This is an optimization exercise on Yosys and OpenROAD, whose aim is small area, a short achievable clock period and few clock cycles per item, not a production implementation.
At most, simulation tests tie the RTL to the original design; equivalence was not proved.
Not every run is shown, and edits may drop behaviour that the tests do not exercise.
Function not checked in runs 2 to 4 and 9: the RTL went through the layout flow alone.

## flow/run.sh

```bash
#!/bin/bash
# synth_recipe.tcl (not shown) runs the flow's synth.tcl, then flattens the netlist and writes it again
# the make line also repeats each setting of config.mk as NAME=value (left out here)
make -C /OpenROAD-flow-scripts/flow DESIGN_CONFIG=/design/flow/config.mk WORK_HOME=/design/flow/orfs CLKGATE_MAP_FILE= SYNTH_SCRIPT=/design/flow/synth_recipe.tcl finish
```

## flow/config.mk

```make
export PLATFORM = sky130hd
export DESIGN_NAME = top
export DESIGN_NICKNAME = top
export VERILOG_FILES = /design/flow/design.v
export SDC_FILE = /design/flow/constraint.sdc
export NUM_CORES = 4
export LEC_CHECK = 0
export CAP_MARGIN = 20
export CORE_MARGIN = 2
export CORE_UTILIZATION = 40
export SLEW_MARGIN = 20
```

## flow/constraint.sdc

```tcl
create_clock -name core_clock -period 8.0 [get_ports {clock}]
set_input_delay 1.6000 -clock core_clock [delete_from_list [all_inputs] [get_ports {clock}]]
set_output_delay 1.6000 -clock core_clock [all_outputs]
set_load 0.01 [all_outputs]
```

## flow/design.v

```verilog
module top(
    input start, op, reset, clock,
    input [31:0] data_a, data_b,
    output busy, ready,
    output [31:0] data_o
);
reg [1:0] EA;
reg [2:0] count;
reg [23:0] mantissa_a, mantissa_b;
reg [47:0] mantissa_soma;
reg [8:0] expoente_a, expoente_b;
reg sinal_o;
reg [8:0] expoente_o;
reg [22:0] mantissa_o;
wire [23:0] mantissa_b_inv;
wire[8:0] expoente_calculo;
wire complemento;
reg erro;
reg [6:0] virgula;
reg soma;
wire loop;
wire loop1;
wire loop2;
reg [4:0] loopcount;
reg A;
always @(posedge clock or posedge reset)
begin
    if(reset == 1'b1)
    begin
        EA <= 2'd0;
    end
    else
    begin
        case(EA)
            2'd0 : begin
                if(start == 1'b1)
                begin
                    EA <= 2'd1;
                end
            end
            2'd1 : begin
                if(count == 3'd7)
                begin
                    EA <= 2'd2;
                end
            end
            2'd2 : begin
                if(ready == 1'b1)
                begin
                    EA <= 2'd0;
                end
            end
        endcase   
    end
end
always @(posedge clock)
begin
    if((EA == 'd0 || EA == 2'd2 || start == 1'b1) && EA != 2'd1)
    begin
        count <= 3'd0;
    end
    else
    begin
        if(loop == 1'b1)
        begin
            count <= count;
        end
        else
        begin
        count <= count + 1'd1;
        end
    end
end
always @(posedge clock)
begin
    if(loop == 1'b0)
    begin
        if(EA == 2'd1)
        begin
            loopcount <= loopcount;
        end
        else
        begin
        loopcount <= 5'd0;
        end
    end
    else
    begin
        loopcount <= loopcount + 1'd1;
    end
end
always @(posedge clock or posedge reset)
begin
    if(reset == 1'b1)
    begin
        mantissa_a <= 23'd0;
        mantissa_b <= 23'd0;
        mantissa_o <= 23'd0;
        expoente_a <= 8'd0;
        expoente_b <= 8'd0;
        expoente_o <= 8'd0;
        A <= 1'b0;
        soma <= 1'b0;
    end
    else
    begin
        case(count)
        3'd0 : begin  
            expoente_a <= data_a[30:23];
            expoente_b <= data_b[30:23];
            virgula <= 7'd22;
            erro <= 1'b0;
            mantissa_soma <= 48'd0;
            mantissa_a <= {1'b1, data_a[22:0]};
            mantissa_b <= {1'b1, data_b[22:0]};
            soma <= 1'b0;
            erro <= 1'b0;
        end
        3'd1 : begin  
            if(expoente_calculo > 9'd23)
            begin
                if(expoente_a > expoente_b)
                begin
                    mantissa_soma <= {1'b0, mantissa_a, 23'd0};
                    expoente_o <= expoente_b;
                    A <= 1'b1;
                end
                else
                begin
                    mantissa_soma <= {1'b0, mantissa_b, 23'd0};
                    expoente_o <= expoente_a;
                end
            end
            else if(expoente_calculo <= 9'd23 && expoente_calculo != 9'd0)
            begin
                if(expoente_a > expoente_b)
                begin
                    mantissa_soma <= mantissa_a << expoente_calculo;
                    expoente_o <= expoente_b;
                    A <= 1'b1;
                end
                else
                begin
                    mantissa_soma <= mantissa_b << expoente_calculo;
                    expoente_o <= expoente_a;
                end
            end
            else
            begin
                expoente_o <= expoente_a;
                mantissa_soma <= mantissa_a;
                A <= 1'b1;
            end
        end
        3'd2 : begin  
            if(data_a[31] == 1'b1)
            begin
                if(A == 1'b1)
                begin
                    mantissa_soma <= ~mantissa_soma + 1'b1;
                end
                else
                begin
                    mantissa_a <= ~mantissa_a + 1'b1;
                end
            end
            if(data_b[31] == 1'b1)
            begin
                if(A == 1'b0)
                begin
                    mantissa_soma <= ~mantissa_soma + 1'b1;
                end
                else
                begin
                    mantissa_b <= ~mantissa_b + 1'b1;
                end
            end
        end
        3'd3 : begin  
        if(expoente_a > expoente_b && expoente_calculo < 8'd23)
        begin
            erro <= mantissa_b[expoente_calculo];
        end
        else if (expoente_calculo < 8'd23)
        begin
            erro <= mantissa_a[expoente_calculo];
        end
                if(op == 1'b0)
                begin
                    if(data_b == 1'b1)
                    begin
                        mantissa_soma[47:24] <= mantissa_soma[47:24] + 24'hFFFFFF;
                        mantissa_soma[23:0] <= mantissa_soma[23:0] + mantissa_b;
                    end
                    else
                    begin
                    mantissa_soma <= mantissa_soma + mantissa_b;
                    end
                end
                else
                begin
                if(data_b == 1'b1)
                    begin
                        mantissa_soma[47:24] <= mantissa_soma[47:24] - 24'hFFFFFF;
                        mantissa_soma[23:0] <= mantissa_soma[23:0] - mantissa_b;
                    end
                    else
                    begin
                    mantissa_soma <= mantissa_soma - mantissa_b;
                    end 
                end
        end
        3'd4 : begin  
        if(mantissa_soma[47] == 1'b1)
        begin
            sinal_o <= 1'b1;
            mantissa_soma <= ~mantissa_soma + 1'b1;
        end
        else
        begin
            sinal_o <= 1'b0;
        end
        end
        3'd5 : begin  
        if(|mantissa_soma[46:24] == 1'b1)
            begin
                soma <= 1'b1;
                mantissa_soma <= mantissa_soma >> 1'b1;
            end
        else
        begin
            if(|mantissa_soma[22:0] == 1'b1)
            begin
                mantissa_soma <= mantissa_soma << 1'b1;
            end
        end
        end
        3'd6 : begin  
        if(soma == 1'b1)
        begin
            expoente_o <= expoente_o + loopcount;
        end
        else
        begin
            expoente_o <= expoente_o - loopcount;
        end
        end
        3'd7 : begin  
        mantissa_o <= mantissa_soma[22:0];
        end
        endcase
    end
end
assign expoente_calculo = (expoente_a > expoente_b) ? expoente_a - expoente_b : (expoente_b > expoente_a) ? expoente_b - expoente_a : 8'd0;
assign data_o[31] = (EA == 2'd2) ? sinal_o : 1'b0;
assign data_o[30:23] = (EA == 2'd2) ? expoente_o[7:0] : 8'd0;
assign data_o[22:0] = (EA == 2'd2 && complemento == 1'b1) ? mantissa_o - erro : (EA == 2'd2 && complemento == 1'b0) ? mantissa_o + erro : 8'd0;
assign busy = (EA == 2'd1) ? 1'b1 : 1'b0;
assign ready = (EA == 2'd2) ? 1'b1 : 1'b0;
assign complemento = ((op == 1'b1 && data_a[31] == data_b[31]) || (op == 1'b0 && data_a[31] != data_b[31])) ? 1'b1 : 1'b0;
assign mantissa_b_inv = ~mantissa_b + 1'b1;
assign loop1 = (count == 3'd5 && (|mantissa_soma[46:24] == 1'b1)) ? 1'b1 : 1'b0;
assign loop2 = (count == 3'd5 && (|mantissa_soma[22:0] == 1'b1) && loop1 == 1'b0 && mantissa_soma[23] != 1'b1) ? 1'b1 : 1'b0;
assign loop = (loop1 || loop2 == 1'b1) ? 1'b1 : 1'b0;
endmodule
```

Run 1, cell outlines without signal wires:
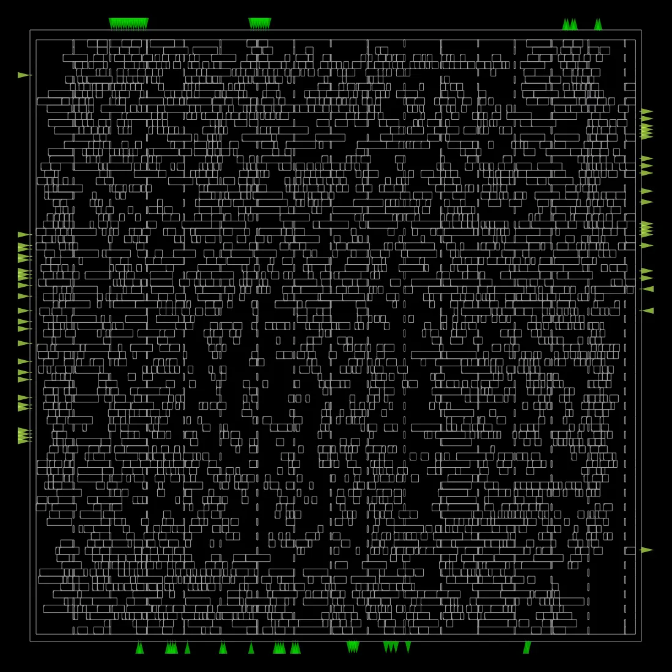
Seq area share: 18.7%
fin util: 44.7%
Rows: 82
Finished Layout Cells: 3,388

Run 1, clock wires, drivers and flops:
Bar = 50 µm.
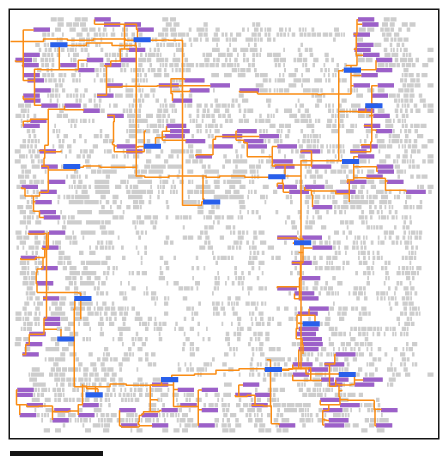
Key: flip-flops = purple [count 157]; clock drivers = blue [count 17]; clock wires = orange [length 2,780 µm]
Position of the flops: all over the die.
clock latency (worst-skew pair): 0.50 ns
Worst Skew: 0.0206 ns

==> flow_summary.json, run 1 <==
{
  "antenna_found_initial": 7,
  "start_kind": "register",
  "cap_violations": 0,
  "synthArstFlopShare_pct": 63.1,
  "drv_slew": 0,
  "outcome": "timing/DRC/antenna clean",
  "cts_sinks": 157,
  "yosys.cell_types.count": 86,
  "dr.first_iter.drc_count": 3614,
  "grt_max_degree": 78,
  "rsz0062_at_grt": "false",
  "crit_arrival_ns": 5.17,
  "drc": 0,
  "max_slew_margin_pct": 28.6,
  "fin_setup_tns_ns": 0,
  "pin_count": 102,
  "synthTopCellsByCount": "306 x nand2_1, 227 x a21oi_1, 221 x o21ai_0, 214 x nor2_1, 204 x clkbuf_1",
  "dr.pass1.iters": 7,
  "tightest_slew_ns": 1.06,
  "ctsLongestPathBuffers": 2,
  "cp-end-kind": "output port",
  "dp_slack_ns": 1.48,
  "worst-path-max-fanout": 11,
  "numCtsBuffers": 17,
  "ctsResizeCount": 0,
  "setup_viol": 0,
  "cts_root_buf": "clkbuf_16",
  "area_delta_synth_final_pct": 10.4,
  "yosysSeqAreaShare_pct": 20.6,
  "synth_ff_type": "dfrtp_1",
  "crit_start": "mantissa_o[2]",
  "syn-num-nets": 2910,
  "postRouteAntennaNets": 0,
  "dp_hpwl_um": 77100,
  "grtUsageTotal_pct": 37.8,
  "final_layout_size_suffix_gt1_share_pct": 7.71,
  "synthTopCellsByArea": "dfrtp_1 12%, edfxtp_1 8.1%, ha_1 5.7%",
  "post_cts_buffers": 0,
  "r2r-start": "expoente_a[4]",
  "syn_area_um2": 20300,
  "hp-class": "reg -> reg",
  "cts_tree": "done",
  "cts_hold_buf": 0,
  "fin_ws_ns": 1.23,
  "r2r-end": "erro",
  "worstSetupPathType": "reg -> out",
  "io_buffers": 101,
  "synth_seq_cells": 157,
  "synth_edf_count": 55,
  "hold_violations": 0,
  "yosysWarnings": 1,
  "clk_pin_slew_ns": 0.07,
  "syn_avg_cell_area_um2": 7.41,
  "vias": 23500,
  "synth.top_cell.area_share_pct": 12.2,
  "grt_pass1_wl_um": 149000,
  "routabilityCongestion": 1.05,
  "period_minus_slack_ns": 6.77,
  "grt_pass1_vias": 22000,
  "reg2reg_slack_ns": 1.86,
  "core-area_um2": 50200,
  "initial_core_util_pct": 40.5,
  "critPathCapture": "data_o[22]",
  "wire_per_inst_um": 30.0,
  "grt_overflow": 0,
  "fmax_ghz": 0.148,
  "fin_crit_sh_pct": 84.7
}
Testbench counts for the RTL of run 1, summed over its fixed seeds: cycles 56,687, items 3,200.
Run 1, final layout:
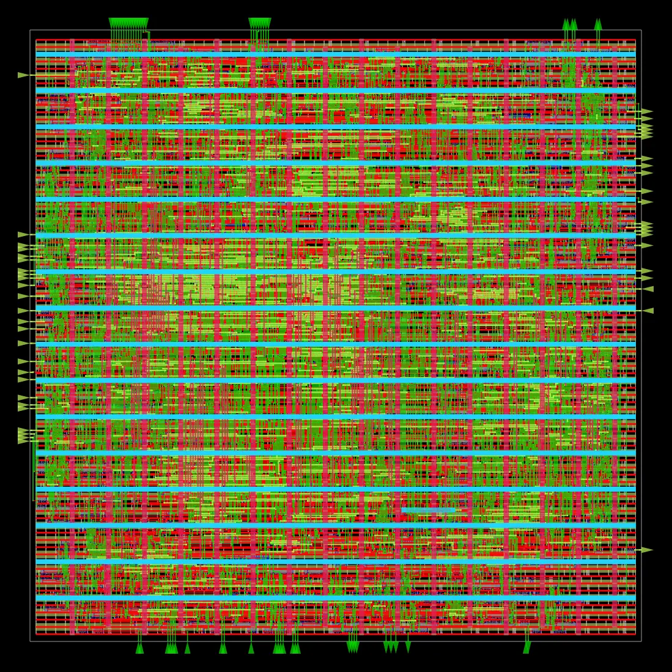
die height: 229 µm
chip width: 229 µm
Die ar.: 52,600 µm²
Routed WL: 102,000 µm
design area: 22,500 µm²

-- run 1: state kept, by name, indices dropped and copies added, names as in the netlist --
register and count:
mantissa_o 23, erro 1, expoente_a 8, soma 1
loopcount 5, mantissa_a 24, expoente_b 8, mantissa_b 24
sinal_o 1, EA 2, expoente_o 8, count 3
A 1, mantissa_soma 48
-- run 1: layer usage --
layer  up-vias  routed length [µm]  global-route usage, %  part of all wire [%]
li1      10300                   -                      -                     -
met1     11500               42600                   52.0                    42
met2      1479               44200                   57.4                    44
met4         2                4150                   14.9                   4.1
met5         -                  18                      0                 0.018
met3       245               10600                   8.19                    10
-- run 1: cell usage in the layout, fill, tap and decap left out, types with 19 or more instances in the layout --
master             n
mux2_2            32
dfrtp_1           99
or3_1             38
xor2_1            30
buf_4             66
o22ai_1           38
ha_1              92
a31oi_1           54
nor3_1           110
a221oi_1          44
a21oi_1          225
nor2b_1           19
and3_1            31
nand4_1           19
a22oi_1           34
mux4_2            37
o211ai_1          42
a21o_1            29
mux2i_1           73
a221o_1           26
nand2_1          305
nand3_1           80
a211oi_1          57
nor2_1           210
inv_1            101
and2_1            43
o31ai_1           24
o21ai_0          219
edfxtp_1          55
nor4_1            32
xnor2_1           50
a311oi_1          20
clkdlybuf4s50_1  100
-- run 1: worst max-delay path, cell delays in order (launching register included) --
cell and delay, ns:
dfrtp_1 0.48, or4_4 0.59, or3_4 0.35, or3_4 0.35, or3_4 0.35, or3_1 0.33
or3_4 0.36, nor4_2 0.26, nand2_1 0.13, or4_1 0.43, mux2_2 0.27, o21ai_1 0.11
and2_1 0.13, clkdlybuf4s50_1 0.53
-- run 1: area by class of cell --
cell class / instances / area [µm²]
flip-flops and latches: 157 / 4190
repair buffers: 168 / 1520
clock buffers: 20 / 437
clock inverters: 12 / 138
well taps: 672 / 841
inverters: 105 / 397
diodes: 6 / 15.0
multi-input cells: 2248 / 14900
fillers: 5071 / 27700
-- run 1: per-stage QoR --
step	utilization [%]	hold WS [ns]	std cells	cell area, µm²
after floorplan	-	0.481	2744	20300
after global placement	43.6	0.526	3350	21900
after detailed placement	43.6	0.520	3350	21900
after CTS	44.7	0.535	3382	22400
after global routing	44.7	0.583	3382	22400
final	44.7	0.529	3388	22500
-- run 1: worst min-delay path by stage --
stage,depth (start not counted),endpoint,slack (ns),startpoint
after floorplan,2,expoente_o[0],0.48,expoente_o[0]
after global placement,2,expoente_o[0],0.53,expoente_o[0]
after detailed placement,2,expoente_o[0],0.52,expoente_o[0]
after CTS,2,expoente_o[0],0.54,expoente_o[0]
after global routing,2,expoente_o[0],0.58,expoente_o[0]
final,2,expoente_o[0],0.53,expoente_o[0]
-- run 1: cells by family (layout without fill, tap and decap cells) --
group           after synthesis  in the layout  share of synthesized area (%)
compound gates              978            978                           31.8
simple gates                950            950                           22.1
buf+inv                     339            305                           6.44
flops                       157            157                           20.6
mux                         142            142                           9.47
fa+ha+maj                    98             98                           6.22
xor+xnor                     80             80                           3.45
other cells                   0              6                              0
## Run 2: what changed since run 1
==> flow/design.v (replaced) <==
module top(
    input start, op, reset, clock,
    input [31:0] data_a, data_b,
    output busy, ready,
    output [31:0] data_o
);
reg        act;    
reg        F;      
reg [29:0] X;      
reg        Un;     
reg [2:0]  cnt;    
wire        sa = data_a[31];
wire        sb = data_b[31];
wire [7:0]  ea = data_a[30:23];
wire [7:0]  eb = data_b[30:23];
wire [23:0] ma = {1'b1, data_a[22:0]};
wire [23:0] mb = {1'b1, data_b[22:0]};
wire [8:0] dab = {1'b0, ea} - {1'b0, eb};
wire [8:0] dba = {1'b0, eb} - {1'b0, ea};
wire       ge  = ~dab[8];
wire       gt  = ge & (dab[7:0] != 8'd0);
wire [7:0] d   = ge ? dab[7:0] : dba[7:0];
wire [4:0] k   = (d > 8'd23) ? 5'd23 : d[4:0];
wire Fn   = F | ge;
wire negS = (sa & Fn) | (sb & ~Fn);    
wire nega = sa & ~Fn;                  
wire negb = sb & Fn;                   
wire sgnZ = negS ^ op;                 
wire [23:0] nmb = -mb;
wire [23:0] M   = ge ? ma : mb;
wire        special = (data_b == 32'h00000001);
wire [4:0]  ks  = (ea > 8'd23) ? 5'd23 : ea[4:0];
wire [4:0]  is  = 5'd23 - ks;
wire        t23 = ma[is];                                    
wire        tnz = |(ma[22:0] & ((23'd1 << is) - 23'd1));     
wire        s23 = t23 ^ (sa & tnz);                          
wire        cy  = op ? (s23 & tnz)
                     : (s23 | (sa & (ea == 8'd0) & (data_a[22:0] == 23'h000001)));
wire [2:0]  Dsp = op ? (cy ? 3'd1 : 3'd2) : (cy ? 3'd6 : 3'd7);
wire [2:0]  Dz  = special ? (sa ? -Dsp : Dsp) : 3'd0;
wire [23:0] Zlo = (sgnZ ^ negb) ? nmb : mb;
wire [2:0]  Zhi = {3{sgnZ}} + Dz;
wire [29:0] Zsh = $signed({Zhi, Zlo, 3'b000}) >>> k;
wire [26:0] U = {3'b000, M} + Zsh[29:3];
wire done;
always @(posedge clock or posedge reset)
begin
    if (reset) begin
        act <= 1'b0;
        F   <= 1'b0;
    end else begin
        act <= start | (act & ~done);
        if (start)
            F <= Fn;
    end
end
wire [23:0] x    = gt ? mb : ma;
wire        negx = gt ? negb : nega;
wire        xd   = x[d[4:0]];
wire        xnz  = |(x & ((24'd1 << d[4:0]) - 24'd1));
wire        r    = (d < 8'd23) & (xd ^ (negx & xnz));
wire        c    = op ^ sa ^ sb;
wire [7:0]  emin = gt ? eb : ea;
wire        wrap = (k == 5'd23) & ~X[29] & X[27];
wire [2:0]  wj   = X[5:3] + {2'b00, data_b[22:0] != 23'd0};
wire [28:0] V    = X[29] ? -X[28:0] : X[28:0];
wire        Vnz  = |X;
wire [1:0]  lz   = V[28] ? 2'd0 : V[27] ? 2'd1 : V[26] ? 2'd2 : 2'd3;
assign      done = ~Vnz | (V[28:25] != 4'd0);
always @(posedge clock)
begin
    X   <= act ? {1'b0, V[24:0], 4'b0000} : {U, Zsh[2:0]};
    Un  <= act ? Un : U[26];
    cnt <= act ? cnt + 3'd1 : 3'd0;
end
wire [28:0] Vn   = V << lz;
wire [21:0] f22  = wrap ? -{19'd0, wj} : Vn[26:5];
wire [7:0]  eo   = wrap ? ((wj == 3'd0) ? emin : emin + 8'd23)
                 : Vnz  ? emin + {3'b000, k} + 8'd2 - {3'b000, cnt, lz}
                 : emin;
wire        sign = wrap ? (~negS | (wj == 3'd0))
                 : negS ? (~Un & Vnz) : Un;
wire [21:0] f22m = f22 - 22'd1;
wire [22:0] fo   = (c & r) ? {f22m, 1'b1} : {f22, r};
assign data_o = {sign, eo, fo};
assign ready  = act & done;
assign busy   = act & ~done;
endmodule
--- a/flow/config.mk
+++ b/flow/config.mk
@@ -7,5 +7,6 @@
 export LEC_CHECK = 0
 export CAP_MARGIN = 20
 export CORE_MARGIN = 2
-export CORE_UTILIZATION = 40
+export CORE_UTILIZATION = 55
+export GPL_TIMING_DRIVEN = 0
 export SLEW_MARGIN = 20
Run 2, PDN straps and rails:
Bar = 50 µm. Pins as bars on the die edge. Tap cells in gray.
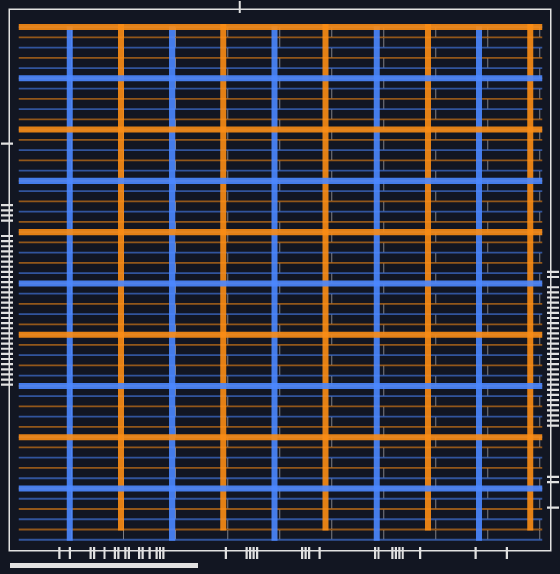
Key: VDD = orange; VSS = blue
51 met1 rails follow the rows. 10 straps on met4. 102 signal pins sit on the boundary.
core area: 18,900 µm²
chip width: 143 µm

Run 2, final layout:
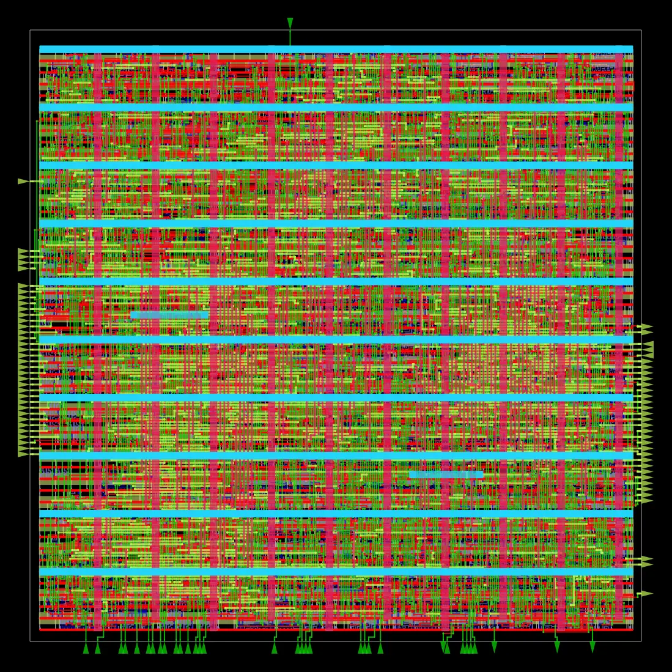
Top Ports: 102
Die ar.: 20,500 µm²

Run 2, cell outlines without signal wires:
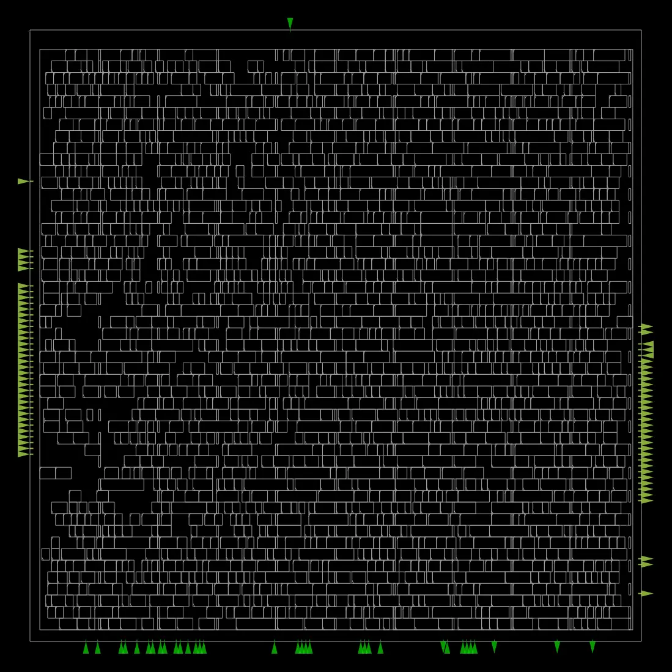
Finished Layout Cells: 2,100
fill cell count: 1,373
Tap Count: 260
flip-flop and latch count: 36

Run 2, placed cells, one color a class:
Fill, decap, tap and diode cells in gray.
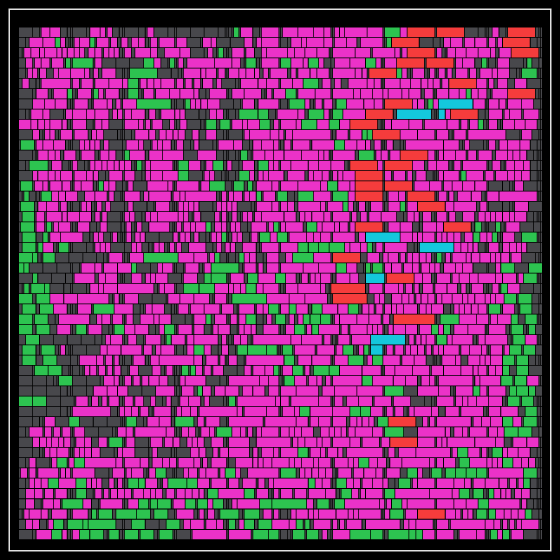
Key: sequential cells = red [cells 36, share of their area 5.2%]; clock drivers and dummy loads = cyan [cells 8, share of their area 1.1%]; remaining buffers and delay cells = green [cells 313, share of their area 17%]; combinational and other logic = magenta [cells 1,483, share of their area 76%]
fin util: 77.8%
Seq area share: 5.04%
Rows: 50
design area: 14,700 µm²

==> flow_summary.json, run 2 <==
{
  "yosysWarnings": 1,
  "grt_pass1_vias": 13600,
  "antenna_found_initial": 2,
  "synthArstFlopShare_pct": 5.56,
  "io_buffers": 92,
  "cp-end-kind": "register",
  "wl_met2_um": 21900,
  "top_regs": "X (30), cnt (3)",
  "fin_crit_sh_pct": 116,
  "postRouteAntennaNets": 0,
  "hold_violations": 0,
  "cts_hold_buf": 0,
  "vias": 14800,
  "grt_overflow": 0,
  "syn_avg_cell_area_um2": 6.57,
  "slowest_delay_ns": 0.44,
  "wire_per_inst_um": 24.2,
  "hold_slack_ns": 0.475,
  "regMostFlops": "X",
  "wl_met3_um": 6860,
  "final_common_cell": "nand2_1",
  "yosysSeqAreaShare_pct": 6.95,
  "dr.pass1.iters": 12,
  "numCtsBuffers": 5,
  "area_delta_synth_final_pct": 37.9,
  "cap_violations": 0,
  "worst_path_max_delay_cell": "or3_4",
  "clk_pin_slew_ns": 0.06,
  "syn_area_um2": 10700,
  "dp_hpwl_um": 34600,
  "synth.top_cell.area_share_pct": 7.98,
  "period_minus_slack_ns": 9.28,
  "largest_reg_flops": 30,
  "yosys.cell_types.count": 89,
  "cts_root_buf": "clkbuf_16",
  "start_kind": "input port",
  "cts_sinks": 36,
  "synthTopCellsByArea": "ha_1 8.0%, nand2_1 7.3%, mux2i_1 6.7%",
  "fin_skew_ns": 0.00568,
  "drv_slew": 0,
  "fmax_ghz": 0.108,
  "wirelength_um": 50800,
  "hp-class": "reg -> reg",
  "worstSetupPathType": "in -> reg",
  "grt_pass1_wl_um": 75700,
  "drc": 0,
  "outcome": "complete, but fails checks",
  "max_slew_margin_pct": 32.7,
  "final_cell_mix": "202 x nand2_1, 147 x nor2_1, 113 x o21ai_0",
  "worst-path-max-fanout": 4,
  "cts_tree": "done",
  "clk_latency_ns": 0.30,
  "synth_seq_cells": 36,
  "fin_ws_ns": -1.28,
  "setup_viol": 50,
  "grt_max_degree": 13,
  "dr.first_iter.drc_count": 2368,
  "final_layout_size_suffix_gt1_share_pct": 25.3,
  "crit_arrival_ns": 9.45,
  "synthTopCellsByCount": "206 x nand2_1, 168 x nor2_1, 140 x o21ai_0, 128 x a21oi_1, 83 x clkbuf_1",
  "initial_core_util_pct": 56.4,
  "m1WireLength_um": 18100,
  "violations": "negative setup slack",
  "dp_slack_ns": -2.86,
  "syn-num-nets": 1768,
  "tightest_slew_ns": 1.00,
  "synth_edf_count": 1,
  "routabilityCongestion": 1.07,
  "rsz0062_at_grt": "true",
  "synth_ff_type": "dfxtp_1",
  "ctsLongestPathBuffers": 2,
  "fin_setup_tns_ns": -26.81,
  "highest_layer": "met5",
  "grtUsageTotal_pct": 46.9
}
[run 2: final timing paths]
| kind | from | end | slack [ns] | cells after the start |
|---|---|---|---|---|
| max | data_a[28] | X[28] | -1.28 | 47 |
| min | cnt[0] | cnt[0] | 0.47 | 1 |
| max reg2reg | F | X[28] | 1.23 | 31 |
| min reg2reg | cnt[0] | cnt[0] | 0.47 | 1 |
| max in group asynchronous | reset | act | 6.32 | 2 |
| min in group asynchronous | reset | F | 1.56 | 2 |
[run 2: per-stage QoR]
step / cell area, µm² / std cells
floorplan: 11000 / 1623
global placement: 12200 / 1975
detailed placement: 12300 / 1975
CTS: 14200 / 2082
global route: 14700 / 2100
finish: 14700 / 2100
[run 2: final cells by class]
| type | count | area, µm² |
|---|---|---|
| Clock inverter | 2 | 13.8 |
| Timing Repair Buffer | 214 | 1860 |
| Fill cell | 1373 | 4190 |
| Inverter | 77 | 329 |
| Multi-Input combinational cell | 1406 | 10700 |
| Buffer | 99 | 648 |
| Sequential cell | 36 | 741 |
| Tap cell | 260 | 325 |
| Clock buffer | 6 | 139 |
[run 2: timing repair]
action | in CTS | in global routing
buffers inserted | 106 | 35
pin swaps | 101 | 78
gates resized for setup | 363 | 99
gates cloned | 1 | 1
endpoints found under the setup margin | 57 | 55
[run 2: logic make-up after synthesis]
logic type	after synthesis	synth area share [%]
simple gates	601	26.3
flops	36	6.95
buf+inv	181	6.69
mux	92	9.20
compound gates	509	30.5
xor+xnor	126	10.6
fa+ha+maj	78	9.76
[run 2: critical path, delay by kind of cell]
family,cells,cell delay (ns)
compound gates,15,2.62
simple gates,14,2.15
fa+ha+maj,5,1.14
buf+inv,9,0.93
xor+xnor,3,0.70
mux,1,0.29
[run 2: metal layers]
metal	track usage (%)	vias to the layer above
met5	0	-
met3	10.5	378
met2	75.5	1341
met1	59.3	6755
met4	22.1	4
li1	-	6353
## Run 3: what changed since run 2
--- a/flow/config.mk
+++ b/flow/config.mk
@@ -7,6 +7,5 @@
 export LEC_CHECK = 0
 export CAP_MARGIN = 20
 export CORE_MARGIN = 2
-export CORE_UTILIZATION = 55
-export GPL_TIMING_DRIVEN = 0
+export CORE_UTILIZATION = 40
 export SLEW_MARGIN = 20
Run 3, final layout:
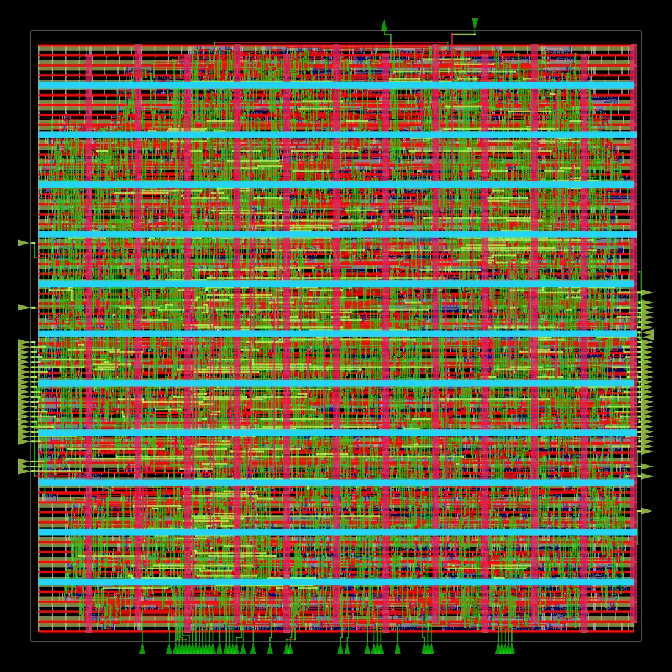
fin util: 63.9%
Rows: 59
Routed WL: 48,700 µm
chip width: 167 µm

Run 3, placed cells, one color a class:
Fill, decap, tap and diode cells in gray.
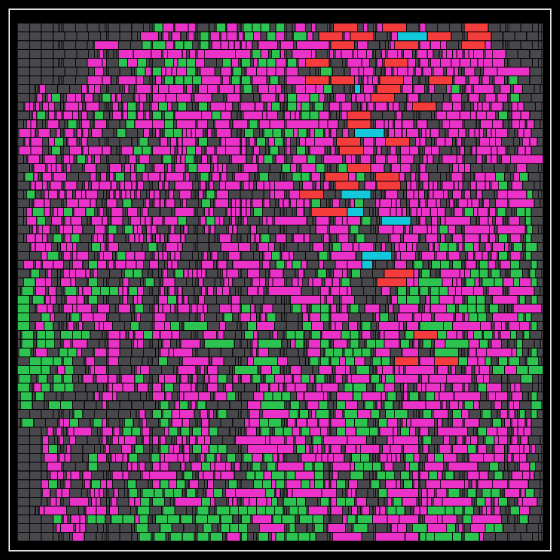
Key: remaining buffers and delay cells = green [cells 560, share of their area 28%]; sequential cells = red [cells 36, share of their area 4.6%]; clock drivers and dummy loads = cyan [cells 8, share of their area 0.94%]; combinational and other logic = magenta [cells 1,483, share of their area 67%]
core area: 26,100 µm²
Seq area share: 4.44%

Run 3, routed metal, one color a layer:
Bar = 50 µm. Only two layers are drawn.
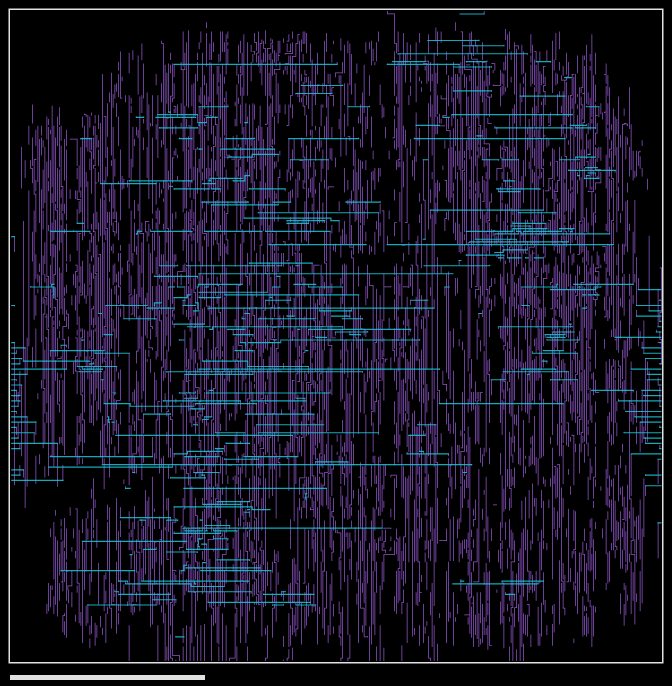
Key: metal 2 = purple [wire length 22.6 mm]; metal 3 = cyan [wire length 3,160 µm]

Run 3, PDN straps and rails:
Bar = 50 µm. Pins as bars on the die edge. Tap cells in gray.
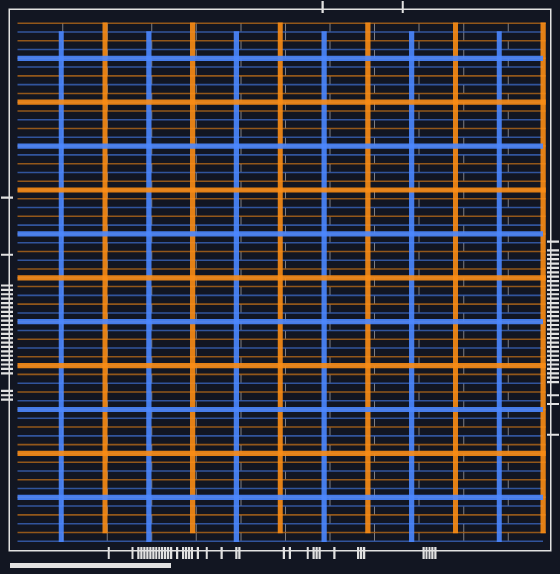
Key: VDD = orange; VSS = blue
102 signal pins sit on the boundary. 335 tap cells.

==> flow_summary.json, run 3 <==
{
  "outcome": "complete, but fails checks",
  "violations": "negative setup slack",
  "grt_pass1_wl_um": 74100,
  "setup_viol": 13,
  "synth_seq_cells": 36,
  "syn-num-nets": 1768,
  "antenna_found_initial": 1,
  "dr.first_iter.drc_count": 1412,
  "fin_crit_sh_pct": 107,
  "grt_overflow": 0,
  "dp_hpwl_um": 38300,
  "grtUsageTotal_pct": 32.9,
  "cts_sinks": 36,
  "synth_edf_count": 1,
  "final_cell_mix": "434 x buf_4, 202 x nand2_1, 149 x nor2_1",
  "yosysSeqAreaShare_pct": 6.95,
  "cap_violations": 0,
  "avgViaCountPerCell": 5.90,
  "cts_tree": "done",
  "largest_reg_flops": 30,
  "cts_root_buf": "clkbuf_16",
  "synth_xor_area_share_pct": 10.6,
  "vias": 14300,
  "stdcell_area_um2": 16700,
  "dieArea_um2": 28000,
  "syn_area_um2": 10700,
  "routabilityCongestion": 1.00,
  "fin_skew_ns": 0.00611,
  "synth.top_cell.area_share_pct": 7.98,
  "hp-class": "reg -> reg",
  "synth_top_cell_by_area": "ha_1",
  "tightest_slew_ns": 1.12,
  "fin_setup_tns_ns": -3.88,
  "synthTopCellsByArea": "ha_1 8.0%, nand2_1 7.3%, mux2i_1 6.7%",
  "clk_latency_ns": 0.29,
  "ctsLongestPathBuffers": 2,
  "dp_slack_ns": -1.46,
  "r2r-start": "F",
  "nets": 2231,
  "io_buffers": 101,
  "wire_per_inst_um": 20.1,
  "critPathCapture": "X[29]",
  "postRouteAntennaNets": 0,
  "worst-path-max-fanout": 6,
  "hold_slack_ns": 0.463,
  "max_slew_margin_pct": 24.7,
  "synthAdderAreaFrac_pct": 9.76,
  "layout.cells.non_filler": 2423,
  "crit_buf_inv": 5,
  "r2r-end": "X[29]",
  "yosysMostFrequentCell": "nand2_1",
  "synth_ff_type": "dfxtp_1",
  "dpl_cell_area_um2": 15100,
  "drv_slew": 0,
  "top_regs": "X (30), cnt (3)",
  "yosys.cell_types.count": 89,
  "yosysWarnings": 1,
  "drc": 0,
  "synthMuxAreaShare_pct": 9.20,
  "syn_avg_cell_area_um2": 6.57,
  "cp-end-kind": "register",
  "synthTopCellsByCount": "206 x nand2_1, 168 x nor2_1, 140 x o21ai_0, 128 x a21oi_1, 83 x clkbuf_1",
  "critPathRequiredTime_ns": 8.18,
  "final_common_cell": "buf_4",
  "worstSetupPathType": "in -> reg",
  "initial_core_util_pct": 40.8,
  "crit_start": "data_a[29]",
  "grt_max_degree": 48,
  "dpl.cell_count": 2366,
  "dr.pass1.iters": 27,
  "worst_path_max_delay_cell": "a2111oi_4",
  "pin_count": 102,
  "numCtsBuffers": 5,
  "start_kind": "input port",
  "synth-compound-area-share_pct": 30.5,
  "slowest_delay_ns": 0.37,
  "fin_ws_ns": -0.600,
  "hold_violations": 0,
  "synth_top_family_by_area": "compound AO/OA/AOI/OAI gates",
  "fmax_ghz": 0.116,
  "synthArstFlopShare_pct": 5.56,
  "worst-path-stages": 43,
  "regMostFlops": "X",
  "cp_common_cell": "o21ai_1",
  "reg2reg_slack_ns": 2.36,
  "final_layout_size_suffix_gt1_share_pct": 36.0,
  "crit_arrival_ns": 8.78,
  "cp_top_family": "simple AND/OR/NAND/NOR gates",
  "clk_pin_slew_ns": 0.05,
  "synth_simple_gate_area_share_pct": 26.3,
  "grt_pass1_vias": 13400,
  "cts_hold_buf": 0,
  "rsz0062_at_grt": "true",
  "worst_r2r_path_depth": 26,
  "period_minus_slack_ns": 8.60,
  "area_delta_synth_final_pct": 56.5
}
[run 3: cell types whose count changed in the layout (fill, tap and decap cells not counted), sizes merged]
cell,previous run,this run
buf,163,481
clkbuf,82,18
dlygate4sd2,26,4
clkdlybuf4s50,45,58
dlymetal6s2s,0,5
clkdlybuf4s15,3,0
clkinvlp,1,0
diode,0,1
inv,74,75
[run 3: logic make-up after synthesis]
group	after synthesis
AND/OR/NAND/NOR	601
AO/OA/AOI/OAI	509
buffers and inverters	181
XOR/XNOR	126
multiplexers	92
adder cells (fa/ha/maj)	78
flip-flops	36
[run 3: per-layer routing]
metal	vias to the layer above	track usage [%]	part of all wire (%)
li1	6837	-	-
met2	600	55.5	46
met5	-	0	0
met1	6753	45.4	44
met4	0	8.02	2.7
met3	98	2.86	6.5
[run 3: worst min-delay path by stage]
stage	from	to	slack [ns]	cells after the start
CTS	cnt[0]	cnt[0]	0.46	1
finish	cnt[0]	cnt[0]	0.46	1
detailed placement	cnt[0]	cnt[0]	0.45	1
global placement	cnt[0]	cnt[0]	0.43	1
floorplan	cnt[0]	cnt[0]	0.42	1
global route	cnt[0]	cnt[0]	0.47	1
[run 3: final cells by class]
cell class	count	area, µm²
multi-input combinational	1406	10600
fill	2374	9440
timing repair buffer	560	4510
sequential	36	741
tap	335	419
inverter	77	303
clock buffer	6	139
clock inverter	2	13.8
antenna	1	2.50
[run 3: worst register-to-register path, stage by stage (launching register included)]
cell,delay [ns]
dfrtp_1,0.43
o31ai_1,0.35
a21boi_0,0.39
xnor2_1,0.21
ha_2,0.22
inv_2,0.04
fa_2,0.36
xnor2_2,0.15
xnor2_2,0.22
buf_12,0.15
o21ai_4,0.06
mux2_4,0.27
nand2_1,0.07
o21ai_1,0.06
ha_2,0.21
or2_4,0.23
or3_4,0.33
o211ai_1,0.30
a21oi_2,0.14
a2111oi_4,0.37
o21ai_2,0.11
a211oi_2,0.28
nor2_2,0.09
nor3_4,0.15
or3_1,0.13
o21ai_1,0.07
and2_1,0.16
[run 3: timing repair]
item                                    4_1_cts  5_1_grt
endpoints found under the setup margin       54       51
pin swaps                                    67      120
gates cloned                                  0        1
resized for setup                           161      232
setup buffers                                25       27
## Run 4: what changed since run 3
==> flow/design.v (replaced) <==
module top(
    input start, op, reset, clock,
    input [31:0] data_a, data_b,
    output busy, ready,
    output [31:0] data_o
);
reg        act;    
reg        F;      
reg [29:0] X;      
reg        Un;     
reg [7:0]  Eb;     
reg        R;      
reg        K23;    
wire        sa = data_a[31];
wire        sb = data_b[31];
wire [7:0]  ea = data_a[30:23];
wire [7:0]  eb = data_b[30:23];
wire [23:0] ma = {1'b1, data_a[22:0]};
wire [23:0] mb = {1'b1, data_b[22:0]};
wire [8:0] dab = {1'b0, ea} - {1'b0, eb};
wire [8:0] dba = {1'b0, eb} - {1'b0, ea};
wire       ge  = ~dab[8];
wire       gt  = ge & (dab[7:0] != 8'd0);
wire [7:0] d   = ge ? dab[7:0] : dba[7:0];
wire [4:0] kab = (dab[7:0] > 8'd23) ? 5'd23 : dab[4:0];
wire [4:0] kba = (dba[7:0] > 8'd23) ? 5'd23 : dba[4:0];
wire [4:0] k   = ge ? kab : kba;
wire Fn   = F | ge;
wire negS = (sa & Fn) | (sb & ~Fn);    
wire nega = sa & ~Fn;                  
wire negb = sb & Fn;                   
wire sgnZ = negS ^ op;                 
wire [23:0] nmb = -mb;
wire [23:0] M   = ge ? ma : mb;
wire        special = (data_b == 32'h00000001);
wire [4:0]  ks  = (ea > 8'd23) ? 5'd23 : ea[4:0];
wire [23:0] mar;                                             
genvar gi;
generate for (gi = 0; gi < 24; gi = gi + 1) begin : rev
    assign mar[gi] = ma[23 - gi];
end endgenerate
wire        t23 = mar[ks];                                   
wire        tnz = |(mar[23:1] & ~((23'd1 << ks) - 23'd1));   
wire        s23 = t23 ^ (sa & tnz);                          
wire        cy  = op ? (s23 & tnz)
                     : (s23 | (sa & (ea == 8'd0) & (data_a[22:0] == 23'h000001)));
wire [23:0] Zlo = (sgnZ ^ negb) ? nmb : mb;
wire [2:0]  Zh0 = ~special ? {3{sgnZ}} : sa ? (op ? 3'd6 : 3'd0) : (op ? 3'd1 : 3'd7);
wire [2:0]  Zh1 = ~special ? {3{sgnZ}} : sa ? (op ? 3'd7 : 3'd1) : (op ? 3'd0 : 3'd6);
wire [2:0]  Zhi = cy ? Zh1 : Zh0;
wire [29:0] Zx  = $signed({Zhi, Zlo, 3'b000}) >>> k;
wire [26:0] U = {3'b000, M} + Zx[29:3];
wire done;
always @(posedge clock or posedge reset)
begin
    if (reset) begin
        act <= 1'b0;
        F   <= 1'b0;
    end else begin
        act <= start | (act & ~done);
        if (start)
            F <= Fn;
    end
end
wire [23:0] x    = gt ? mb : ma;
wire        negx = gt ? negb : nega;
wire        xd   = x[d[4:0]];
wire        xnz  = |(x & ((24'd1 << d[4:0]) - 24'd1));
wire        r    = (d < 8'd23) & (xd ^ (negx & xnz));
wire        c    = op ^ sa ^ sb;
wire [7:0]  emin = gt ? eb : ea;
wire        wrap = K23 & ~X[29] & X[27];
wire [2:0]  wj   = X[5:3] + {2'b00, data_b[22:0] != 23'd0};
wire [28:0] V    = X[29] ? -X[28:0] : X[28:0];
wire        Vnz  = |X;
wire [1:0]  lz   = V[28] ? 2'd0 : V[27] ? 2'd1 : V[26] ? 2'd2 : 2'd3;
assign      done = ~Vnz | (V[28:25] != 4'd0);
always @(posedge clock)
begin
    X   <= act ? {1'b0, V[24:0], 4'b0000} : {U, Zx[2:0]};
    Un  <= act ? Un : U[26];
    Eb  <= act ? Eb - 8'd4 : emin + {3'b000, k} + 8'd2;
    R   <= act ? R : r;
    K23 <= act ? K23 : (k == 5'd23);
end
wire [28:0] Vn   = V << lz;
wire [21:0] f22  = wrap ? -{19'd0, wj} : Vn[26:5];
wire [1:0]  lze  = wrap ? 2'd2 : lz;                  
wire [7:0]  eo   = (~Vnz | (wrap & (wj == 3'd0))) ? emin : Eb - {6'd0, lze};
wire        sign = wrap ? (~negS | (wj == 3'd0))
                 : negS ? (~Un & Vnz) : Un;
wire [21:0] f22m = f22 - 22'd1;
wire [22:0] fo   = (c & R) ? {f22m, 1'b1} : {f22, R};
assign data_o = {sign, eo, fo};
assign ready  = act & done;
assign busy   = act & ~done;
endmodule
--- a/flow/config.mk
+++ b/flow/config.mk
@@ -8,4 +8,5 @@
 export CAP_MARGIN = 20
 export CORE_MARGIN = 2
 export CORE_UTILIZATION = 40
+export GPL_TIMING_DRIVEN = 0
 export SLEW_MARGIN = 20
Run 4, final layout:
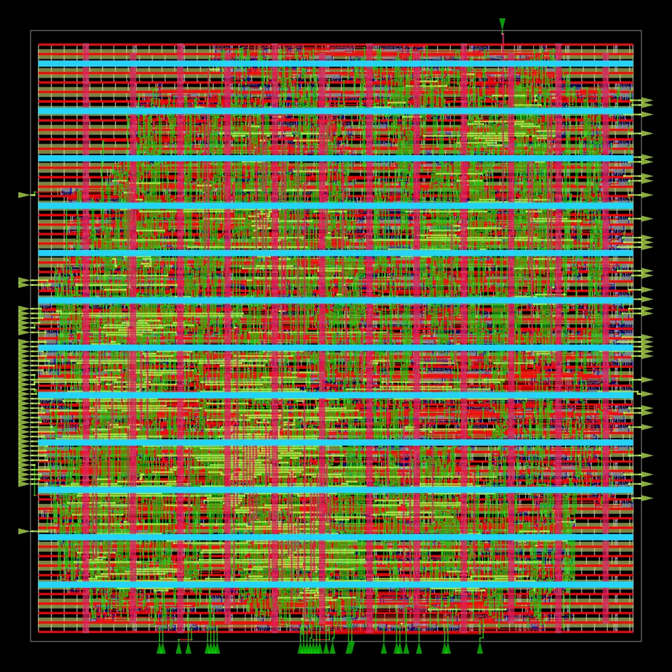
die height: 175 µm
chip width: 175 µm

Run 4, placed cells, one color a class:
Fill, decap, tap and diode cells in gray.
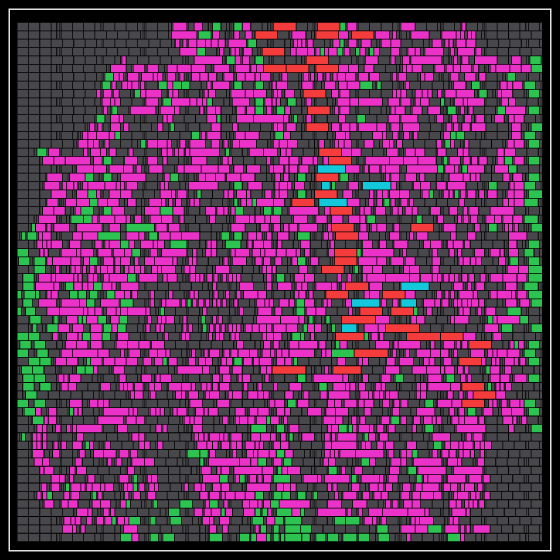
Key: sequential cells = red [cells 43, share of their area 6.3%]; remaining buffers and delay cells = green [cells 304, share of their area 16%]; combinational and other logic = magenta [cells 1,528, share of their area 77%]; clock drivers and dummy loads = cyan [cells 8, share of their area 1.1%]

Run 4, routed metal, one color a layer:
Bar = 50 µm. Only two layers are drawn.
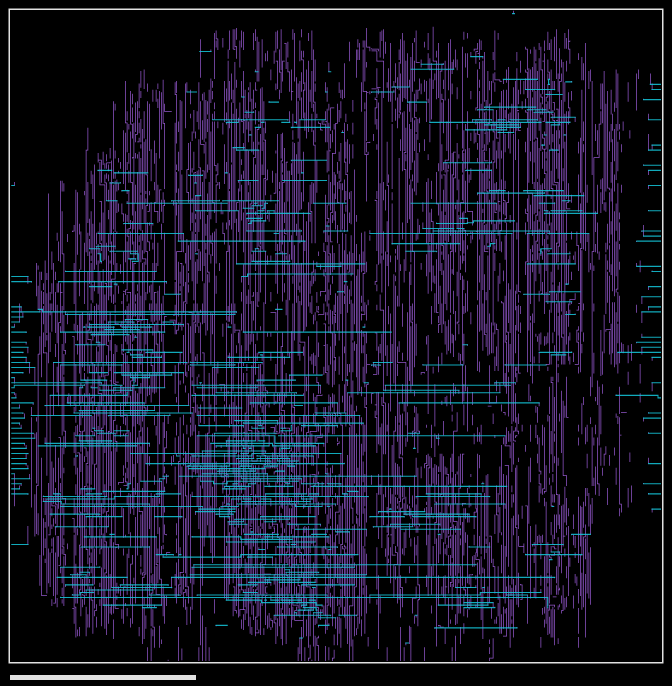
Key: metal 3 = cyan [wire length 4,790 µm]; metal 2 = purple [wire length 24.0 mm]

Run 4, PDN straps and rails:
Bar = 50 µm. Pins as bars on the die edge. Tap cells in gray.
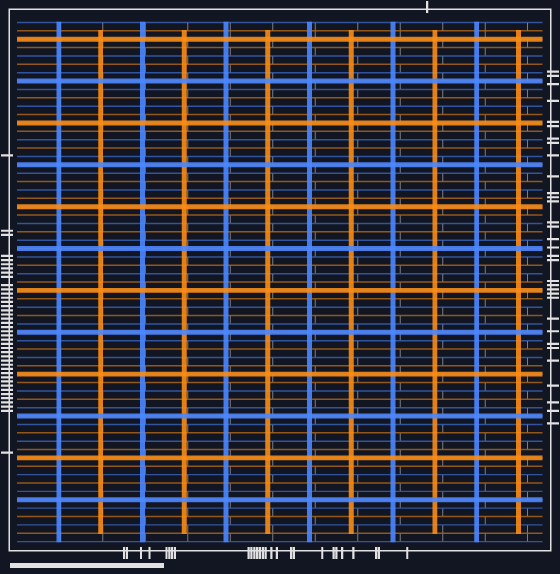
Key: VSS = blue; VDD = orange
The core has 62 rows. 12 straps on met4.
core area: 28,800 µm²

==> flow_summary.json, run 4 <==
{
  "synth_seq_cells": 43,
  "synth-compound-area-share_pct": 29.7,
  "drc": 0,
  "synthMuxAreaShare_pct": 11.6,
  "vias": 14600,
  "fillers": 2868,
  "wire_per_inst_um": 23.3,
  "start_kind": "input port",
  "hold_slack_ns": 0.500,
  "grtUsageTotal_pct": 32.4,
  "final_cell_mix": "210 x nand2_1, 132 x nor2_1, 104 x a21oi_1",
  "synth_cells": 1701,
  "max_slew_margin_pct": 25.7,
  "h-tree-depth": 2,
  "fin_skew_ns": 0.00954,
  "syn_avg_cell_area_um2": 6.91,
  "dp_slack_ns": -2.58,
  "postRouteAntennaNets": 0,
  "clk_latency_ns": 0.29,
  "synth.top_cell.area_share_pct": 8.01,
  "tightest_slew_ns": 1.11,
  "critPathRequiredTime_ns": 8.17,
  "cts_root_buf": "clkbuf_16",
  "numCtsBuffers": 5,
  "worst_path_max_delay_cell": "clkbuf_1",
  "fin_ws_ns": -0.123,
  "synth_top_family_by_area": "compound AO/OA/AOI/OAI gates",
  "fin_crit_sh_pct": 102,
  "yosysMostFrequentCell": "nand2_1",
  "cap_violations": 0,
  "synth_top_cell_by_area": "mux2i_1",
  "dr.first_iter.drc_count": 1380,
  "syn-num-nets": 1835,
  "wirelength_um": 52900,
  "initial_core_util_pct": 40.8,
  "synthArstFlopShare_pct": 4.65,
  "pin_count": 102,
  "fmax_ghz": 0.123,
  "yosysWarnings": 1,
  "avgViaCountPerCell": 6.43,
  "ctsLongestPathBuffers": 2,
  "dr.pass1.iters": 8,
  "yosys.cell_types.count": 115,
  "period_minus_slack_ns": 8.12,
  "cts_tree": "done",
  "final_layout_size_suffix_gt1_share_pct": 21.3,
  "row_count": 62,
  "dieArea_um2": 30800,
  "worstSetupPathType": "in -> reg",
  "hold_violations": 0,
  "rsz0062_at_grt": "true",
  "setup_viol": 3,
  "yosysSeqAreaShare_pct": 7.84,
  "slowest_delay_ns": 0.47,
  "largest_reg_flops": 30,
  "synth_xor_area_share_pct": 8.25,
  "dp_hpwl_um": 41000,
  "grt_overflow": 0,
  "drv_slew": 0,
  "area_delta_synth_final_pct": 29.3,
  "synth_simple_gate_area_share_pct": 28.4,
  "outcome": "complete, but fails checks",
  "grt_pass1_wl_um": 78700,
  "worst-path-max-fanout": 10,
  "synth_ff_type": "dfxtp_1",
  "cp-end-kind": "register",
  "syn_area_um2": 11800,
  "cts_sinks": 43,
  "top_regs": "X (30), Eb (8)",
  "final_common_cell": "nand2_1",
  "antenna_found_initial": 1,
  "grt_pass1_vias": 13400,
  "regMostFlops": "X",
  "nets": 2016,
  "hp-class": "reg -> reg",
  "synthAdderAreaFrac_pct": 7.35,
  "synthTopCellsByArea": "mux2i_1 8.0%, nand2_1 6.8%, ha_1 6.5%",
  "clk_pin_slew_ns": 0.06,
  "synth_edf_count": 5,
  "violations": "negative setup slack",
  "crit_arrival_ns": 8.29,
  "synthTopCellsByCount": "212 x nand2_1, 134 x nor2_1, 117 x a21oi_1, 95 x o21ai_0, 94 x mux2i_1",
  "io_buffers": 90,
  "grt_max_degree": 20,
  "routabilityCongestion": 0.991,
  "fin_setup_tns_ns": -0.197
}
## run 4: changes by cell type after synthesis, moves of 13 or more
cell	before	now
o21ai_0	140	95
nor2_1	168	134
mux2i_1	71	94
nand3_1	27	44
xor2_1	63	50
## run 4: logic make-up (layout without fill, tap and decap cells)
group                      after synthesis  in the layout
muxes                                  126            126
DFF                                     43             43
adders and majority gates               66             66
other                                    0              1
buffers and inverters                  197            379
and+or+nand+nor                        661            661
AOI/OAI and AO/OA                      499            499
xor gates and xnor gates               109            109
## run 4: path summary, 6_finish.rpt
check | slack (ns) | to | cells past startpoint | from
hold / removal | 0.50 | X[4] | 2 | X[0]
max in group asynchronous | 6.37 | act | 2 | reset
hold reg to reg | 0.50 | X[4] | 2 | X[0]
min in group asynchronous | 1.49 | F | 2 | reset
setup / recovery | -0.12 | X[27] | 31 | data_a[23]
setup reg to reg | 2.56 | X[27] | 24 | F
## run 4: through the flow
stage,instance area [µm²],instances,utilization (%)
after floorplan,11800,1701,-
after global placement,13100,2175,45.6
after detailed placement,13100,2175,45.7
after CTS,14200,2223,49.4
after global routing,15200,2267,52.8
final,15200,2268,52.8
## run 4: timing repair
item                                    CTS  global route
resized for setup                       176           176
gates cloned                              0             1
endpoints found under the setup margin   63            33
endpoints found under the hold margin     0             0
hold buffers                              0             0
buffers inserted                         44            44
pin swaps                                25            57
## run 4: cell type report
| cell class | instances | area, µm² | area share, % |
|---|---|---|---|
| Inverter | 67 | 270 | 1.78 |
| Clock buffer | 7 | 153 | 1.00 |
| Multi-Input combinational cell | 1461 | 11000 | 72.6 |
| Clock inverter | 1 | 7.51 | 0.0494 |
| Timing Repair Buffer | 179 | 1600 | 10.6 |
| Buffer | 125 | 724 | 4.77 |
| Sequential cell | 43 | 921 | 6.06 |
| Tap cell | 384 | 480 | 3.16 |
| Antenna cell | 1 | 2.50 | 0.0165 |
## run 4: routing by layer
metal / routed length (µm) / global-route usage, % / up-vias
met1: 22100 / 43.8 / 6898
met3: 4790 / 3.87 / 151
met5: 0 / 0 / -
li1: - / - / 6702
met2: 24000 / 53.5 / 823
met4: 2060 / 10.7 / 0
## run 4: worst max-delay path, delay by kind of cell
family,cells,cell delay (ns)
adder cells (fa/ha/maj),2,0.48
buffers and inverters,6,1.34
AO/OA/AOI/OAI,15,3.20
XOR/XNOR,1,0.28
AND/OR/NAND/NOR,6,1.26
multiplexers,1,0.11
## Run 5: what changed since run 4
--- a/flow/design.v
+++ b/flow/design.v
@@ -48,7 +48,8 @@
 wire [2:0]  Zh0 = ~special ? {3{sgnZ}} : sa ? (op ? 3'd6 : 3'd0) : (op ? 3'd1 : 3'd7);
 wire [2:0]  Zh1 = ~special ? {3{sgnZ}} : sa ? (op ? 3'd7 : 3'd1) : (op ? 3'd0 : 3'd6);
 wire [2:0]  Zhi = cy ? Zh1 : Zh0;
-wire [29:0] Zx  = $signed({Zhi, Zlo, 3'b000}) >>> k;
+wire [59:0] Zxw = {{30{Zhi[2]}}, Zhi, Zlo, 3'b000} >> k;
+wire [29:0] Zx  = Zxw[29:0];
 wire [26:0] U = {3'b000, M} + Zx[29:3];
 wire done;
 always @(posedge clock or posedge reset)
==> flow/flow/run.sh (new file) <==
#!/bin/bash
# The standard layout (standard.sh, standard synthesis unchanged),
# with the port buffers made from sky130_fd_sc_hd__buf_2 instead of the
# default delay-cell buffer. Every port still gets its own buffer.
set -euo pipefail
export BUFFER_PORTS_ARGS="-buffer_cell sky130_fd_sc_hd__buf_2"
bash standard.sh > standard_make.log 2>&1
==> flow/standard.sh (new file) <==
#!/bin/bash
# synth_recipe.tcl (not shown) runs the flow's synth.tcl, then flattens the netlist and writes it again
# the make line also repeats each setting of config.mk as NAME=value (left out here)
make -C /OpenROAD-flow-scripts/flow DESIGN_CONFIG=/design/flow/config.mk WORK_HOME=/design/flow/orfs CLKGATE_MAP_FILE= SYNTH_SCRIPT=/design/flow/synth_recipe.tcl "${@:-finish}"
--- a/flow/config.mk
+++ b/flow/config.mk
@@ -7,6 +7,7 @@
 export LEC_CHECK = 0
 export CAP_MARGIN = 20
 export CORE_MARGIN = 2
-export CORE_UTILIZATION = 40
+export CORE_UTILIZATION = 50
 export GPL_TIMING_DRIVEN = 0
+export SETUP_SLACK_MARGIN = 0.2
 export SLEW_MARGIN = 20
removed: flow/run.sh
Run 5, PDN straps and rails:
Bar = 50 µm. Pins as bars on the die edge. Tap cells in gray.
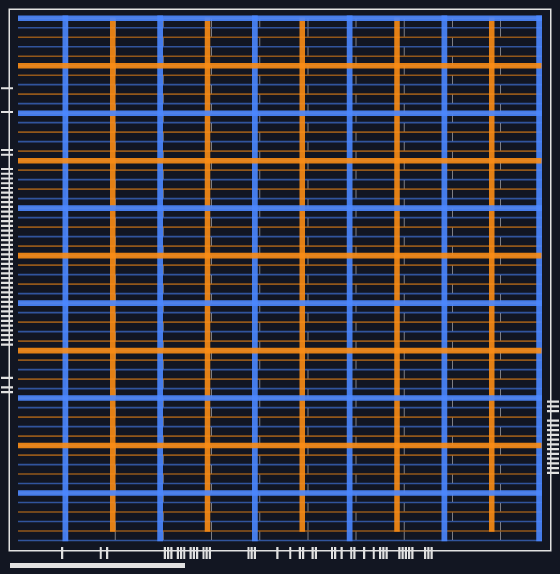
Key: VSS = blue; VDD = orange
56 met1 rails follow the rows. 11 straps on met4. 102 signal pins sit on the boundary. 285 tap cells. The core has 55 rows.
core area: 22,400 µm²
die height: 155 µm
chip width: 155 µm

Run 5, placed cells, one color a class:
Fill, decap, tap and diode cells in gray.
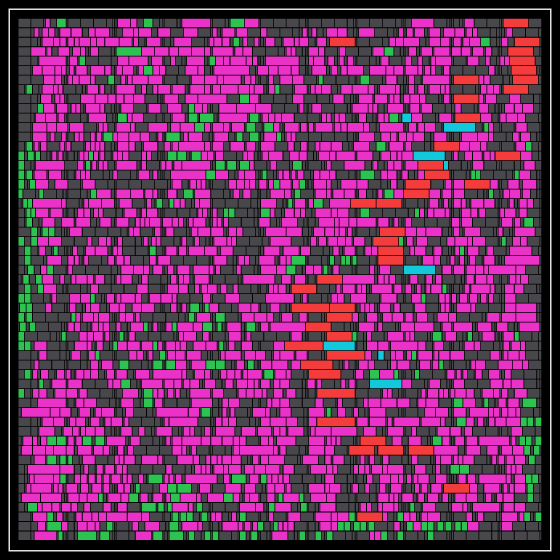
Key: combinational and other logic = magenta [cells 1,461, share of their area 81%]; remaining buffers and delay cells = green [cells 253, share of their area 11%]; clock drivers and dummy loads = cyan [cells 8, share of their area 1.1%]; sequential cells = red [cells 43, share of their area 6.9%]

Run 5, routed metal, one color a layer:
Bar = 50 µm. Only two layers are drawn.
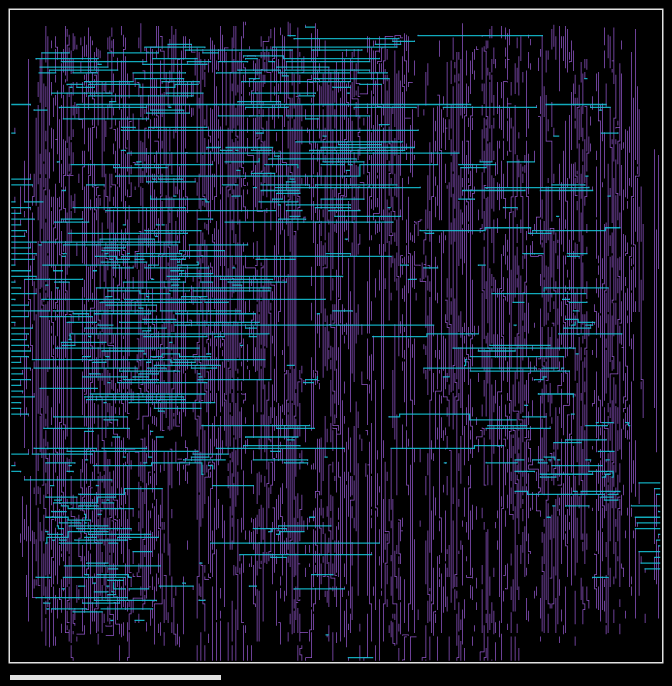
Key: metal 2 = purple [wire length 22.3 mm]; metal 3 = cyan [wire length 4,700 µm]
Routed WL: 48,500 µm
drt wl/cell: 23.7 µm
GR Util All Layers: 38.6%

Run 5, clock wires, drivers and flops:
Bar = 50 µm.
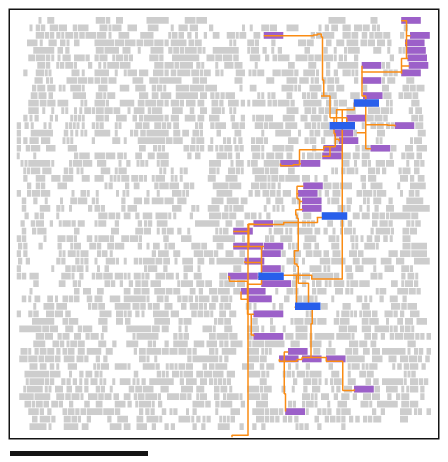
Key: flip-flops = purple [count 43]; clock drivers = blue [count 5]; clock wires = orange [length 677 µm]
There are 6 routed clock nets.
clock latency (worst-skew pair): 0.29 ns
Worst Skew: 0.00682 ns

==> flow_summary.json, run 5 <==
{
  "outcome": "timing/DRC/antenna clean",
  "synthTopCellsByArea": "mux2i_1 7.4%, ha_1 6.7%, dfxtp_1 6.3%",
  "fin_crit_sh_pct": 96.3,
  "cts_sinks": 43,
  "area_delta_synth_final_pct": 19.9,
  "grt_overflow": 0,
  "hp-start": "X[0]",
  "fin_setup_tns_ns": 0,
  "row_count": 55,
  "drc": 0,
  "num_antenna_cells": 0,
  "grt_pass1_vias": 12500,
  "hold_path_depth": 2,
  "h-tree-depth": 2,
  "synth_seq_cells": 43,
  "synthTopCellsByCount": "176 x nand2_1, 131 x nor2_1, 114 x a21oi_1, 109 x o21ai_0, 88 x clkbuf_1",
  "antenna_found_initial": 0,
  "cts_tree": "done",
  "routabilityCongestion": 1.06,
  "hold_end": "X[4]",
  "dp_slack_ns": -1.65,
  "clk_pin_slew_ns": 0.06,
  "cap_violations": 0,
  "dp_hpwl_um": 38000,
  "drv_slew": 0,
  "dr.first_iter.drc_count": 1349,
  "synth_ff_type": "dfxtp_1",
  "fmax_ghz": 0.130,
  "synth_cells": 1620,
  "worstSetupPathType": "in -> reg",
  "synth.top_cell.area_share_pct": 7.41,
  "numCtsBuffers": 5,
  "vias": 13800,
  "fin_ws_ns": 0.299,
  "synth_edf_count": 5,
  "syn_area_um2": 11400,
  "worst-path-max-fanout": 5,
  "critPathRequiredTime_ns": 8.04,
  "max_slew_margin_pct": 24.4,
  "dpl.cell_count": 1993,
  "hp-class": "reg -> reg",
  "layout.cells.non_filler": 2050,
  "yosysSeqAreaShare_pct": 8.11,
  "initial_core_util_pct": 50.6,
  "tightest_slew_ns": 1.13,
  "setup_viol": 0,
  "dr.pass1.iters": 5,
  "yosysMostFrequentCell": "nand2_1",
  "cp-end-kind": "register",
  "regMostFlops": "X",
  "grt_pass1_wl_um": 72900,
  "final_cell_mix": "170 x nand2_1, 123 x nor2_1, 106 x a21oi_1",
  "r2r-end": "Un",
  "cts_root_buf": "clkbuf_16",
  "worst_r2r_path_depth": 26,
  "synth_top_cell_by_area": "mux2i_1",
  "hold_violations": 0,
  "pin_count": 102,
  "avgViaCountPerCell": 6.74,
  "reg2reg_slack_ns": 2.40,
  "final_layout_size_suffix_gt1_share_pct": 22.6,
  "rsz0062_at_grt": "true",
  "fillers": 2178,
  "layout.core_utilization_pct": 60.7,
  "start_kind": "input port",
  "nets": 1898,
  "crit_arrival_ns": 7.74,
  "largest_reg_flops": 30,
  "syn-num-nets": 1754,
  "period_minus_slack_ns": 7.70,
  "dieArea_um2": 23900,
  "syn_avg_cell_area_um2": 7.01,
  "yosys.cell_types.count": 99,
  "top_regs": "X (30), Eb (8)",
  "ctsLongestPathBuffers": 2,
  "io_buffers": 88,
  "grt_max_degree": 15,
  "hold_slack_ns": 0.526,
  "synthArstFlopShare_pct": 4.65,
  "final_common_cell": "nand2_1",
  "yosysWarnings": 1,
  "postRouteAntennaNets": 0,
  "r2r-start": "F"
}
Testbench counts for the RTL of run 5, summed over its fixed seeds: cycles 6,449, items 3,200.
[run 5: cell count changes after synthesis, moves of 10 or more]
cell	change
nand2_1	-36
nor3_1	-16
o21ai_0	+14
mux2_2	+11
nor4_1	-11
or2_2	-11
mux2i_1	-10
nand2b_1	-10
o211ai_1	-10
[run 5: routing by layer]
metal	track usage, %	vias to the layer above	routed length (µm)
met5	0	-	0
met4	17.4	0	2670
met3	4.93	206	4700
met2	64.5	884	22300
met1	49.6	6383	18800
li1	-	6338	-
[run 5: layout make-up]
class | count | area, µm² | share of cell area, %
multi-input combinational | 1388 | 10400 | 76.7
buffer | 116 | 616 | 4.52
clock buffer | 6 | 129 | 0.947
timing repair buffer | 137 | 836 | 6.14
tap | 285 | 357 | 2.62
sequential | 43 | 921 | 6.77
clock inverter | 2 | 12.5 | 0.0919
inverter | 73 | 297 | 2.18
[run 5: cells by family (layout without fill, tap and decap cells)]
group                    after synthesis  after routing  share of synthesized area (%)
multiplexers                         129            129                           12.4
AO/OA/AOI/OAI                        511            511                           31.0
XOR/XNOR                             121            121                           9.53
flip-flops                            43             43                           8.11
adder cells (fa/ha/maj)               66             66                           7.60
buffers and inverters                189            334                           6.61
AND/OR/NAND/NOR                      561            561                           24.8
[run 5: worst max-delay path, cell delays in order]
cell and delay [ns]:
buf_6 0.11, or4_4 0.53, buf_6 0.15, nor2_4 0.13, nand3_2 0.12, ha_4 0.23, nor2_4 0.15, a41oi_2 0.13
a221oi_2 0.36, o2111ai_2 0.19, o311a_1 0.35, or3_4 0.43, mux4_2 0.51, mux2_4 0.31, a211o_1 0.30, fa_2 0.37
nor2b_1 0.12, o21a_1 0.16, o21ai_2 0.10, a311oi_2 0.36, o211ai_1 0.15, a31oi_1 0.21, o21ai_2 0.11, a21boi_2 0.19
a211o_1 0.19, buf_6 0.13, a21oi_4 0.05
[run 5: worst max-delay path by stage]
stage	slack (ns)	cells after the start	from	endpoint
after floorplan	0.21	29	data_a[23]	X[28]
after global placement	-1.68	32	data_a[23]	X[27]
after detailed placement	-1.65	32	data_a[23]	X[27]
after CTS	0.05	28	data_a[29]	X[28]
after global routing	0.11	28	data_a[27]	X[27]
final	0.30	27	data_a[27]	Un
[run 5: repair_timing]
| item | CTS | global route |
|---|---|---|
| buffers inserted | 14 | 35 |
| cloned | 0 | 0 |
| hold buffers | 0 | 0 |
| pin swaps | 20 | 64 |
| endpoints found under the setup margin | 52 | 31 |
| gates resized for setup | 119 | 162 |
[run 5: per-stage QoR]
stage                     area, µm²
after floorplan               11400
after global placement        12200
after detailed placement      12200
after CTS                     12800
after global routing          13600
final                         13600
## Run 6: what changed since run 5
--- a/flow/design.v
+++ b/flow/design.v
@@ -44,13 +44,15 @@
 wire        s23 = t23 ^ (sa & tnz);                          
 wire        cy  = op ? (s23 & tnz)
                      : (s23 | (sa & (ea == 8'd0) & (data_a[22:0] == 23'h000001)));
-wire [23:0] Zlo = (sgnZ ^ negb) ? nmb : mb;
+wire        nm  = act & X[29];
+wire [23:0] Zlo = (sgnZ ^ negb ^ nm) ? nmb : mb;
 wire [2:0]  Zh0 = ~special ? {3{sgnZ}} : sa ? (op ? 3'd6 : 3'd0) : (op ? 3'd1 : 3'd7);
 wire [2:0]  Zh1 = ~special ? {3{sgnZ}} : sa ? (op ? 3'd7 : 3'd1) : (op ? 3'd0 : 3'd6);
-wire [2:0]  Zhi = cy ? Zh1 : Zh0;
+wire [2:0]  Zhi = (cy ? Zh1 : Zh0) ^ {3{nm}};
 wire [59:0] Zxw = {{30{Zhi[2]}}, Zhi, Zlo, 3'b000} >> k;
 wire [29:0] Zx  = Zxw[29:0];
-wire [26:0] U = {3'b000, M} + Zx[29:3];
+wire [27:0] Uc = {{3{nm}}, M ^ {24{nm}}, nm} + {Zx[29:3], nm};    
+wire [26:0] U  = Uc[27:1];
 wire done;
 always @(posedge clock or posedge reset)
 begin
@@ -72,15 +74,15 @@
 wire [7:0]  emin = gt ? eb : ea;
 wire        wrap = K23 & ~X[29] & X[27];
 wire [2:0]  wj   = X[5:3] + {2'b00, data_b[22:0] != 23'd0};
-wire [28:0] V    = X[29] ? -X[28:0] : X[28:0];
+wire [28:0] V    = X[28:0];
 wire        Vnz  = |X;
 wire [1:0]  lz   = V[28] ? 2'd0 : V[27] ? 2'd1 : V[26] ? 2'd2 : 2'd3;
-assign      done = ~Vnz | (V[28:25] != 4'd0);
+assign      done = ~X[29] & (~Vnz | (V[28:25] != 4'd0));
 always @(posedge clock)
 begin
-    X   <= act ? {1'b0, V[24:0], 4'b0000} : {U, Zx[2:0]};
+    X   <= (act & ~X[29]) ? {1'b0, V[24:0], 4'b0000} : {U, Zx[2:0]};
     Un  <= act ? Un : U[26];
-    Eb  <= act ? Eb - 8'd4 : emin + {3'b000, k} + 8'd2;
+    Eb  <= act ? (X[29] ? Eb : Eb - 8'd4) : emin + {3'b000, k} + 8'd2;
     R   <= act ? R : r;
     K23 <= act ? K23 : (k == 5'd23);
 end
Run 6, final layout:
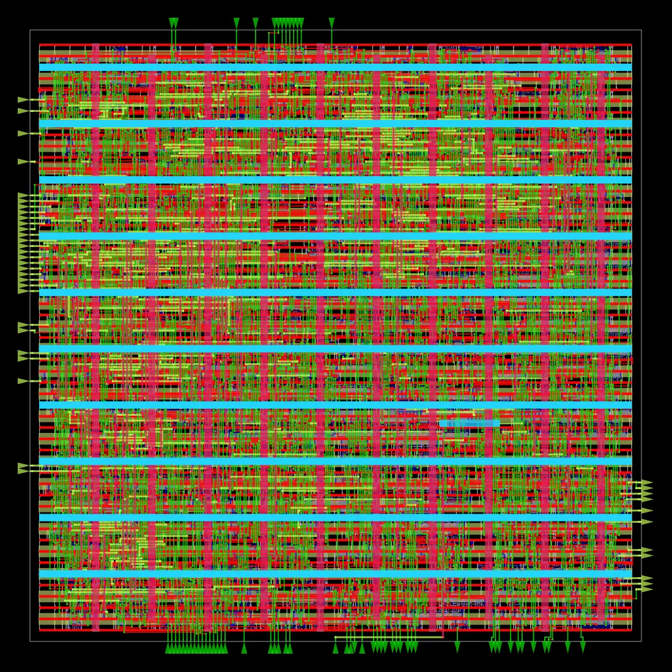
Finished Layout Cells: 1,911
chip width: 148 µm

Run 6, PDN straps and rails:
Bar = 50 µm. Pins as bars on the die edge. Tap cells in gray.
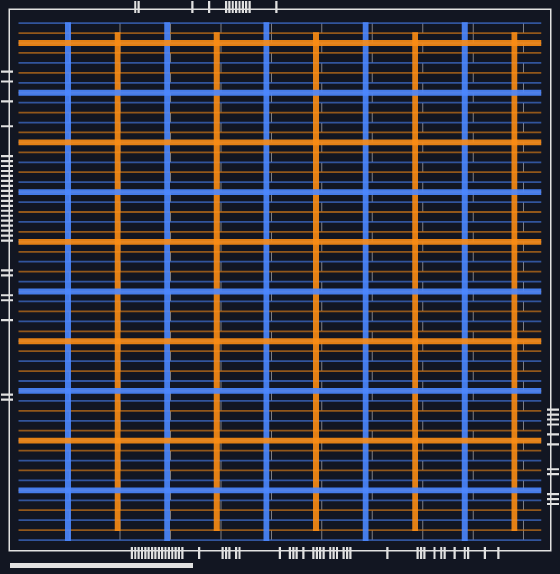
Key: VDD = orange; VSS = blue
10 straps on met5. 270 tap cells.
core area: 20,200 µm²
die height: 148 µm

Run 6, cell outlines without signal wires:
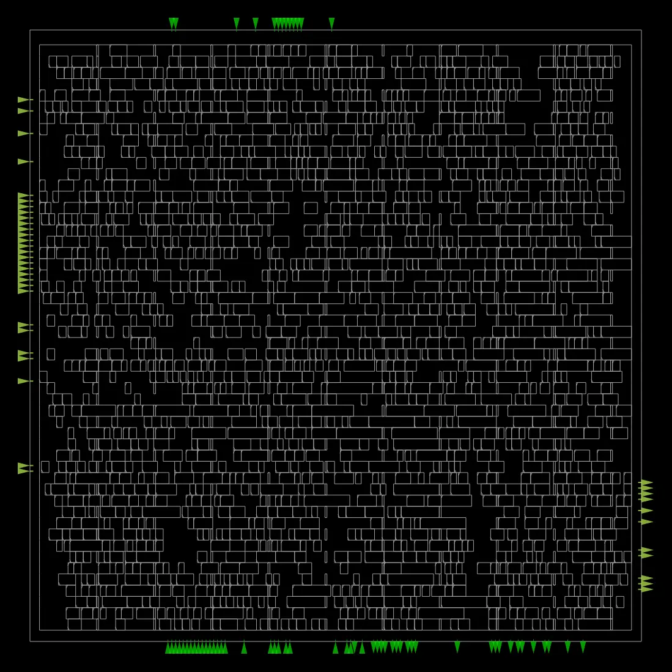
Rows: 52
flip-flop and latch count: 43
fin util: 61.1%

Run 6, routed metal, one color a layer:
Bar = 50 µm. Only two layers are drawn.
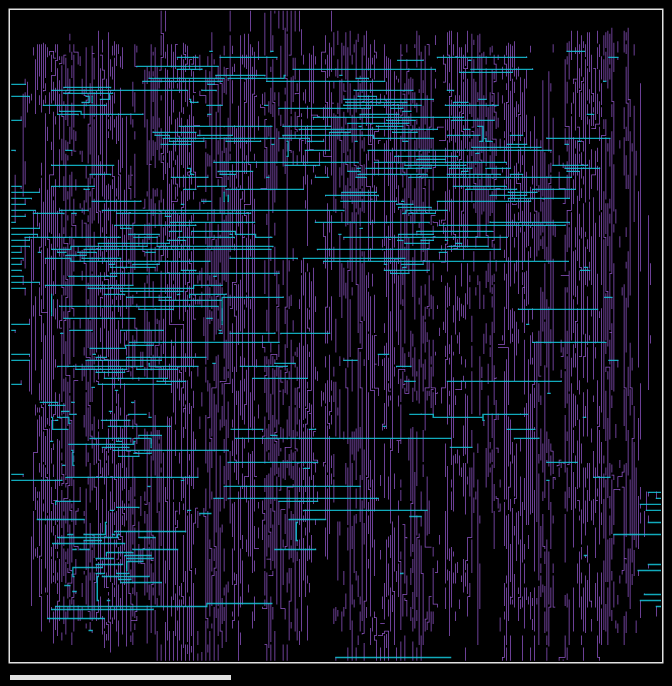
Key: metal 3 = cyan [wire length 3,420 µm]; metal 2 = purple [wire length 19,200 µm]

==> flow_summary.json, run 6 <==
{
  "grt_pass1_vias": 11300,
  "fin_ws_ns": 0.295,
  "synth.top_cell.area_share_pct": 9.49,
  "dpl.cell_count": 1857,
  "fin_skew_ns": 0.00947,
  "fillers": 1964,
  "postRouteAntennaNets": 0,
  "largest_reg_flops": 30,
  "worst_r2r_path_depth": 28,
  "clk_pin_slew_ns": 0.07,
  "final_cell_mix": "169 x nor2_1, 148 x nand2_1, 122 x a21oi_1",
  "top_regs": "X (30), Eb (8)",
  "cp_top_family": "compound AO/OA/AOI/OAI gates",
  "slowest_delay_ns": 0.54,
  "syn-num-nets": 1630,
  "h-tree-depth": 2,
  "cp-end-kind": "register",
  "period_minus_slack_ns": 7.71,
  "crit_start": "data_a[29]",
  "hp-start": "X[0]",
  "nets": 1774,
  "worst_path_max_delay_cell": "or4_4",
  "synth_ff_type": "dfxtp_1",
  "io_buffers": 91,
  "reg2reg_slack_ns": 1.51,
  "outcome": "timing/DRC/antenna clean",
  "rsz0062_at_grt": "true",
  "synth_edf_count": 11,
  "hold_end": "X[4]",
  "grt_overflow": 0,
  "syn_avg_cell_area_um2": 6.91,
  "drc": 0,
  "crit_buf_inv": 4,
  "dieArea_um2": 21800,
  "cp_common_cell": "a21oi_2",
  "hold_violations": 0,
  "dpl_cell_area_um2": 11100,
  "fmax_ghz": 0.130,
  "dr.first_iter.drc_count": 1323,
  "max_slew_margin_pct": 34.7,
  "synthTopCellsByCount": "177 x nor2_1, 152 x nand2_1, 137 x a21oi_1, 98 x mux2i_1, 81 x o21ai_0",
  "yosysSeqAreaShare_pct": 9.49,
  "cts_root_buf": "clkbuf_16",
  "hold_path_depth": 2,
  "syn_area_um2": 10300,
  "dr.pass1.iters": 8,
  "dp_slack_ns": -1.85,
  "num_antenna_cells": 0,
  "yosysMostFrequentCell": "nor2_1",
  "numCtsBuffers": 5,
  "ctsLongestPathBuffers": 2,
  "clk_latency_ns": 0.29,
  "regMostFlops": "X",
  "start_kind": "input port",
  "drv_slew": 0,
  "hp-class": "reg -> reg",
  "wire_per_inst_um": 22.0,
  "cap_violations": 0,
  "routabilityCongestion": 1.03,
  "worstSetupPathType": "in -> reg",
  "grt_max_degree": 16,
  "r2r-start": "act",
  "synthTopCellsByArea": "mux2i_1 9.5%, ha_1 7.5%, a21oi_1 6.6%",
  "area_delta_synth_final_pct": 19.6,
  "tightest_slew_ns": 0.973,
  "worst-path-max-fanout": 5,
  "crit_arrival_ns": 7.85,
  "stdcell_area_um2": 12400,
  "setup_viol": 0
}
Testbench counts for the RTL of run 6, summed over its fixed seeds: cycles 6,476, items 3,200.
run 6: worst max path at each step:
stage,to,slack (ns)
after CTS,X[27],0.21
final,Un,0.29
after detailed placement,Un,-1.85
after global placement,X[27],-2.17
after floorplan,Un,0.23
after global routing,Un,-0.02
run 6: worst register-to-register path: cells and delay by family, from the launching register on:
family | cells | cell delay, ns
AOI/OAI and AO/OA | 19 | 3.76
xor gates and xnor gates | 1 | 0.69
and+or+nand+nor | 4 | 0.68
buffers and inverters | 2 | 0.52
DFF | 1 | 0.32
adders and majority gates | 1 | 0.26
muxes | 1 | 0.12
run 6: logic make-up (layout without fill, tap and decap cells):
kind of cell / Yosys count / in the layout / synth area share (%)
xor gates and xnor gates: 119 / 119 / 10.3
DFF: 43 / 43 / 9.49
and+or+nand+nor: 547 / 547 / 25.1
AOI/OAI and AO/OA: 441 / 441 / 28.5
muxes: 119 / 119 / 12.1
buffers and inverters: 161 / 306 / 6.27
adders and majority gates: 66 / 66 / 8.28
run 6: stage by stage:
step	TNS [ns]	utilization, %	hold slack (ns)
5_1_grt	-0.0187	61.1	0.530
4_1_cts	0	58.1	0.503
3_5_place_dp	-37.33	55.0	0.493
2_1_floorplan	0	-	0.447
6_report	0	61.1	0.500
3_3_place_gp	-45.53	55.0	0.487
run 6: final cells by class:
cell class | count | area (µm²) | area share [%]
Multi-Input combinational cell | 1292 | 9320 | 75.4
Sequential cell | 43 | 981 | 7.94
Timing Repair Buffer | 137 | 828 | 6.70
Buffer | 94 | 479 | 3.88
Tap cell | 270 | 338 | 2.73
Inverter | 67 | 263 | 2.13
Clock buffer | 5 | 125 | 1.01
Clock inverter | 3 | 25.0 | 0.202
run 6: what timing repair did:
| item | CTS | global route |
|---|---|---|
| endpoints found under the setup margin | 51 | 36 |
| setup buffers | 22 | 24 |
| resized for setup | 84 | 123 |
| hold buffers | 0 | 0 |
| pin swaps | 29 | 56 |
run 6: metal layers:
metal / global-route usage (%) / wire (µm) / up-vias
met3: 4.44 / 3420 / 134
met1: 48.7 / 17300 / 5765
met2: 60.0 / 19200 / 654
li1: - / - / 5782
met5: 0 / 12 / -
met4: 15.8 / 2100 / 2
## Run 7: what changed since run 6
==> flow/flow/run.sh (replaced) <==
#!/bin/bash
# Layout flow: the standard flow (standard.sh), with two changes.
# 1. Synthesis is ORFS's own synthesis script, run with a copy of the ORFS
#    scripts folder whose ABC mapping script (abc_speed.script, from this
#    folder) maps for a delay target, and without the full-adder cell
#    mapping (ADDER_MAP_FILE empty). Registers are mapped as before.
# 2. The port buffers are sky130_fd_sc_hd__buf_2 instead of the default
#    delay-cell buffer. Every port still gets its own buffer.
set -euo pipefail
here=$(pwd)
rm -rf "$here/scripts_abc"
cp -r "$FLOW_HOME/scripts" "$here/scripts_abc"
cp "$here/flow/abc_speed.script" "$here/scripts_abc/abc_speed.script"
export BUFFER_PORTS_ARGS="-buffer_cell sky130_fd_sc_hd__buf_2"
bash standard.sh SCRIPTS_DIR="$here/scripts_abc" ADDER_MAP_FILE= synth > synth_make.log 2>&1
bash standard.sh > standard_make.log 2>&1
==> flow/flow/abc_speed.script (new file) <==
strash
dch -f
map -D 4000
buffer -c
topo
upsize -c -D 4000
dnsize -c -D 4000
Run 7, final layout:
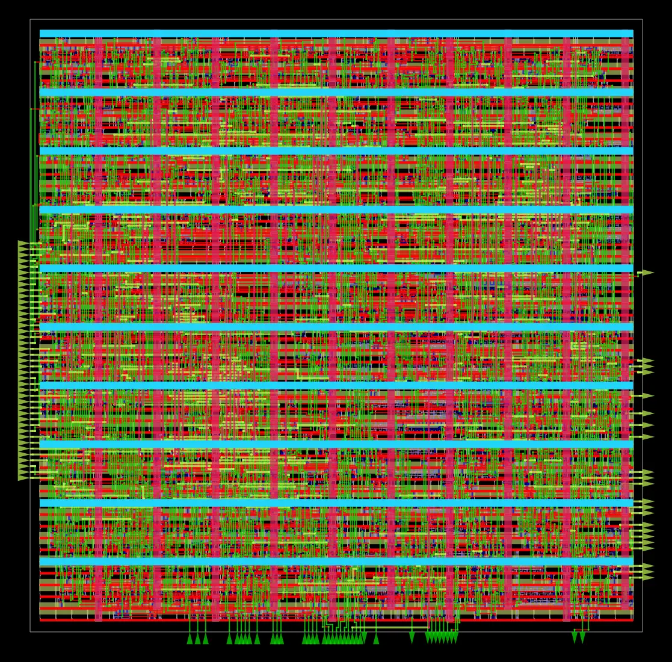
fin util: 56.2%
design area: 10,500 µm²
Rows: 50

Run 7, clock wires, drivers and flops:
Bar = 50 µm.
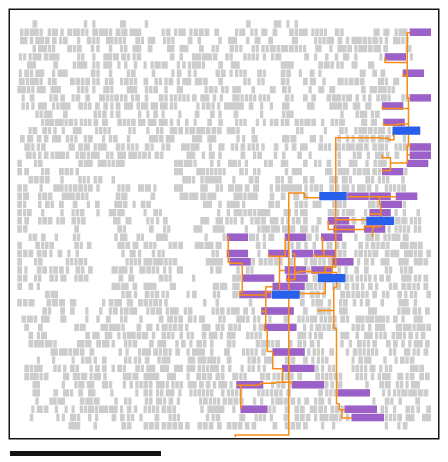
Key: clock wires = orange [length 627 µm]; flip-flops = purple [count 43]; clock drivers = blue [count 5]
There are 6 routed clock nets.
Worst Skew: 0.0117 ns

Run 7, PDN straps and rails:
Bar = 50 µm. Pins as bars on the die edge. Tap cells in gray.
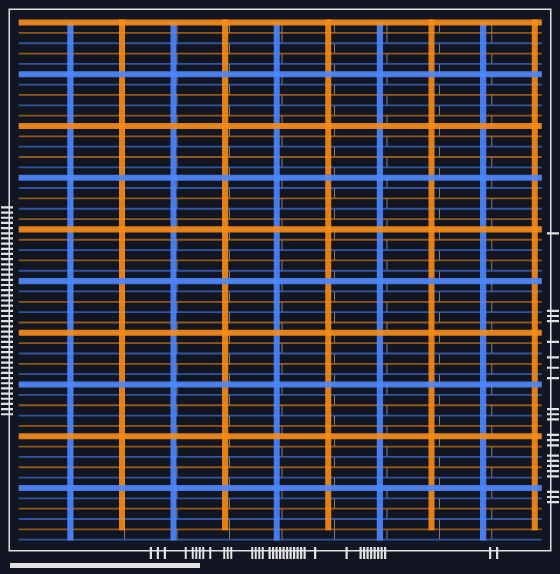
Key: VDD = orange; VSS = blue
10 straps on met4. 10 straps on met5. 102 signal pins sit on the boundary. 51 met1 rails follow the rows.

Run 7, placed cells, one color a class:
Fill, decap, tap and diode cells in gray.
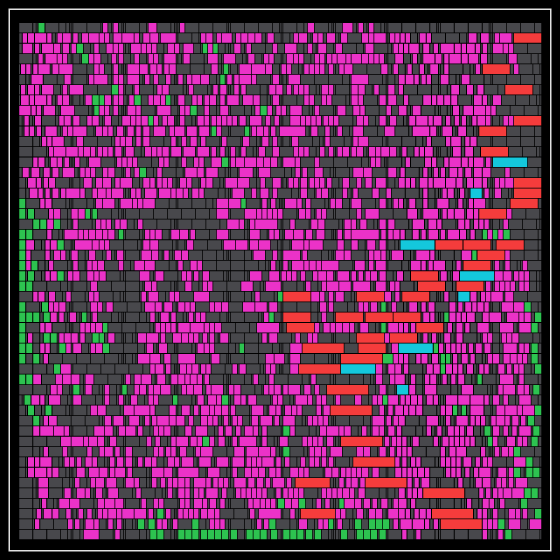
Key: remaining buffers and delay cells = green [cells 156, share of their area 7.2%]; sequential cells = red [cells 43, share of their area 9.6%]; clock drivers and dummy loads = cyan [cells 8, share of their area 1.5%]; combinational and other logic = magenta [cells 1,662, share of their area 82%]

==> flow_summary.json, run 7 <==
{
  "period_minus_slack_ns": 7.42,
  "area_delta_synth_final_pct": 10.4,
  "fillers": 2056,
  "r2r-start": "act",
  "yosys.cell_types.count": 78,
  "max_slew_margin_pct": 28.5,
  "worst-path-max-fanout": 10,
  "top_regs": "X (30), Eb (8)",
  "start_kind": "input port",
  "dr.pass1.iters": 8,
  "syn-num-nets": 1828,
  "ctsLongestPathBuffers": 2,
  "synth.top_cell.area_share_pct": 14.9,
  "slowest_delay_ns": 0.67,
  "synth_top_cell_by_area": "nand2_1",
  "synthArstFlopShare_pct": 4.65,
  "syn_area_um2": 9530,
  "hold_end": "X[5]",
  "cp_common_cell": "nor2_1",
  "regMostFlops": "X",
  "fin_crit_sh_pct": 92.7,
  "antenna_found_initial": 0,
  "numCtsBuffers": 5,
  "die_h_um": 142,
  "final_cell_mix": "378 x nand2_1, 274 x nor2_1, 213 x inv_1",
  "crit_arrival_ns": 5.82,
  "rsz0062_at_grt": "false",
  "io_buffers": 101,
  "drc": 0,
  "cp_cell_sequence": "buf_2, nor4_2, nand3_1, nor2_2, nand2_1, inv_1, a31oi_1, a21oi_1, nor2_1, clkbuf_1, a221oi_1, inv_1, nor2_1, nand2_1, nor2_1, nand4_1, nor3_2, nand3_1, xor2_1, buf_2",
  "cts_sinks": 43,
  "cap_violations": 0,
  "cp_top_family": "simple AND/OR/NAND/NOR gates",
  "h-tree-depth": 2,
  "synthTopCellsByArea": "nand2_1 15%, nor2_1 11%, inv_1 8.4%",
  "synth_edf_count": 11,
  "dr.first_iter.drc_count": 1309,
  "grt_overflow": 0,
  "wire_per_inst_um": 18.2,
  "fmax_ghz": 0.135,
  "grt_max_degree": 17,
  "num_antenna_cells": 0,
  "cts_root_buf": "clkbuf_16",
  "cts_tree": "done",
  "nets": 1936,
  "syn_avg_cell_area_um2": 5.41,
  "outcome": "timing/DRC/antenna clean",
  "avgViaCountPerCell": 5.98,
  "cts_hold_buf": 0,
  "grt_pass1_wl_um": 59400,
  "synth_cells": 1760,
  "critPathRequiredTime_ns": 6.40,
  "crit_buf_inv": 5,
  "postRouteAntennaNets": 0,
  "synth_seq_cells": 43,
  "largest_reg_flops": 30,
  "synth_ff_type": "dfxtp_1",
  "reg2reg_slack_ns": 2.49,
  "synthTopCellsByCount": "378 x nand2_1, 276 x nor2_1, 213 x inv_1, 149 x o21ai_0, 95 x a21oi_1",
  "yosysWarnings": 1,
  "dp_hpwl_um": 32300,
  "yosysSeqAreaShare_pct": 10.3,
  "die-width_um": 142,
  "worstSetupPathType": "in -> out",
  "vias": 12600,
  "final_layout_size_suffix_gt1_share_pct": 11.7,
  "post_cts_buffers": 0,
  "crit_start": "data_b[4]",
  "grtUsageTotal_pct": 37.0,
  "clk_pin_slew_ns": 0.07,
  "hp-class": "reg -> reg",
  "dieArea_um2": 20200,
  "final_common_cell": "nand2_1",
  "drv_slew": 0,
  "grt_pass1_vias": 11600,
  "hp-start": "X[1]",
  "clk_latency_ns": 0.30,
  "worst_r2r_path_depth": 27,
  "routabilityCongestion": 1.04,
  "fin_setup_tns_ns": 0,
  "yosysMostFrequentCell": "nand2_1",
  "setup_viol": 0,
  "cp-end-kind": "output port",
  "tightest_slew_ns": 1.07,
  "core-area_um2": 18700,
  "hold_path_depth": 2,
  "initial_core_util_pct": 50.9,
  "r2r-end": "X[24]",
  "wirelength_um": 38200,
  "hold_violations": 0,
  "worst_path_max_delay_cell": "nor4_2",
  "pin_count": 102
}
[run 7: changes by cell type after synthesis, sizes merged, moves of 18 or more]
cell	change
nand2	+231
inv	+173
o21ai	+126
nor2	+113
mux2i	-89
ha	-62
xnor2	-59
a21oi	-36
clkbuf	-27
xor2	+25
a31oi	+21
mux2	-18
[run 7: how the worst max path moves through the flow]
| stage | cells after the start | slack, ns | end |
|---|---|---|---|
| after detailed placement | 20 | 0.10 | data_o[22] |
| after CTS | 26 | 0.29 | data_o[29] |
| final | 20 | 0.58 | data_o[22] |
| after global placement | 24 | 0.15 | data_o[29] |
| after floorplan | 21 | 1.46 | data_o[30] |
| after global routing | 20 | 0.23 | data_o[22] |
[run 7: cell families after synthesis]
| logic type | count (synthesis) | synth area share (%) |
|---|---|---|
| simple gates | 836 | 37.8 |
| compound gates | 487 | 31.1 |
| buf+inv | 300 | 12.0 |
| xor+xnor | 85 | 7.89 |
| flops | 43 | 10.3 |
| mux | 9 | 0.946 |
[run 7: metrics by stage]
stage / hold WS [ns] / setup WS (ns) / std cells / instance area [µm²]
global route: 0.524 / 0.228 / 2103 / 10500
global placement: 0.474 / 0.148 / 2095 / 10300
CTS: 0.506 / 0.291 / 2103 / 10500
floorplan: 0.430 / 1.46 / 1760 / 9530
finish: 0.505 / 0.583 / 2103 / 10500
detailed placement: 0.484 / 0.102 / 2095 / 10300
[run 7: layout make-up]
cell class	count	area, µm²	share of cell area [%]
Inverter	245	920	8.74
Clock inverter	3	26.3	0.250
Sequential cell	43	981	9.33
Timing Repair Buffer	101	505	4.81
Multi-Input combinational cell	1417	7440	70.7
Tap cell	234	293	2.78
Clock buffer	5	125	1.19
Buffer	55	229	2.18
[run 7: routing by layer]
layer | GRT usage (%) | part of all wire (%) | up-vias
met5 | 0 | 0 | -
met4 | 17.0 | 4.9 | 0
met3 | 3.94 | 6.9 | 128
met2 | 63.1 | 46 | 595
met1 | 46.9 | 43 | 5690
li1 | - | - | 6161
[run 7: worst register-to-register path: cells and delay by family (launching register included)]
kind | cells | cell delay, ns
AOI/OAI and AO/OA | 5 | 0.92
xor gates and xnor gates | 1 | 0.15
buffers and inverters | 5 | 0.99
DFF | 1 | 0.37
and+or+nand+nor | 16 | 2.97
[run 7: repair_timing]
item,4_1_cts,5_1_grt
endpoints found under the setup margin,4,10
gates resized for setup,2,12
gates cloned,0,0
## Run 8: what changed since run 7
--- a/flow/config.mk
+++ b/flow/config.mk
@@ -9,5 +9,5 @@
 export CORE_MARGIN = 2
 export CORE_UTILIZATION = 50
 export GPL_TIMING_DRIVEN = 0
-export SETUP_SLACK_MARGIN = 0.2
+export SETUP_SLACK_MARGIN = 0.8
 export SLEW_MARGIN = 20
Run 8, cell outlines without signal wires:
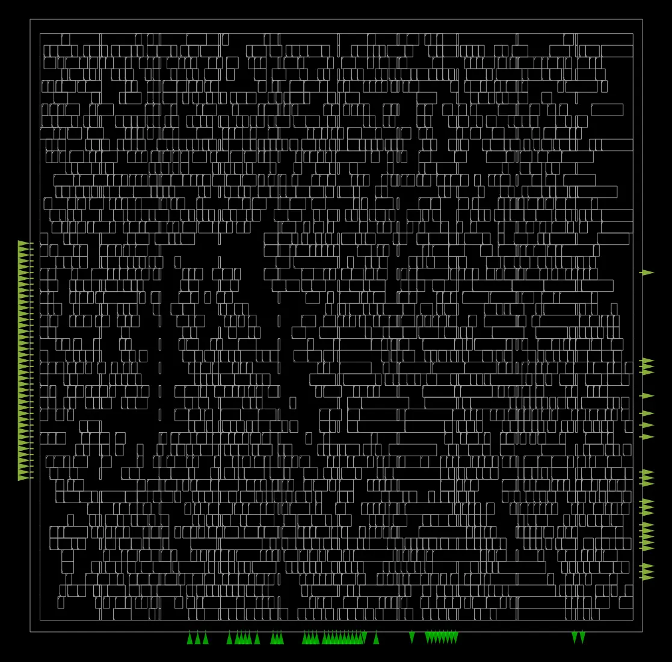
fill cell count: 1,994
Seq area share: 8.95%
fin util: 58.6%
core area: 18,700 µm²

Run 8, routed metal, one color a layer:
Bar = 50 µm. Only two layers are drawn.
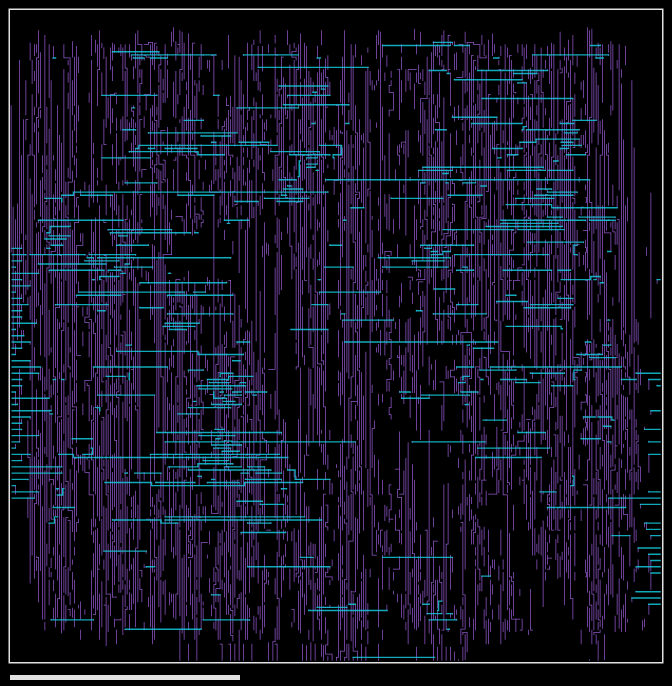
Key: metal 3 = cyan [wire length 2,590 µm]; metal 2 = purple [wire length 18,000 µm]

Run 8, clock wires, drivers and flops:
Bar = 50 µm.
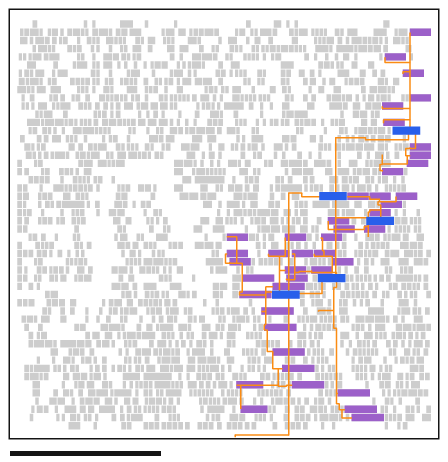
Key: clock drivers = blue [count 5]; clock wires = orange [length 645 µm]; flip-flops = purple [count 43]
There are 6 routed clock nets.

Run 8, final layout:
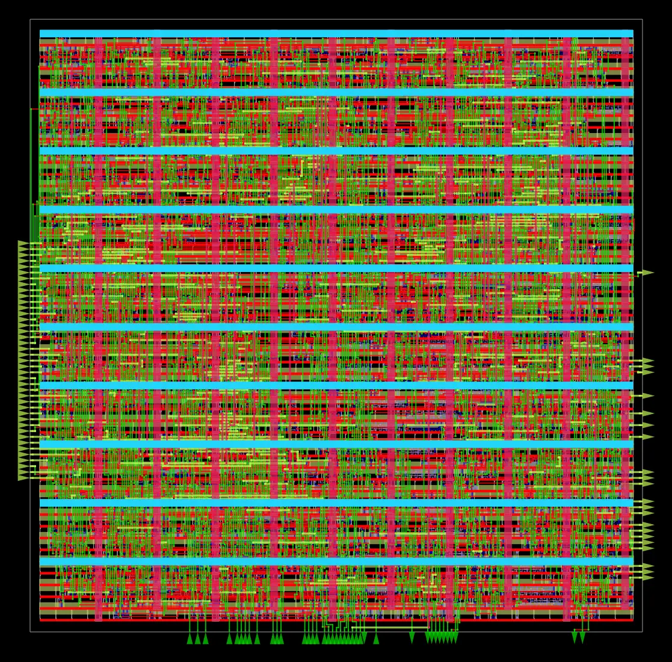
Routed WL: 38,500 µm
chip width: 142 µm

==> flow_summary.json, run 8 <==
{
  "outcome": "timing/DRC/antenna clean",
  "grt_overflow": 0,
  "m1WireLength_um": 16300,
  "hold_path_depth": 2,
  "wire_per_inst_um": 18.2,
  "fmax_ghz": 0.144,
  "grt_max_degree": 17,
  "final_common_cell": "nand2_1",
  "largest_reg_flops": 30,
  "top_regs": "X (30), Eb (8)",
  "worstSetupPathType": "in -> out",
  "dp_hpwl_um": 32300,
  "clk_latency_ns": 0.30,
  "hold_slack_ns": 0.497,
  "initial_core_util_pct": 50.9,
  "synth_edf_count": 11,
  "routabilityCongestion": 1.04,
  "drc": 0,
  "final_layout_size_suffix_gt1_share_pct": 15.0,
  "cts_hold_buf": 0,
  "hold_violations": 0,
  "hp-class": "reg -> reg",
  "yosysWarnings": 1,
  "synthArstFlopShare_pct": 4.65,
  "num_antenna_cells": 0,
  "cp-end-kind": "output port",
  "synth_seq_cells": 43,
  "cts_tree": "done",
  "period_minus_slack_ns": 6.93,
  "wl_met2_um": 18000,
  "h-tree-depth": 2,
  "yosysSeqAreaShare_pct": 10.3,
  "dr.first_iter.drc_count": 1142,
  "synth.top_cell.area_share_pct": 14.9,
  "clk_pin_slew_ns": 0.07,
  "syn-num-nets": 1828,
  "highest_layer": "met4",
  "syn_area_um2": 9530
}
## run 8: final cells by class
type	instances	area, µm²
Clock inverter	3	26.3
Buffer	55	241
Timing Repair Buffer	114	603
Sequential cell	43	981
Fill cell	1994	7750
Tap cell	234	293
Multi-Input combinational cell	1417	7770
Clock buffer	5	125
Inverter	245	920
## run 8: what timing repair did
item,4_1_cts,5_1_grt
endpoints found under the hold margin,0,0
endpoints found under the setup margin,15,39
gates resized for setup,12,83
pin swaps,0,13
buffers inserted,0,13
## run 8: critical path, stage by stage
cell and delay (ns):
buf_2 0.14, nor4_2 0.36, nand4_1 0.26, nor2_4 0.26, nand2_1 0.13, inv_1 0.09, a31oi_1 0.08, a21oi_1 0.24
nor2_1 0.13, clkbuf_1 0.24, a221oi_2 0.26, inv_1 0.10, nor2_1 0.18, nand2_1 0.09, nor2_1 0.13, nand4_1 0.26
nor3_4 0.31, nand3_1 0.14, xor2_1 0.17, buf_2 0.15
## run 8: cells by family after synthesis
group | after synthesis | share of synthesized area (%)
DFF | 43 | 10.3
buffers and inverters | 300 | 12.0
and+or+nand+nor | 836 | 37.8
xor gates and xnor gates | 85 | 7.89
AOI/OAI and AO/OA | 487 | 31.1
muxes | 9 | 0.946
## run 8: path summary, 6_finish.rpt
| path | startpoint | to | slack, ns |
|---|---|---|---|
| max | data_b[8] | data_o[22] | 1.07 |
| min | X[1] | X[5] | 0.50 |
| max reg2reg | act | X[26] | 2.72 |
| min reg2reg | X[1] | X[5] | 0.50 |
| max in group asynchronous | reset | F | 6.76 |
| min in group asynchronous | reset | act | 1.13 |
## run 8: metrics by stage
stage | setup slack (ns) | cells
global route | 0.722 | 2116
floorplan | 1.46 | 1760
detailed placement | 0.102 | 2095
CTS | 0.802 | 2103
global placement | 0.148 | 2095
finish | 1.07 | 2116
## run 8: layer usage
metal	track usage, %	vias up
li1	-	6189
met1	47.1	5743
met2	63.3	621
met3	3.94	105
met4	16.6	0
met5	0	-
## Run 9: what changed since run 8
--- a/flow/design.v
+++ b/flow/design.v
@@ -11,6 +11,8 @@
 reg [7:0]  Eb;     
 reg        R;      
 reg        K23;    
+reg        GT;     
+reg        BNZ;    
 wire        sa = data_a[31];
 wire        sb = data_b[31];
 wire [7:0]  ea = data_a[30:23];
@@ -21,7 +23,6 @@
 wire [8:0] dba = {1'b0, eb} - {1'b0, ea};
 wire       ge  = ~dab[8];
 wire       gt  = ge & (dab[7:0] != 8'd0);
-wire [7:0] d   = ge ? dab[7:0] : dba[7:0];
 wire [4:0] kab = (dab[7:0] > 8'd23) ? 5'd23 : dab[4:0];
 wire [4:0] kba = (dba[7:0] > 8'd23) ? 5'd23 : dba[4:0];
 wire [4:0] k   = ge ? kab : kba;
@@ -67,13 +68,15 @@
 end
 wire [23:0] x    = gt ? mb : ma;
 wire        negx = gt ? negb : nega;
-wire        xd   = x[d[4:0]];
-wire        xnz  = |(x & ((24'd1 << d[4:0]) - 24'd1));
-wire        r    = (d < 8'd23) & (xd ^ (negx & xnz));
+wire        xd   = x[k];                                   
+wire        xnz  = |(x & ((24'd1 << k) - 24'd1));
+wire        r    = (k != 5'd23) & (xd ^ (negx & xnz));
 wire        c    = op ^ sa ^ sb;
-wire [7:0]  emin = gt ? eb : ea;
+wire [7:0]  emin = GT ? eb : ea;
+wire        negR = F ? sa : sb;      
 wire        wrap = K23 & ~X[29] & X[27];
-wire [2:0]  wj   = X[5:3] + {2'b00, data_b[22:0] != 23'd0};
+wire [2:0]  wj   = X[5:3] + {2'b00, BNZ};
+wire        Uneg = Un | X[29];
 wire [28:0] V    = X[28:0];
 wire        Vnz  = |X;
 wire [1:0]  lz   = V[28] ? 2'd0 : V[27] ? 2'd1 : V[26] ? 2'd2 : 2'd3;
@@ -81,17 +84,19 @@
 always @(posedge clock)
 begin
     X   <= (act & ~X[29]) ? {1'b0, V[24:0], 4'b0000} : {U, Zx[2:0]};
-    Un  <= act ? Un : U[26];
-    Eb  <= act ? (X[29] ? Eb : Eb - 8'd4) : emin + {3'b000, k} + 8'd2;
-    R   <= act ? R : r;
-    K23 <= act ? K23 : (k == 5'd23);
+    Un  <= act & (Un | X[29]);
+    Eb  <= act ? (X[29] ? Eb : Eb - 8'd4) : (gt ? eb : ea) + {3'b000, k} + 8'd2;
+    R   <= r;
+    K23 <= (k == 5'd23);
+    GT  <= gt;
+    BNZ <= (data_b[22:0] != 23'd0);
 end
 wire [28:0] Vn   = V << lz;
 wire [21:0] f22  = wrap ? -{19'd0, wj} : Vn[26:5];
 wire [1:0]  lze  = wrap ? 2'd2 : lz;                  
 wire [7:0]  eo   = (~Vnz | (wrap & (wj == 3'd0))) ? emin : Eb - {6'd0, lze};
-wire        sign = wrap ? (~negS | (wj == 3'd0))
-                 : negS ? (~Un & Vnz) : Un;
+wire        sign = wrap ? (~negR | (wj == 3'd0))
+                 : negR ? (~Uneg & Vnz) : Uneg;
 wire [21:0] f22m = f22 - 22'd1;
 wire [22:0] fo   = (c & R) ? {f22m, 1'b1} : {f22, R};
 assign data_o = {sign, eo, fo};
--- a/flow/config.mk
+++ b/flow/config.mk
@@ -9,5 +9,5 @@
 export CORE_MARGIN = 2
 export CORE_UTILIZATION = 50
 export GPL_TIMING_DRIVEN = 0
-export SETUP_SLACK_MARGIN = 0.8
+export SETUP_SLACK_MARGIN = 0.2
 export SLEW_MARGIN = 20
Run 9, PDN straps and rails:
Bar = 50 µm. Pins as bars on the die edge. Tap cells in gray.
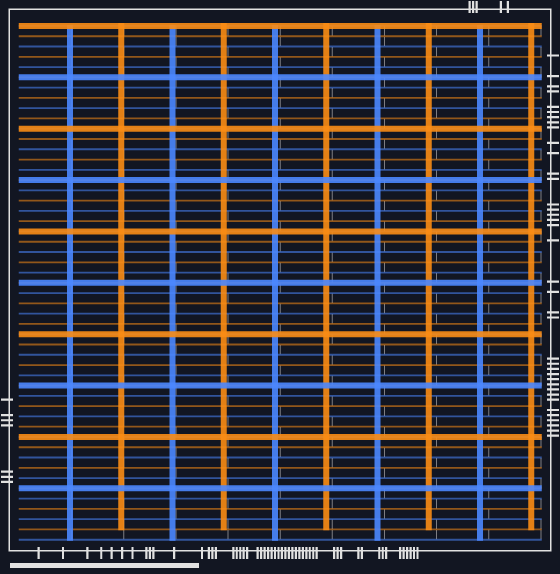
Key: VDD = orange; VSS = blue
The core has 50 rows. 260 tap cells. 51 met1 rails follow the rows. 10 straps on met5.
core area: 18,800 µm²
die height: 143 µm

Run 9, routed metal, one color a layer:
Bar = 50 µm. Only two layers are drawn.
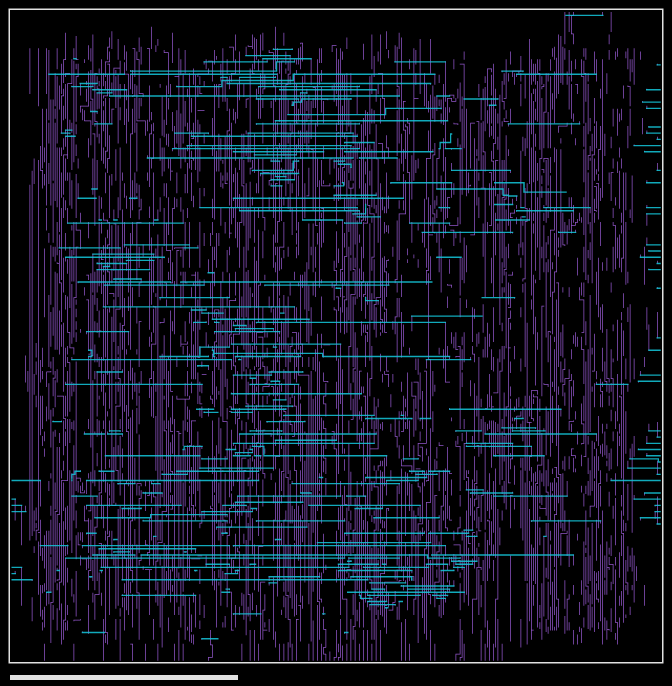
Key: metal 3 = cyan [wire length 3,430 µm]; metal 2 = purple [wire length 16,300 µm]
Routed WL: 37,700 µm
drt wl/cell: 18.0 µm
GR Util All Layers: 36.2%
via count: 12.3k

Run 9, cell outlines without signal wires:
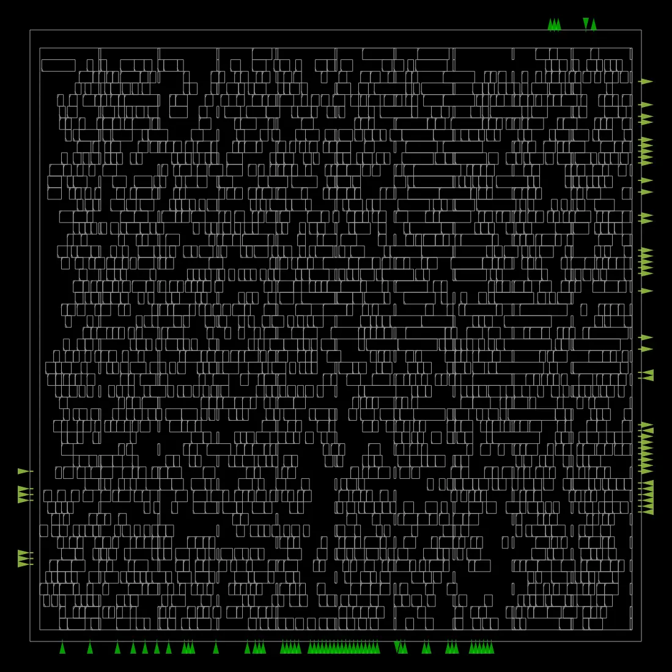
Seq area share: 9.29%
Finished Layout Cells: 2,101
fill cell count: 2,029
fin util: 56.7%

Run 9, placed cells, one color a class:
Fill, decap, tap and diode cells in gray.
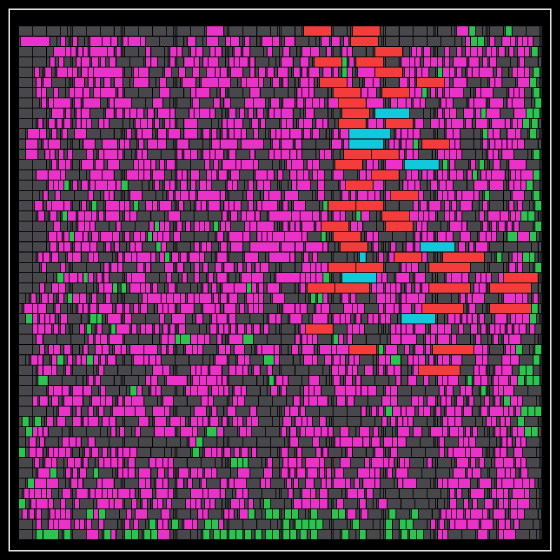
Key: sequential cells = red [cells 45, share of their area 9.6%]; clock drivers and dummy loads = cyan [cells 8, share of their area 1.8%]; combinational and other logic = magenta [cells 1,622, share of their area 81%]; remaining buffers and delay cells = green [cells 166, share of their area 7.7%]

==> flow_summary.json, run 9 <==
{
  "outcome": "timing/DRC/antenna clean",
  "cap_violations": 0,
  "regMostFlops": "X",
  "routabilityCongestion": 1.01,
  "antenna_found_initial": 0,
  "yosysSeqAreaShare_pct": 10.3,
  "synth-compound-area-share_pct": 30.4,
  "fin_ws_ns": 0.576,
  "dpl_cell_area_um2": 10500,
  "grt_pass1_wl_um": 58000,
  "cts_tree": "done",
  "drv_slew": 0,
  "yosys.cell_types.count": 75,
  "hold_end": "X[4]",
  "dp_slack_ns": 0.494,
  "synth_top_cell_by_area": "nand2_1",
  "cp-end-kind": "output port",
  "fmax_ghz": 0.135,
  "yosysWarnings": 1,
  "synthTopCellsByCount": "387 x nand2_1, 223 x nor2_1, 210 x inv_1, 129 x o21ai_0, 91 x a21oi_1",
  "syn_avg_cell_area_um2": 5.57,
  "synthAdderAreaFrac_pct": 0,
  "r2r-start": "act",
  "final_layout_size_suffix_gt1_share_pct": 13.7,
  "r2r-end": "X[26]",
  "initial_core_util_pct": 51.3,
  "row_count": 50,
  "worst-path-max-fanout": 4,
  "stdcell_area_um2": 10700,
  "syn-num-nets": 1801,
  "tightest_slew_ns": 1.04,
  "final_cell_mix": "387 x nand2_1, 223 x nor2_1, 210 x inv_1",
  "synth_edf_count": 8,
  "critPathRequiredTime_ns": 6.40,
  "hp-class": "reg -> reg",
  "dr.pass1.iters": 8,
  "synth_cells": 1733,
  "cts_sinks": 45,
  "numCtsBuffers": 5,
  "synth_top_family_by_area": "simple AND/OR/NAND/NOR gates",
  "rsz0062_at_grt": "false",
  "fin_crit_sh_pct": 92.8,
  "grt_pass1_vias": 11100
}
-- run 9: cells by family (layout without fill, tap and decap cells) --
logic type,Yosys count,count (layout)
xor+xnor,84,84
mux,11,11
flops,45,45
simple gates,818,818
compound gates,473,473
buf+inv,302,410
-- run 9: critical path, stage by stage --
cell and delay [ns]:
buf_2 0.12, inv_1 0.10, nand2_1 0.10, nand2_1 0.12
inv_1 0.08, nand2_1 0.06, nand3_1 0.17, or3_1 0.45
nor2_1 0.21, inv_1 0.13, nor4_2 0.30, nand2_1 0.10
or2_2 0.30, nor2_1 0.20, nand2_1 0.13, nor2_1 0.15
nand3_1 0.12, or2_2 0.33, or4_1 0.48, nor2_1 0.19
nand2_1 0.09, xor2_1 0.15, buf_2 0.15
-- run 9: what timing repair did --
item / 4_1_cts / 5_1_grt
resized for setup: 0 / 1
buffers inserted: 0 / 0
endpoints found under the hold margin: 0 / 0
setup endpoints to repair: 0 / 1
-- run 9: layer usage --
layer  vias to the layer above  wire (µm)  GRT usage, %  part of all wire [%]
met3                        69       3430          4.09                   9.1
met1                      5598      16700          50.5                    44
met2                       585      16300          58.5                    43
met5                         -          0             0                     0
li1                       6049          -             -                     -
met4                         0       1260          11.2                   3.3
-- run 9: final cells by class --
class	count	area, µm²	area share [%]
clock inverter	2	35.0	0.328
tap	260	325	3.05
clock buffer	6	150	1.41
multi-input combinational	1386	7480	70.1
inverter	236	886	8.30
buffer	66	298	2.79
timing repair buffer	100	500	4.69
sequential	45	991	9.29
-- run 9: worst max-delay path by stage --
stage / startpoint / cells after the start / end
2_1_floorplan: op / 21 / data_o[22]
3_3_place_gp: op / 23 / data_o[22]
3_5_place_dp: op / 23 / data_o[22]
4_1_cts: op / 23 / data_o[22]
5_1_grt: op / 23 / data_o[22]
6_report: op / 23 / data_o[22]

## Gallery

Placed cells, one color a class.
Fill, decap, tap and diode cells in gray.
(a)
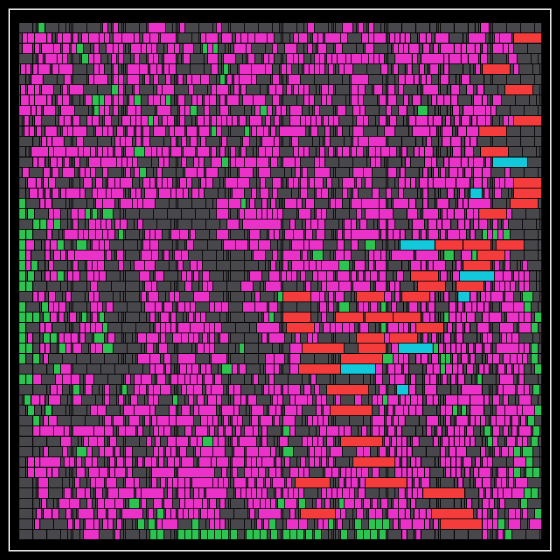
(b)
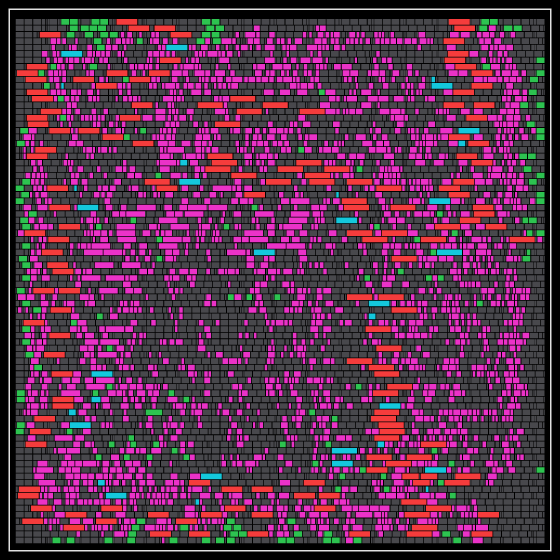
(c)
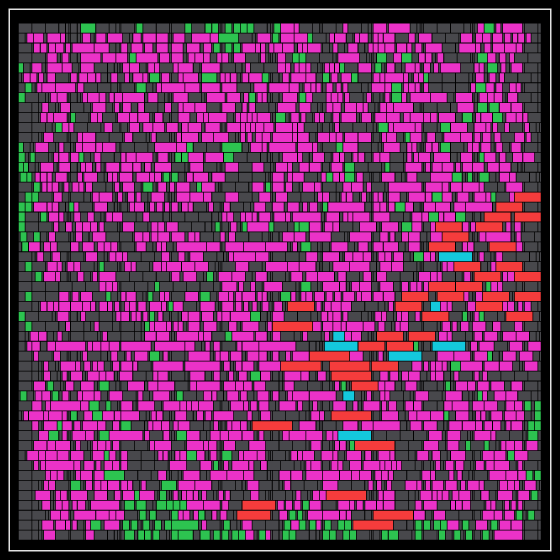
(b) is run 1.
(a) is run 8.
(c) is run 6.
The one with the lowest utilization is (b).
The one with the most cells is (b).

Key to (c):
Key: remaining buffers and delay cells = green [cells 231, share of their area 11%]; combinational and other logic = magenta [cells 1,359, share of their area 80%]; clock drivers and dummy loads = cyan [cells 8, share of their area 1.2%]; sequential cells = red [cells 43, share of their area 8.2%]


## Gallery

Routed metal, one color a layer.
Bar = 50 µm. Only two layers are drawn.
image #1
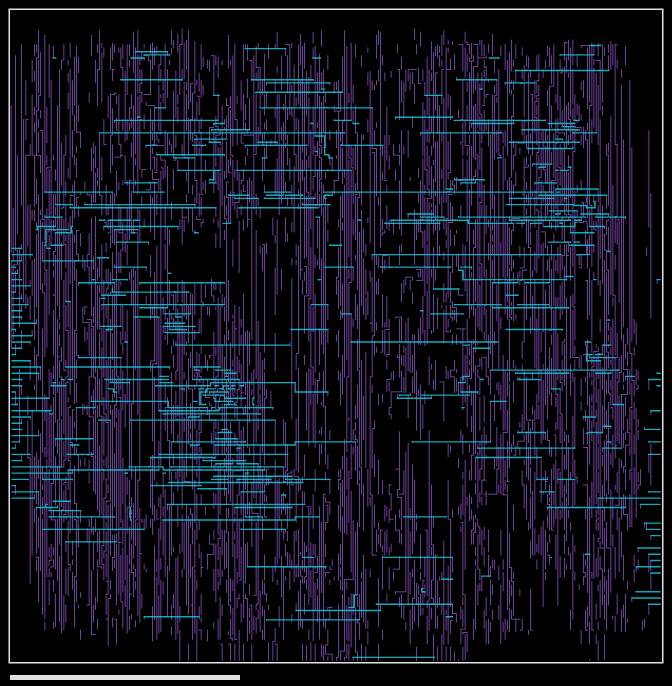
image #2
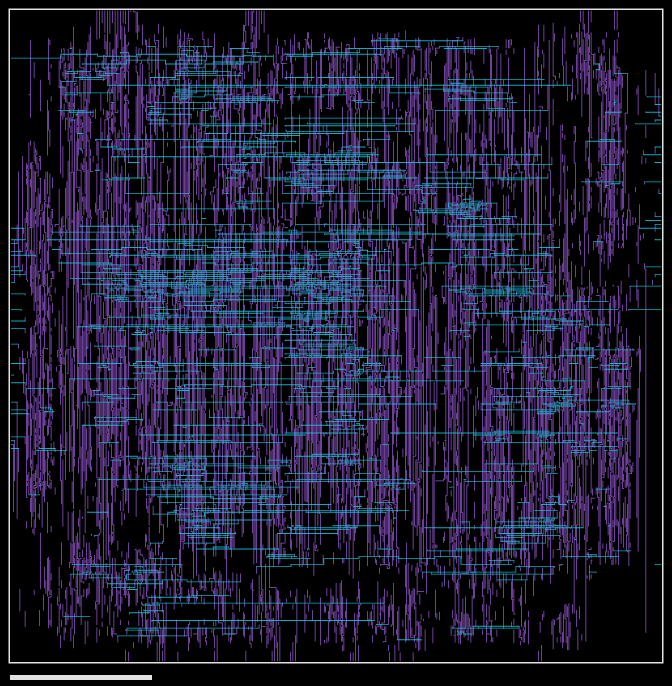
image #3
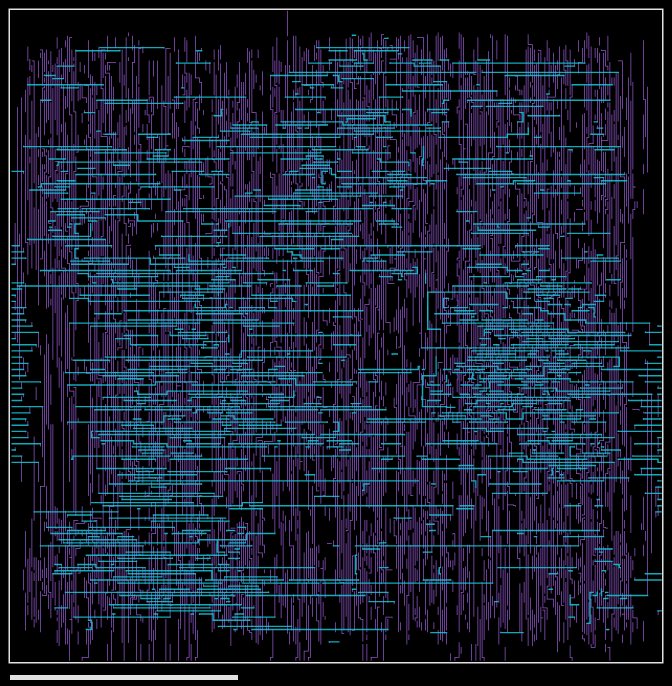
For run 7, see image #1.
For run 2, see image #3.
For run 1, see image #2.
Of these, most wire: image #2
Of these, least wire: image #1

Key to image #1:
Key: metal 2 = purple [wire length 17,400 µm]; metal 3 = cyan [wire length 2,650 µm]

## afterwards: timing with drivers on the ports
The results above use ideal ports. As a check the final layouts listed here were re-extracted and re-timed, cells and wires unchanged.
Step 1 sets driving cells, clkbuf_16 on the clock port and buf_2 on the other inputs (assumed; they add their load-dependent delay and slew).
Step 2 adds t to the input delays and takes it off the output delays; t is the mean of the earliest and latest rising clock arrival at the registers after step 1. Input paths then give back, and output paths get back, about the clock's delay inside the block.
a / b / c = ideal / step 1 / step 2; a / b = the first two.
run	t, ns	setup slack, ns	worst setup path at the end	slew at the worst register clock pin (ns)	worst slew at a driven data input, ns
run 1	0.553	1.228 / 1.169 / 1.344	input to output	0.08 / 0.08	0.04
run 2	0.324	-1.285 / -1.297 / -1.621	input to register	0.06 / 0.06	0.06
run 3	0.319	-0.600 / -0.604 / -0.923	input to register	0.06 / 0.06	0.05
run 4	0.319	-0.123 / -0.119 / -0.438	input to register	0.07 / 0.07	0.05
run 5	0.336	0.299 / 0.306 / -0.029	input to register	0.07 / 0.07	0.05
run 6	0.324	0.295 / 0.284 / -0.040	input to register	0.07 / 0.07	0.06
run 7	0.331	0.583 / 0.554 / 0.388	input to register	0.07 / 0.07	0.05
run 8	0.333	1.068 / 1.047 / 0.857	input to register	0.07 / 0.07	0.05
run 9	0.322	0.576 / 0.555 / 0.493	input to register	0.06 / 0.06	0.03
Met with ideal ports but missed after step 2: setup timing in run 5 and run 6. The setup slack of run 2, which loses most, moves by -0.012 ns with the drivers and by -0.336 ns with both steps.
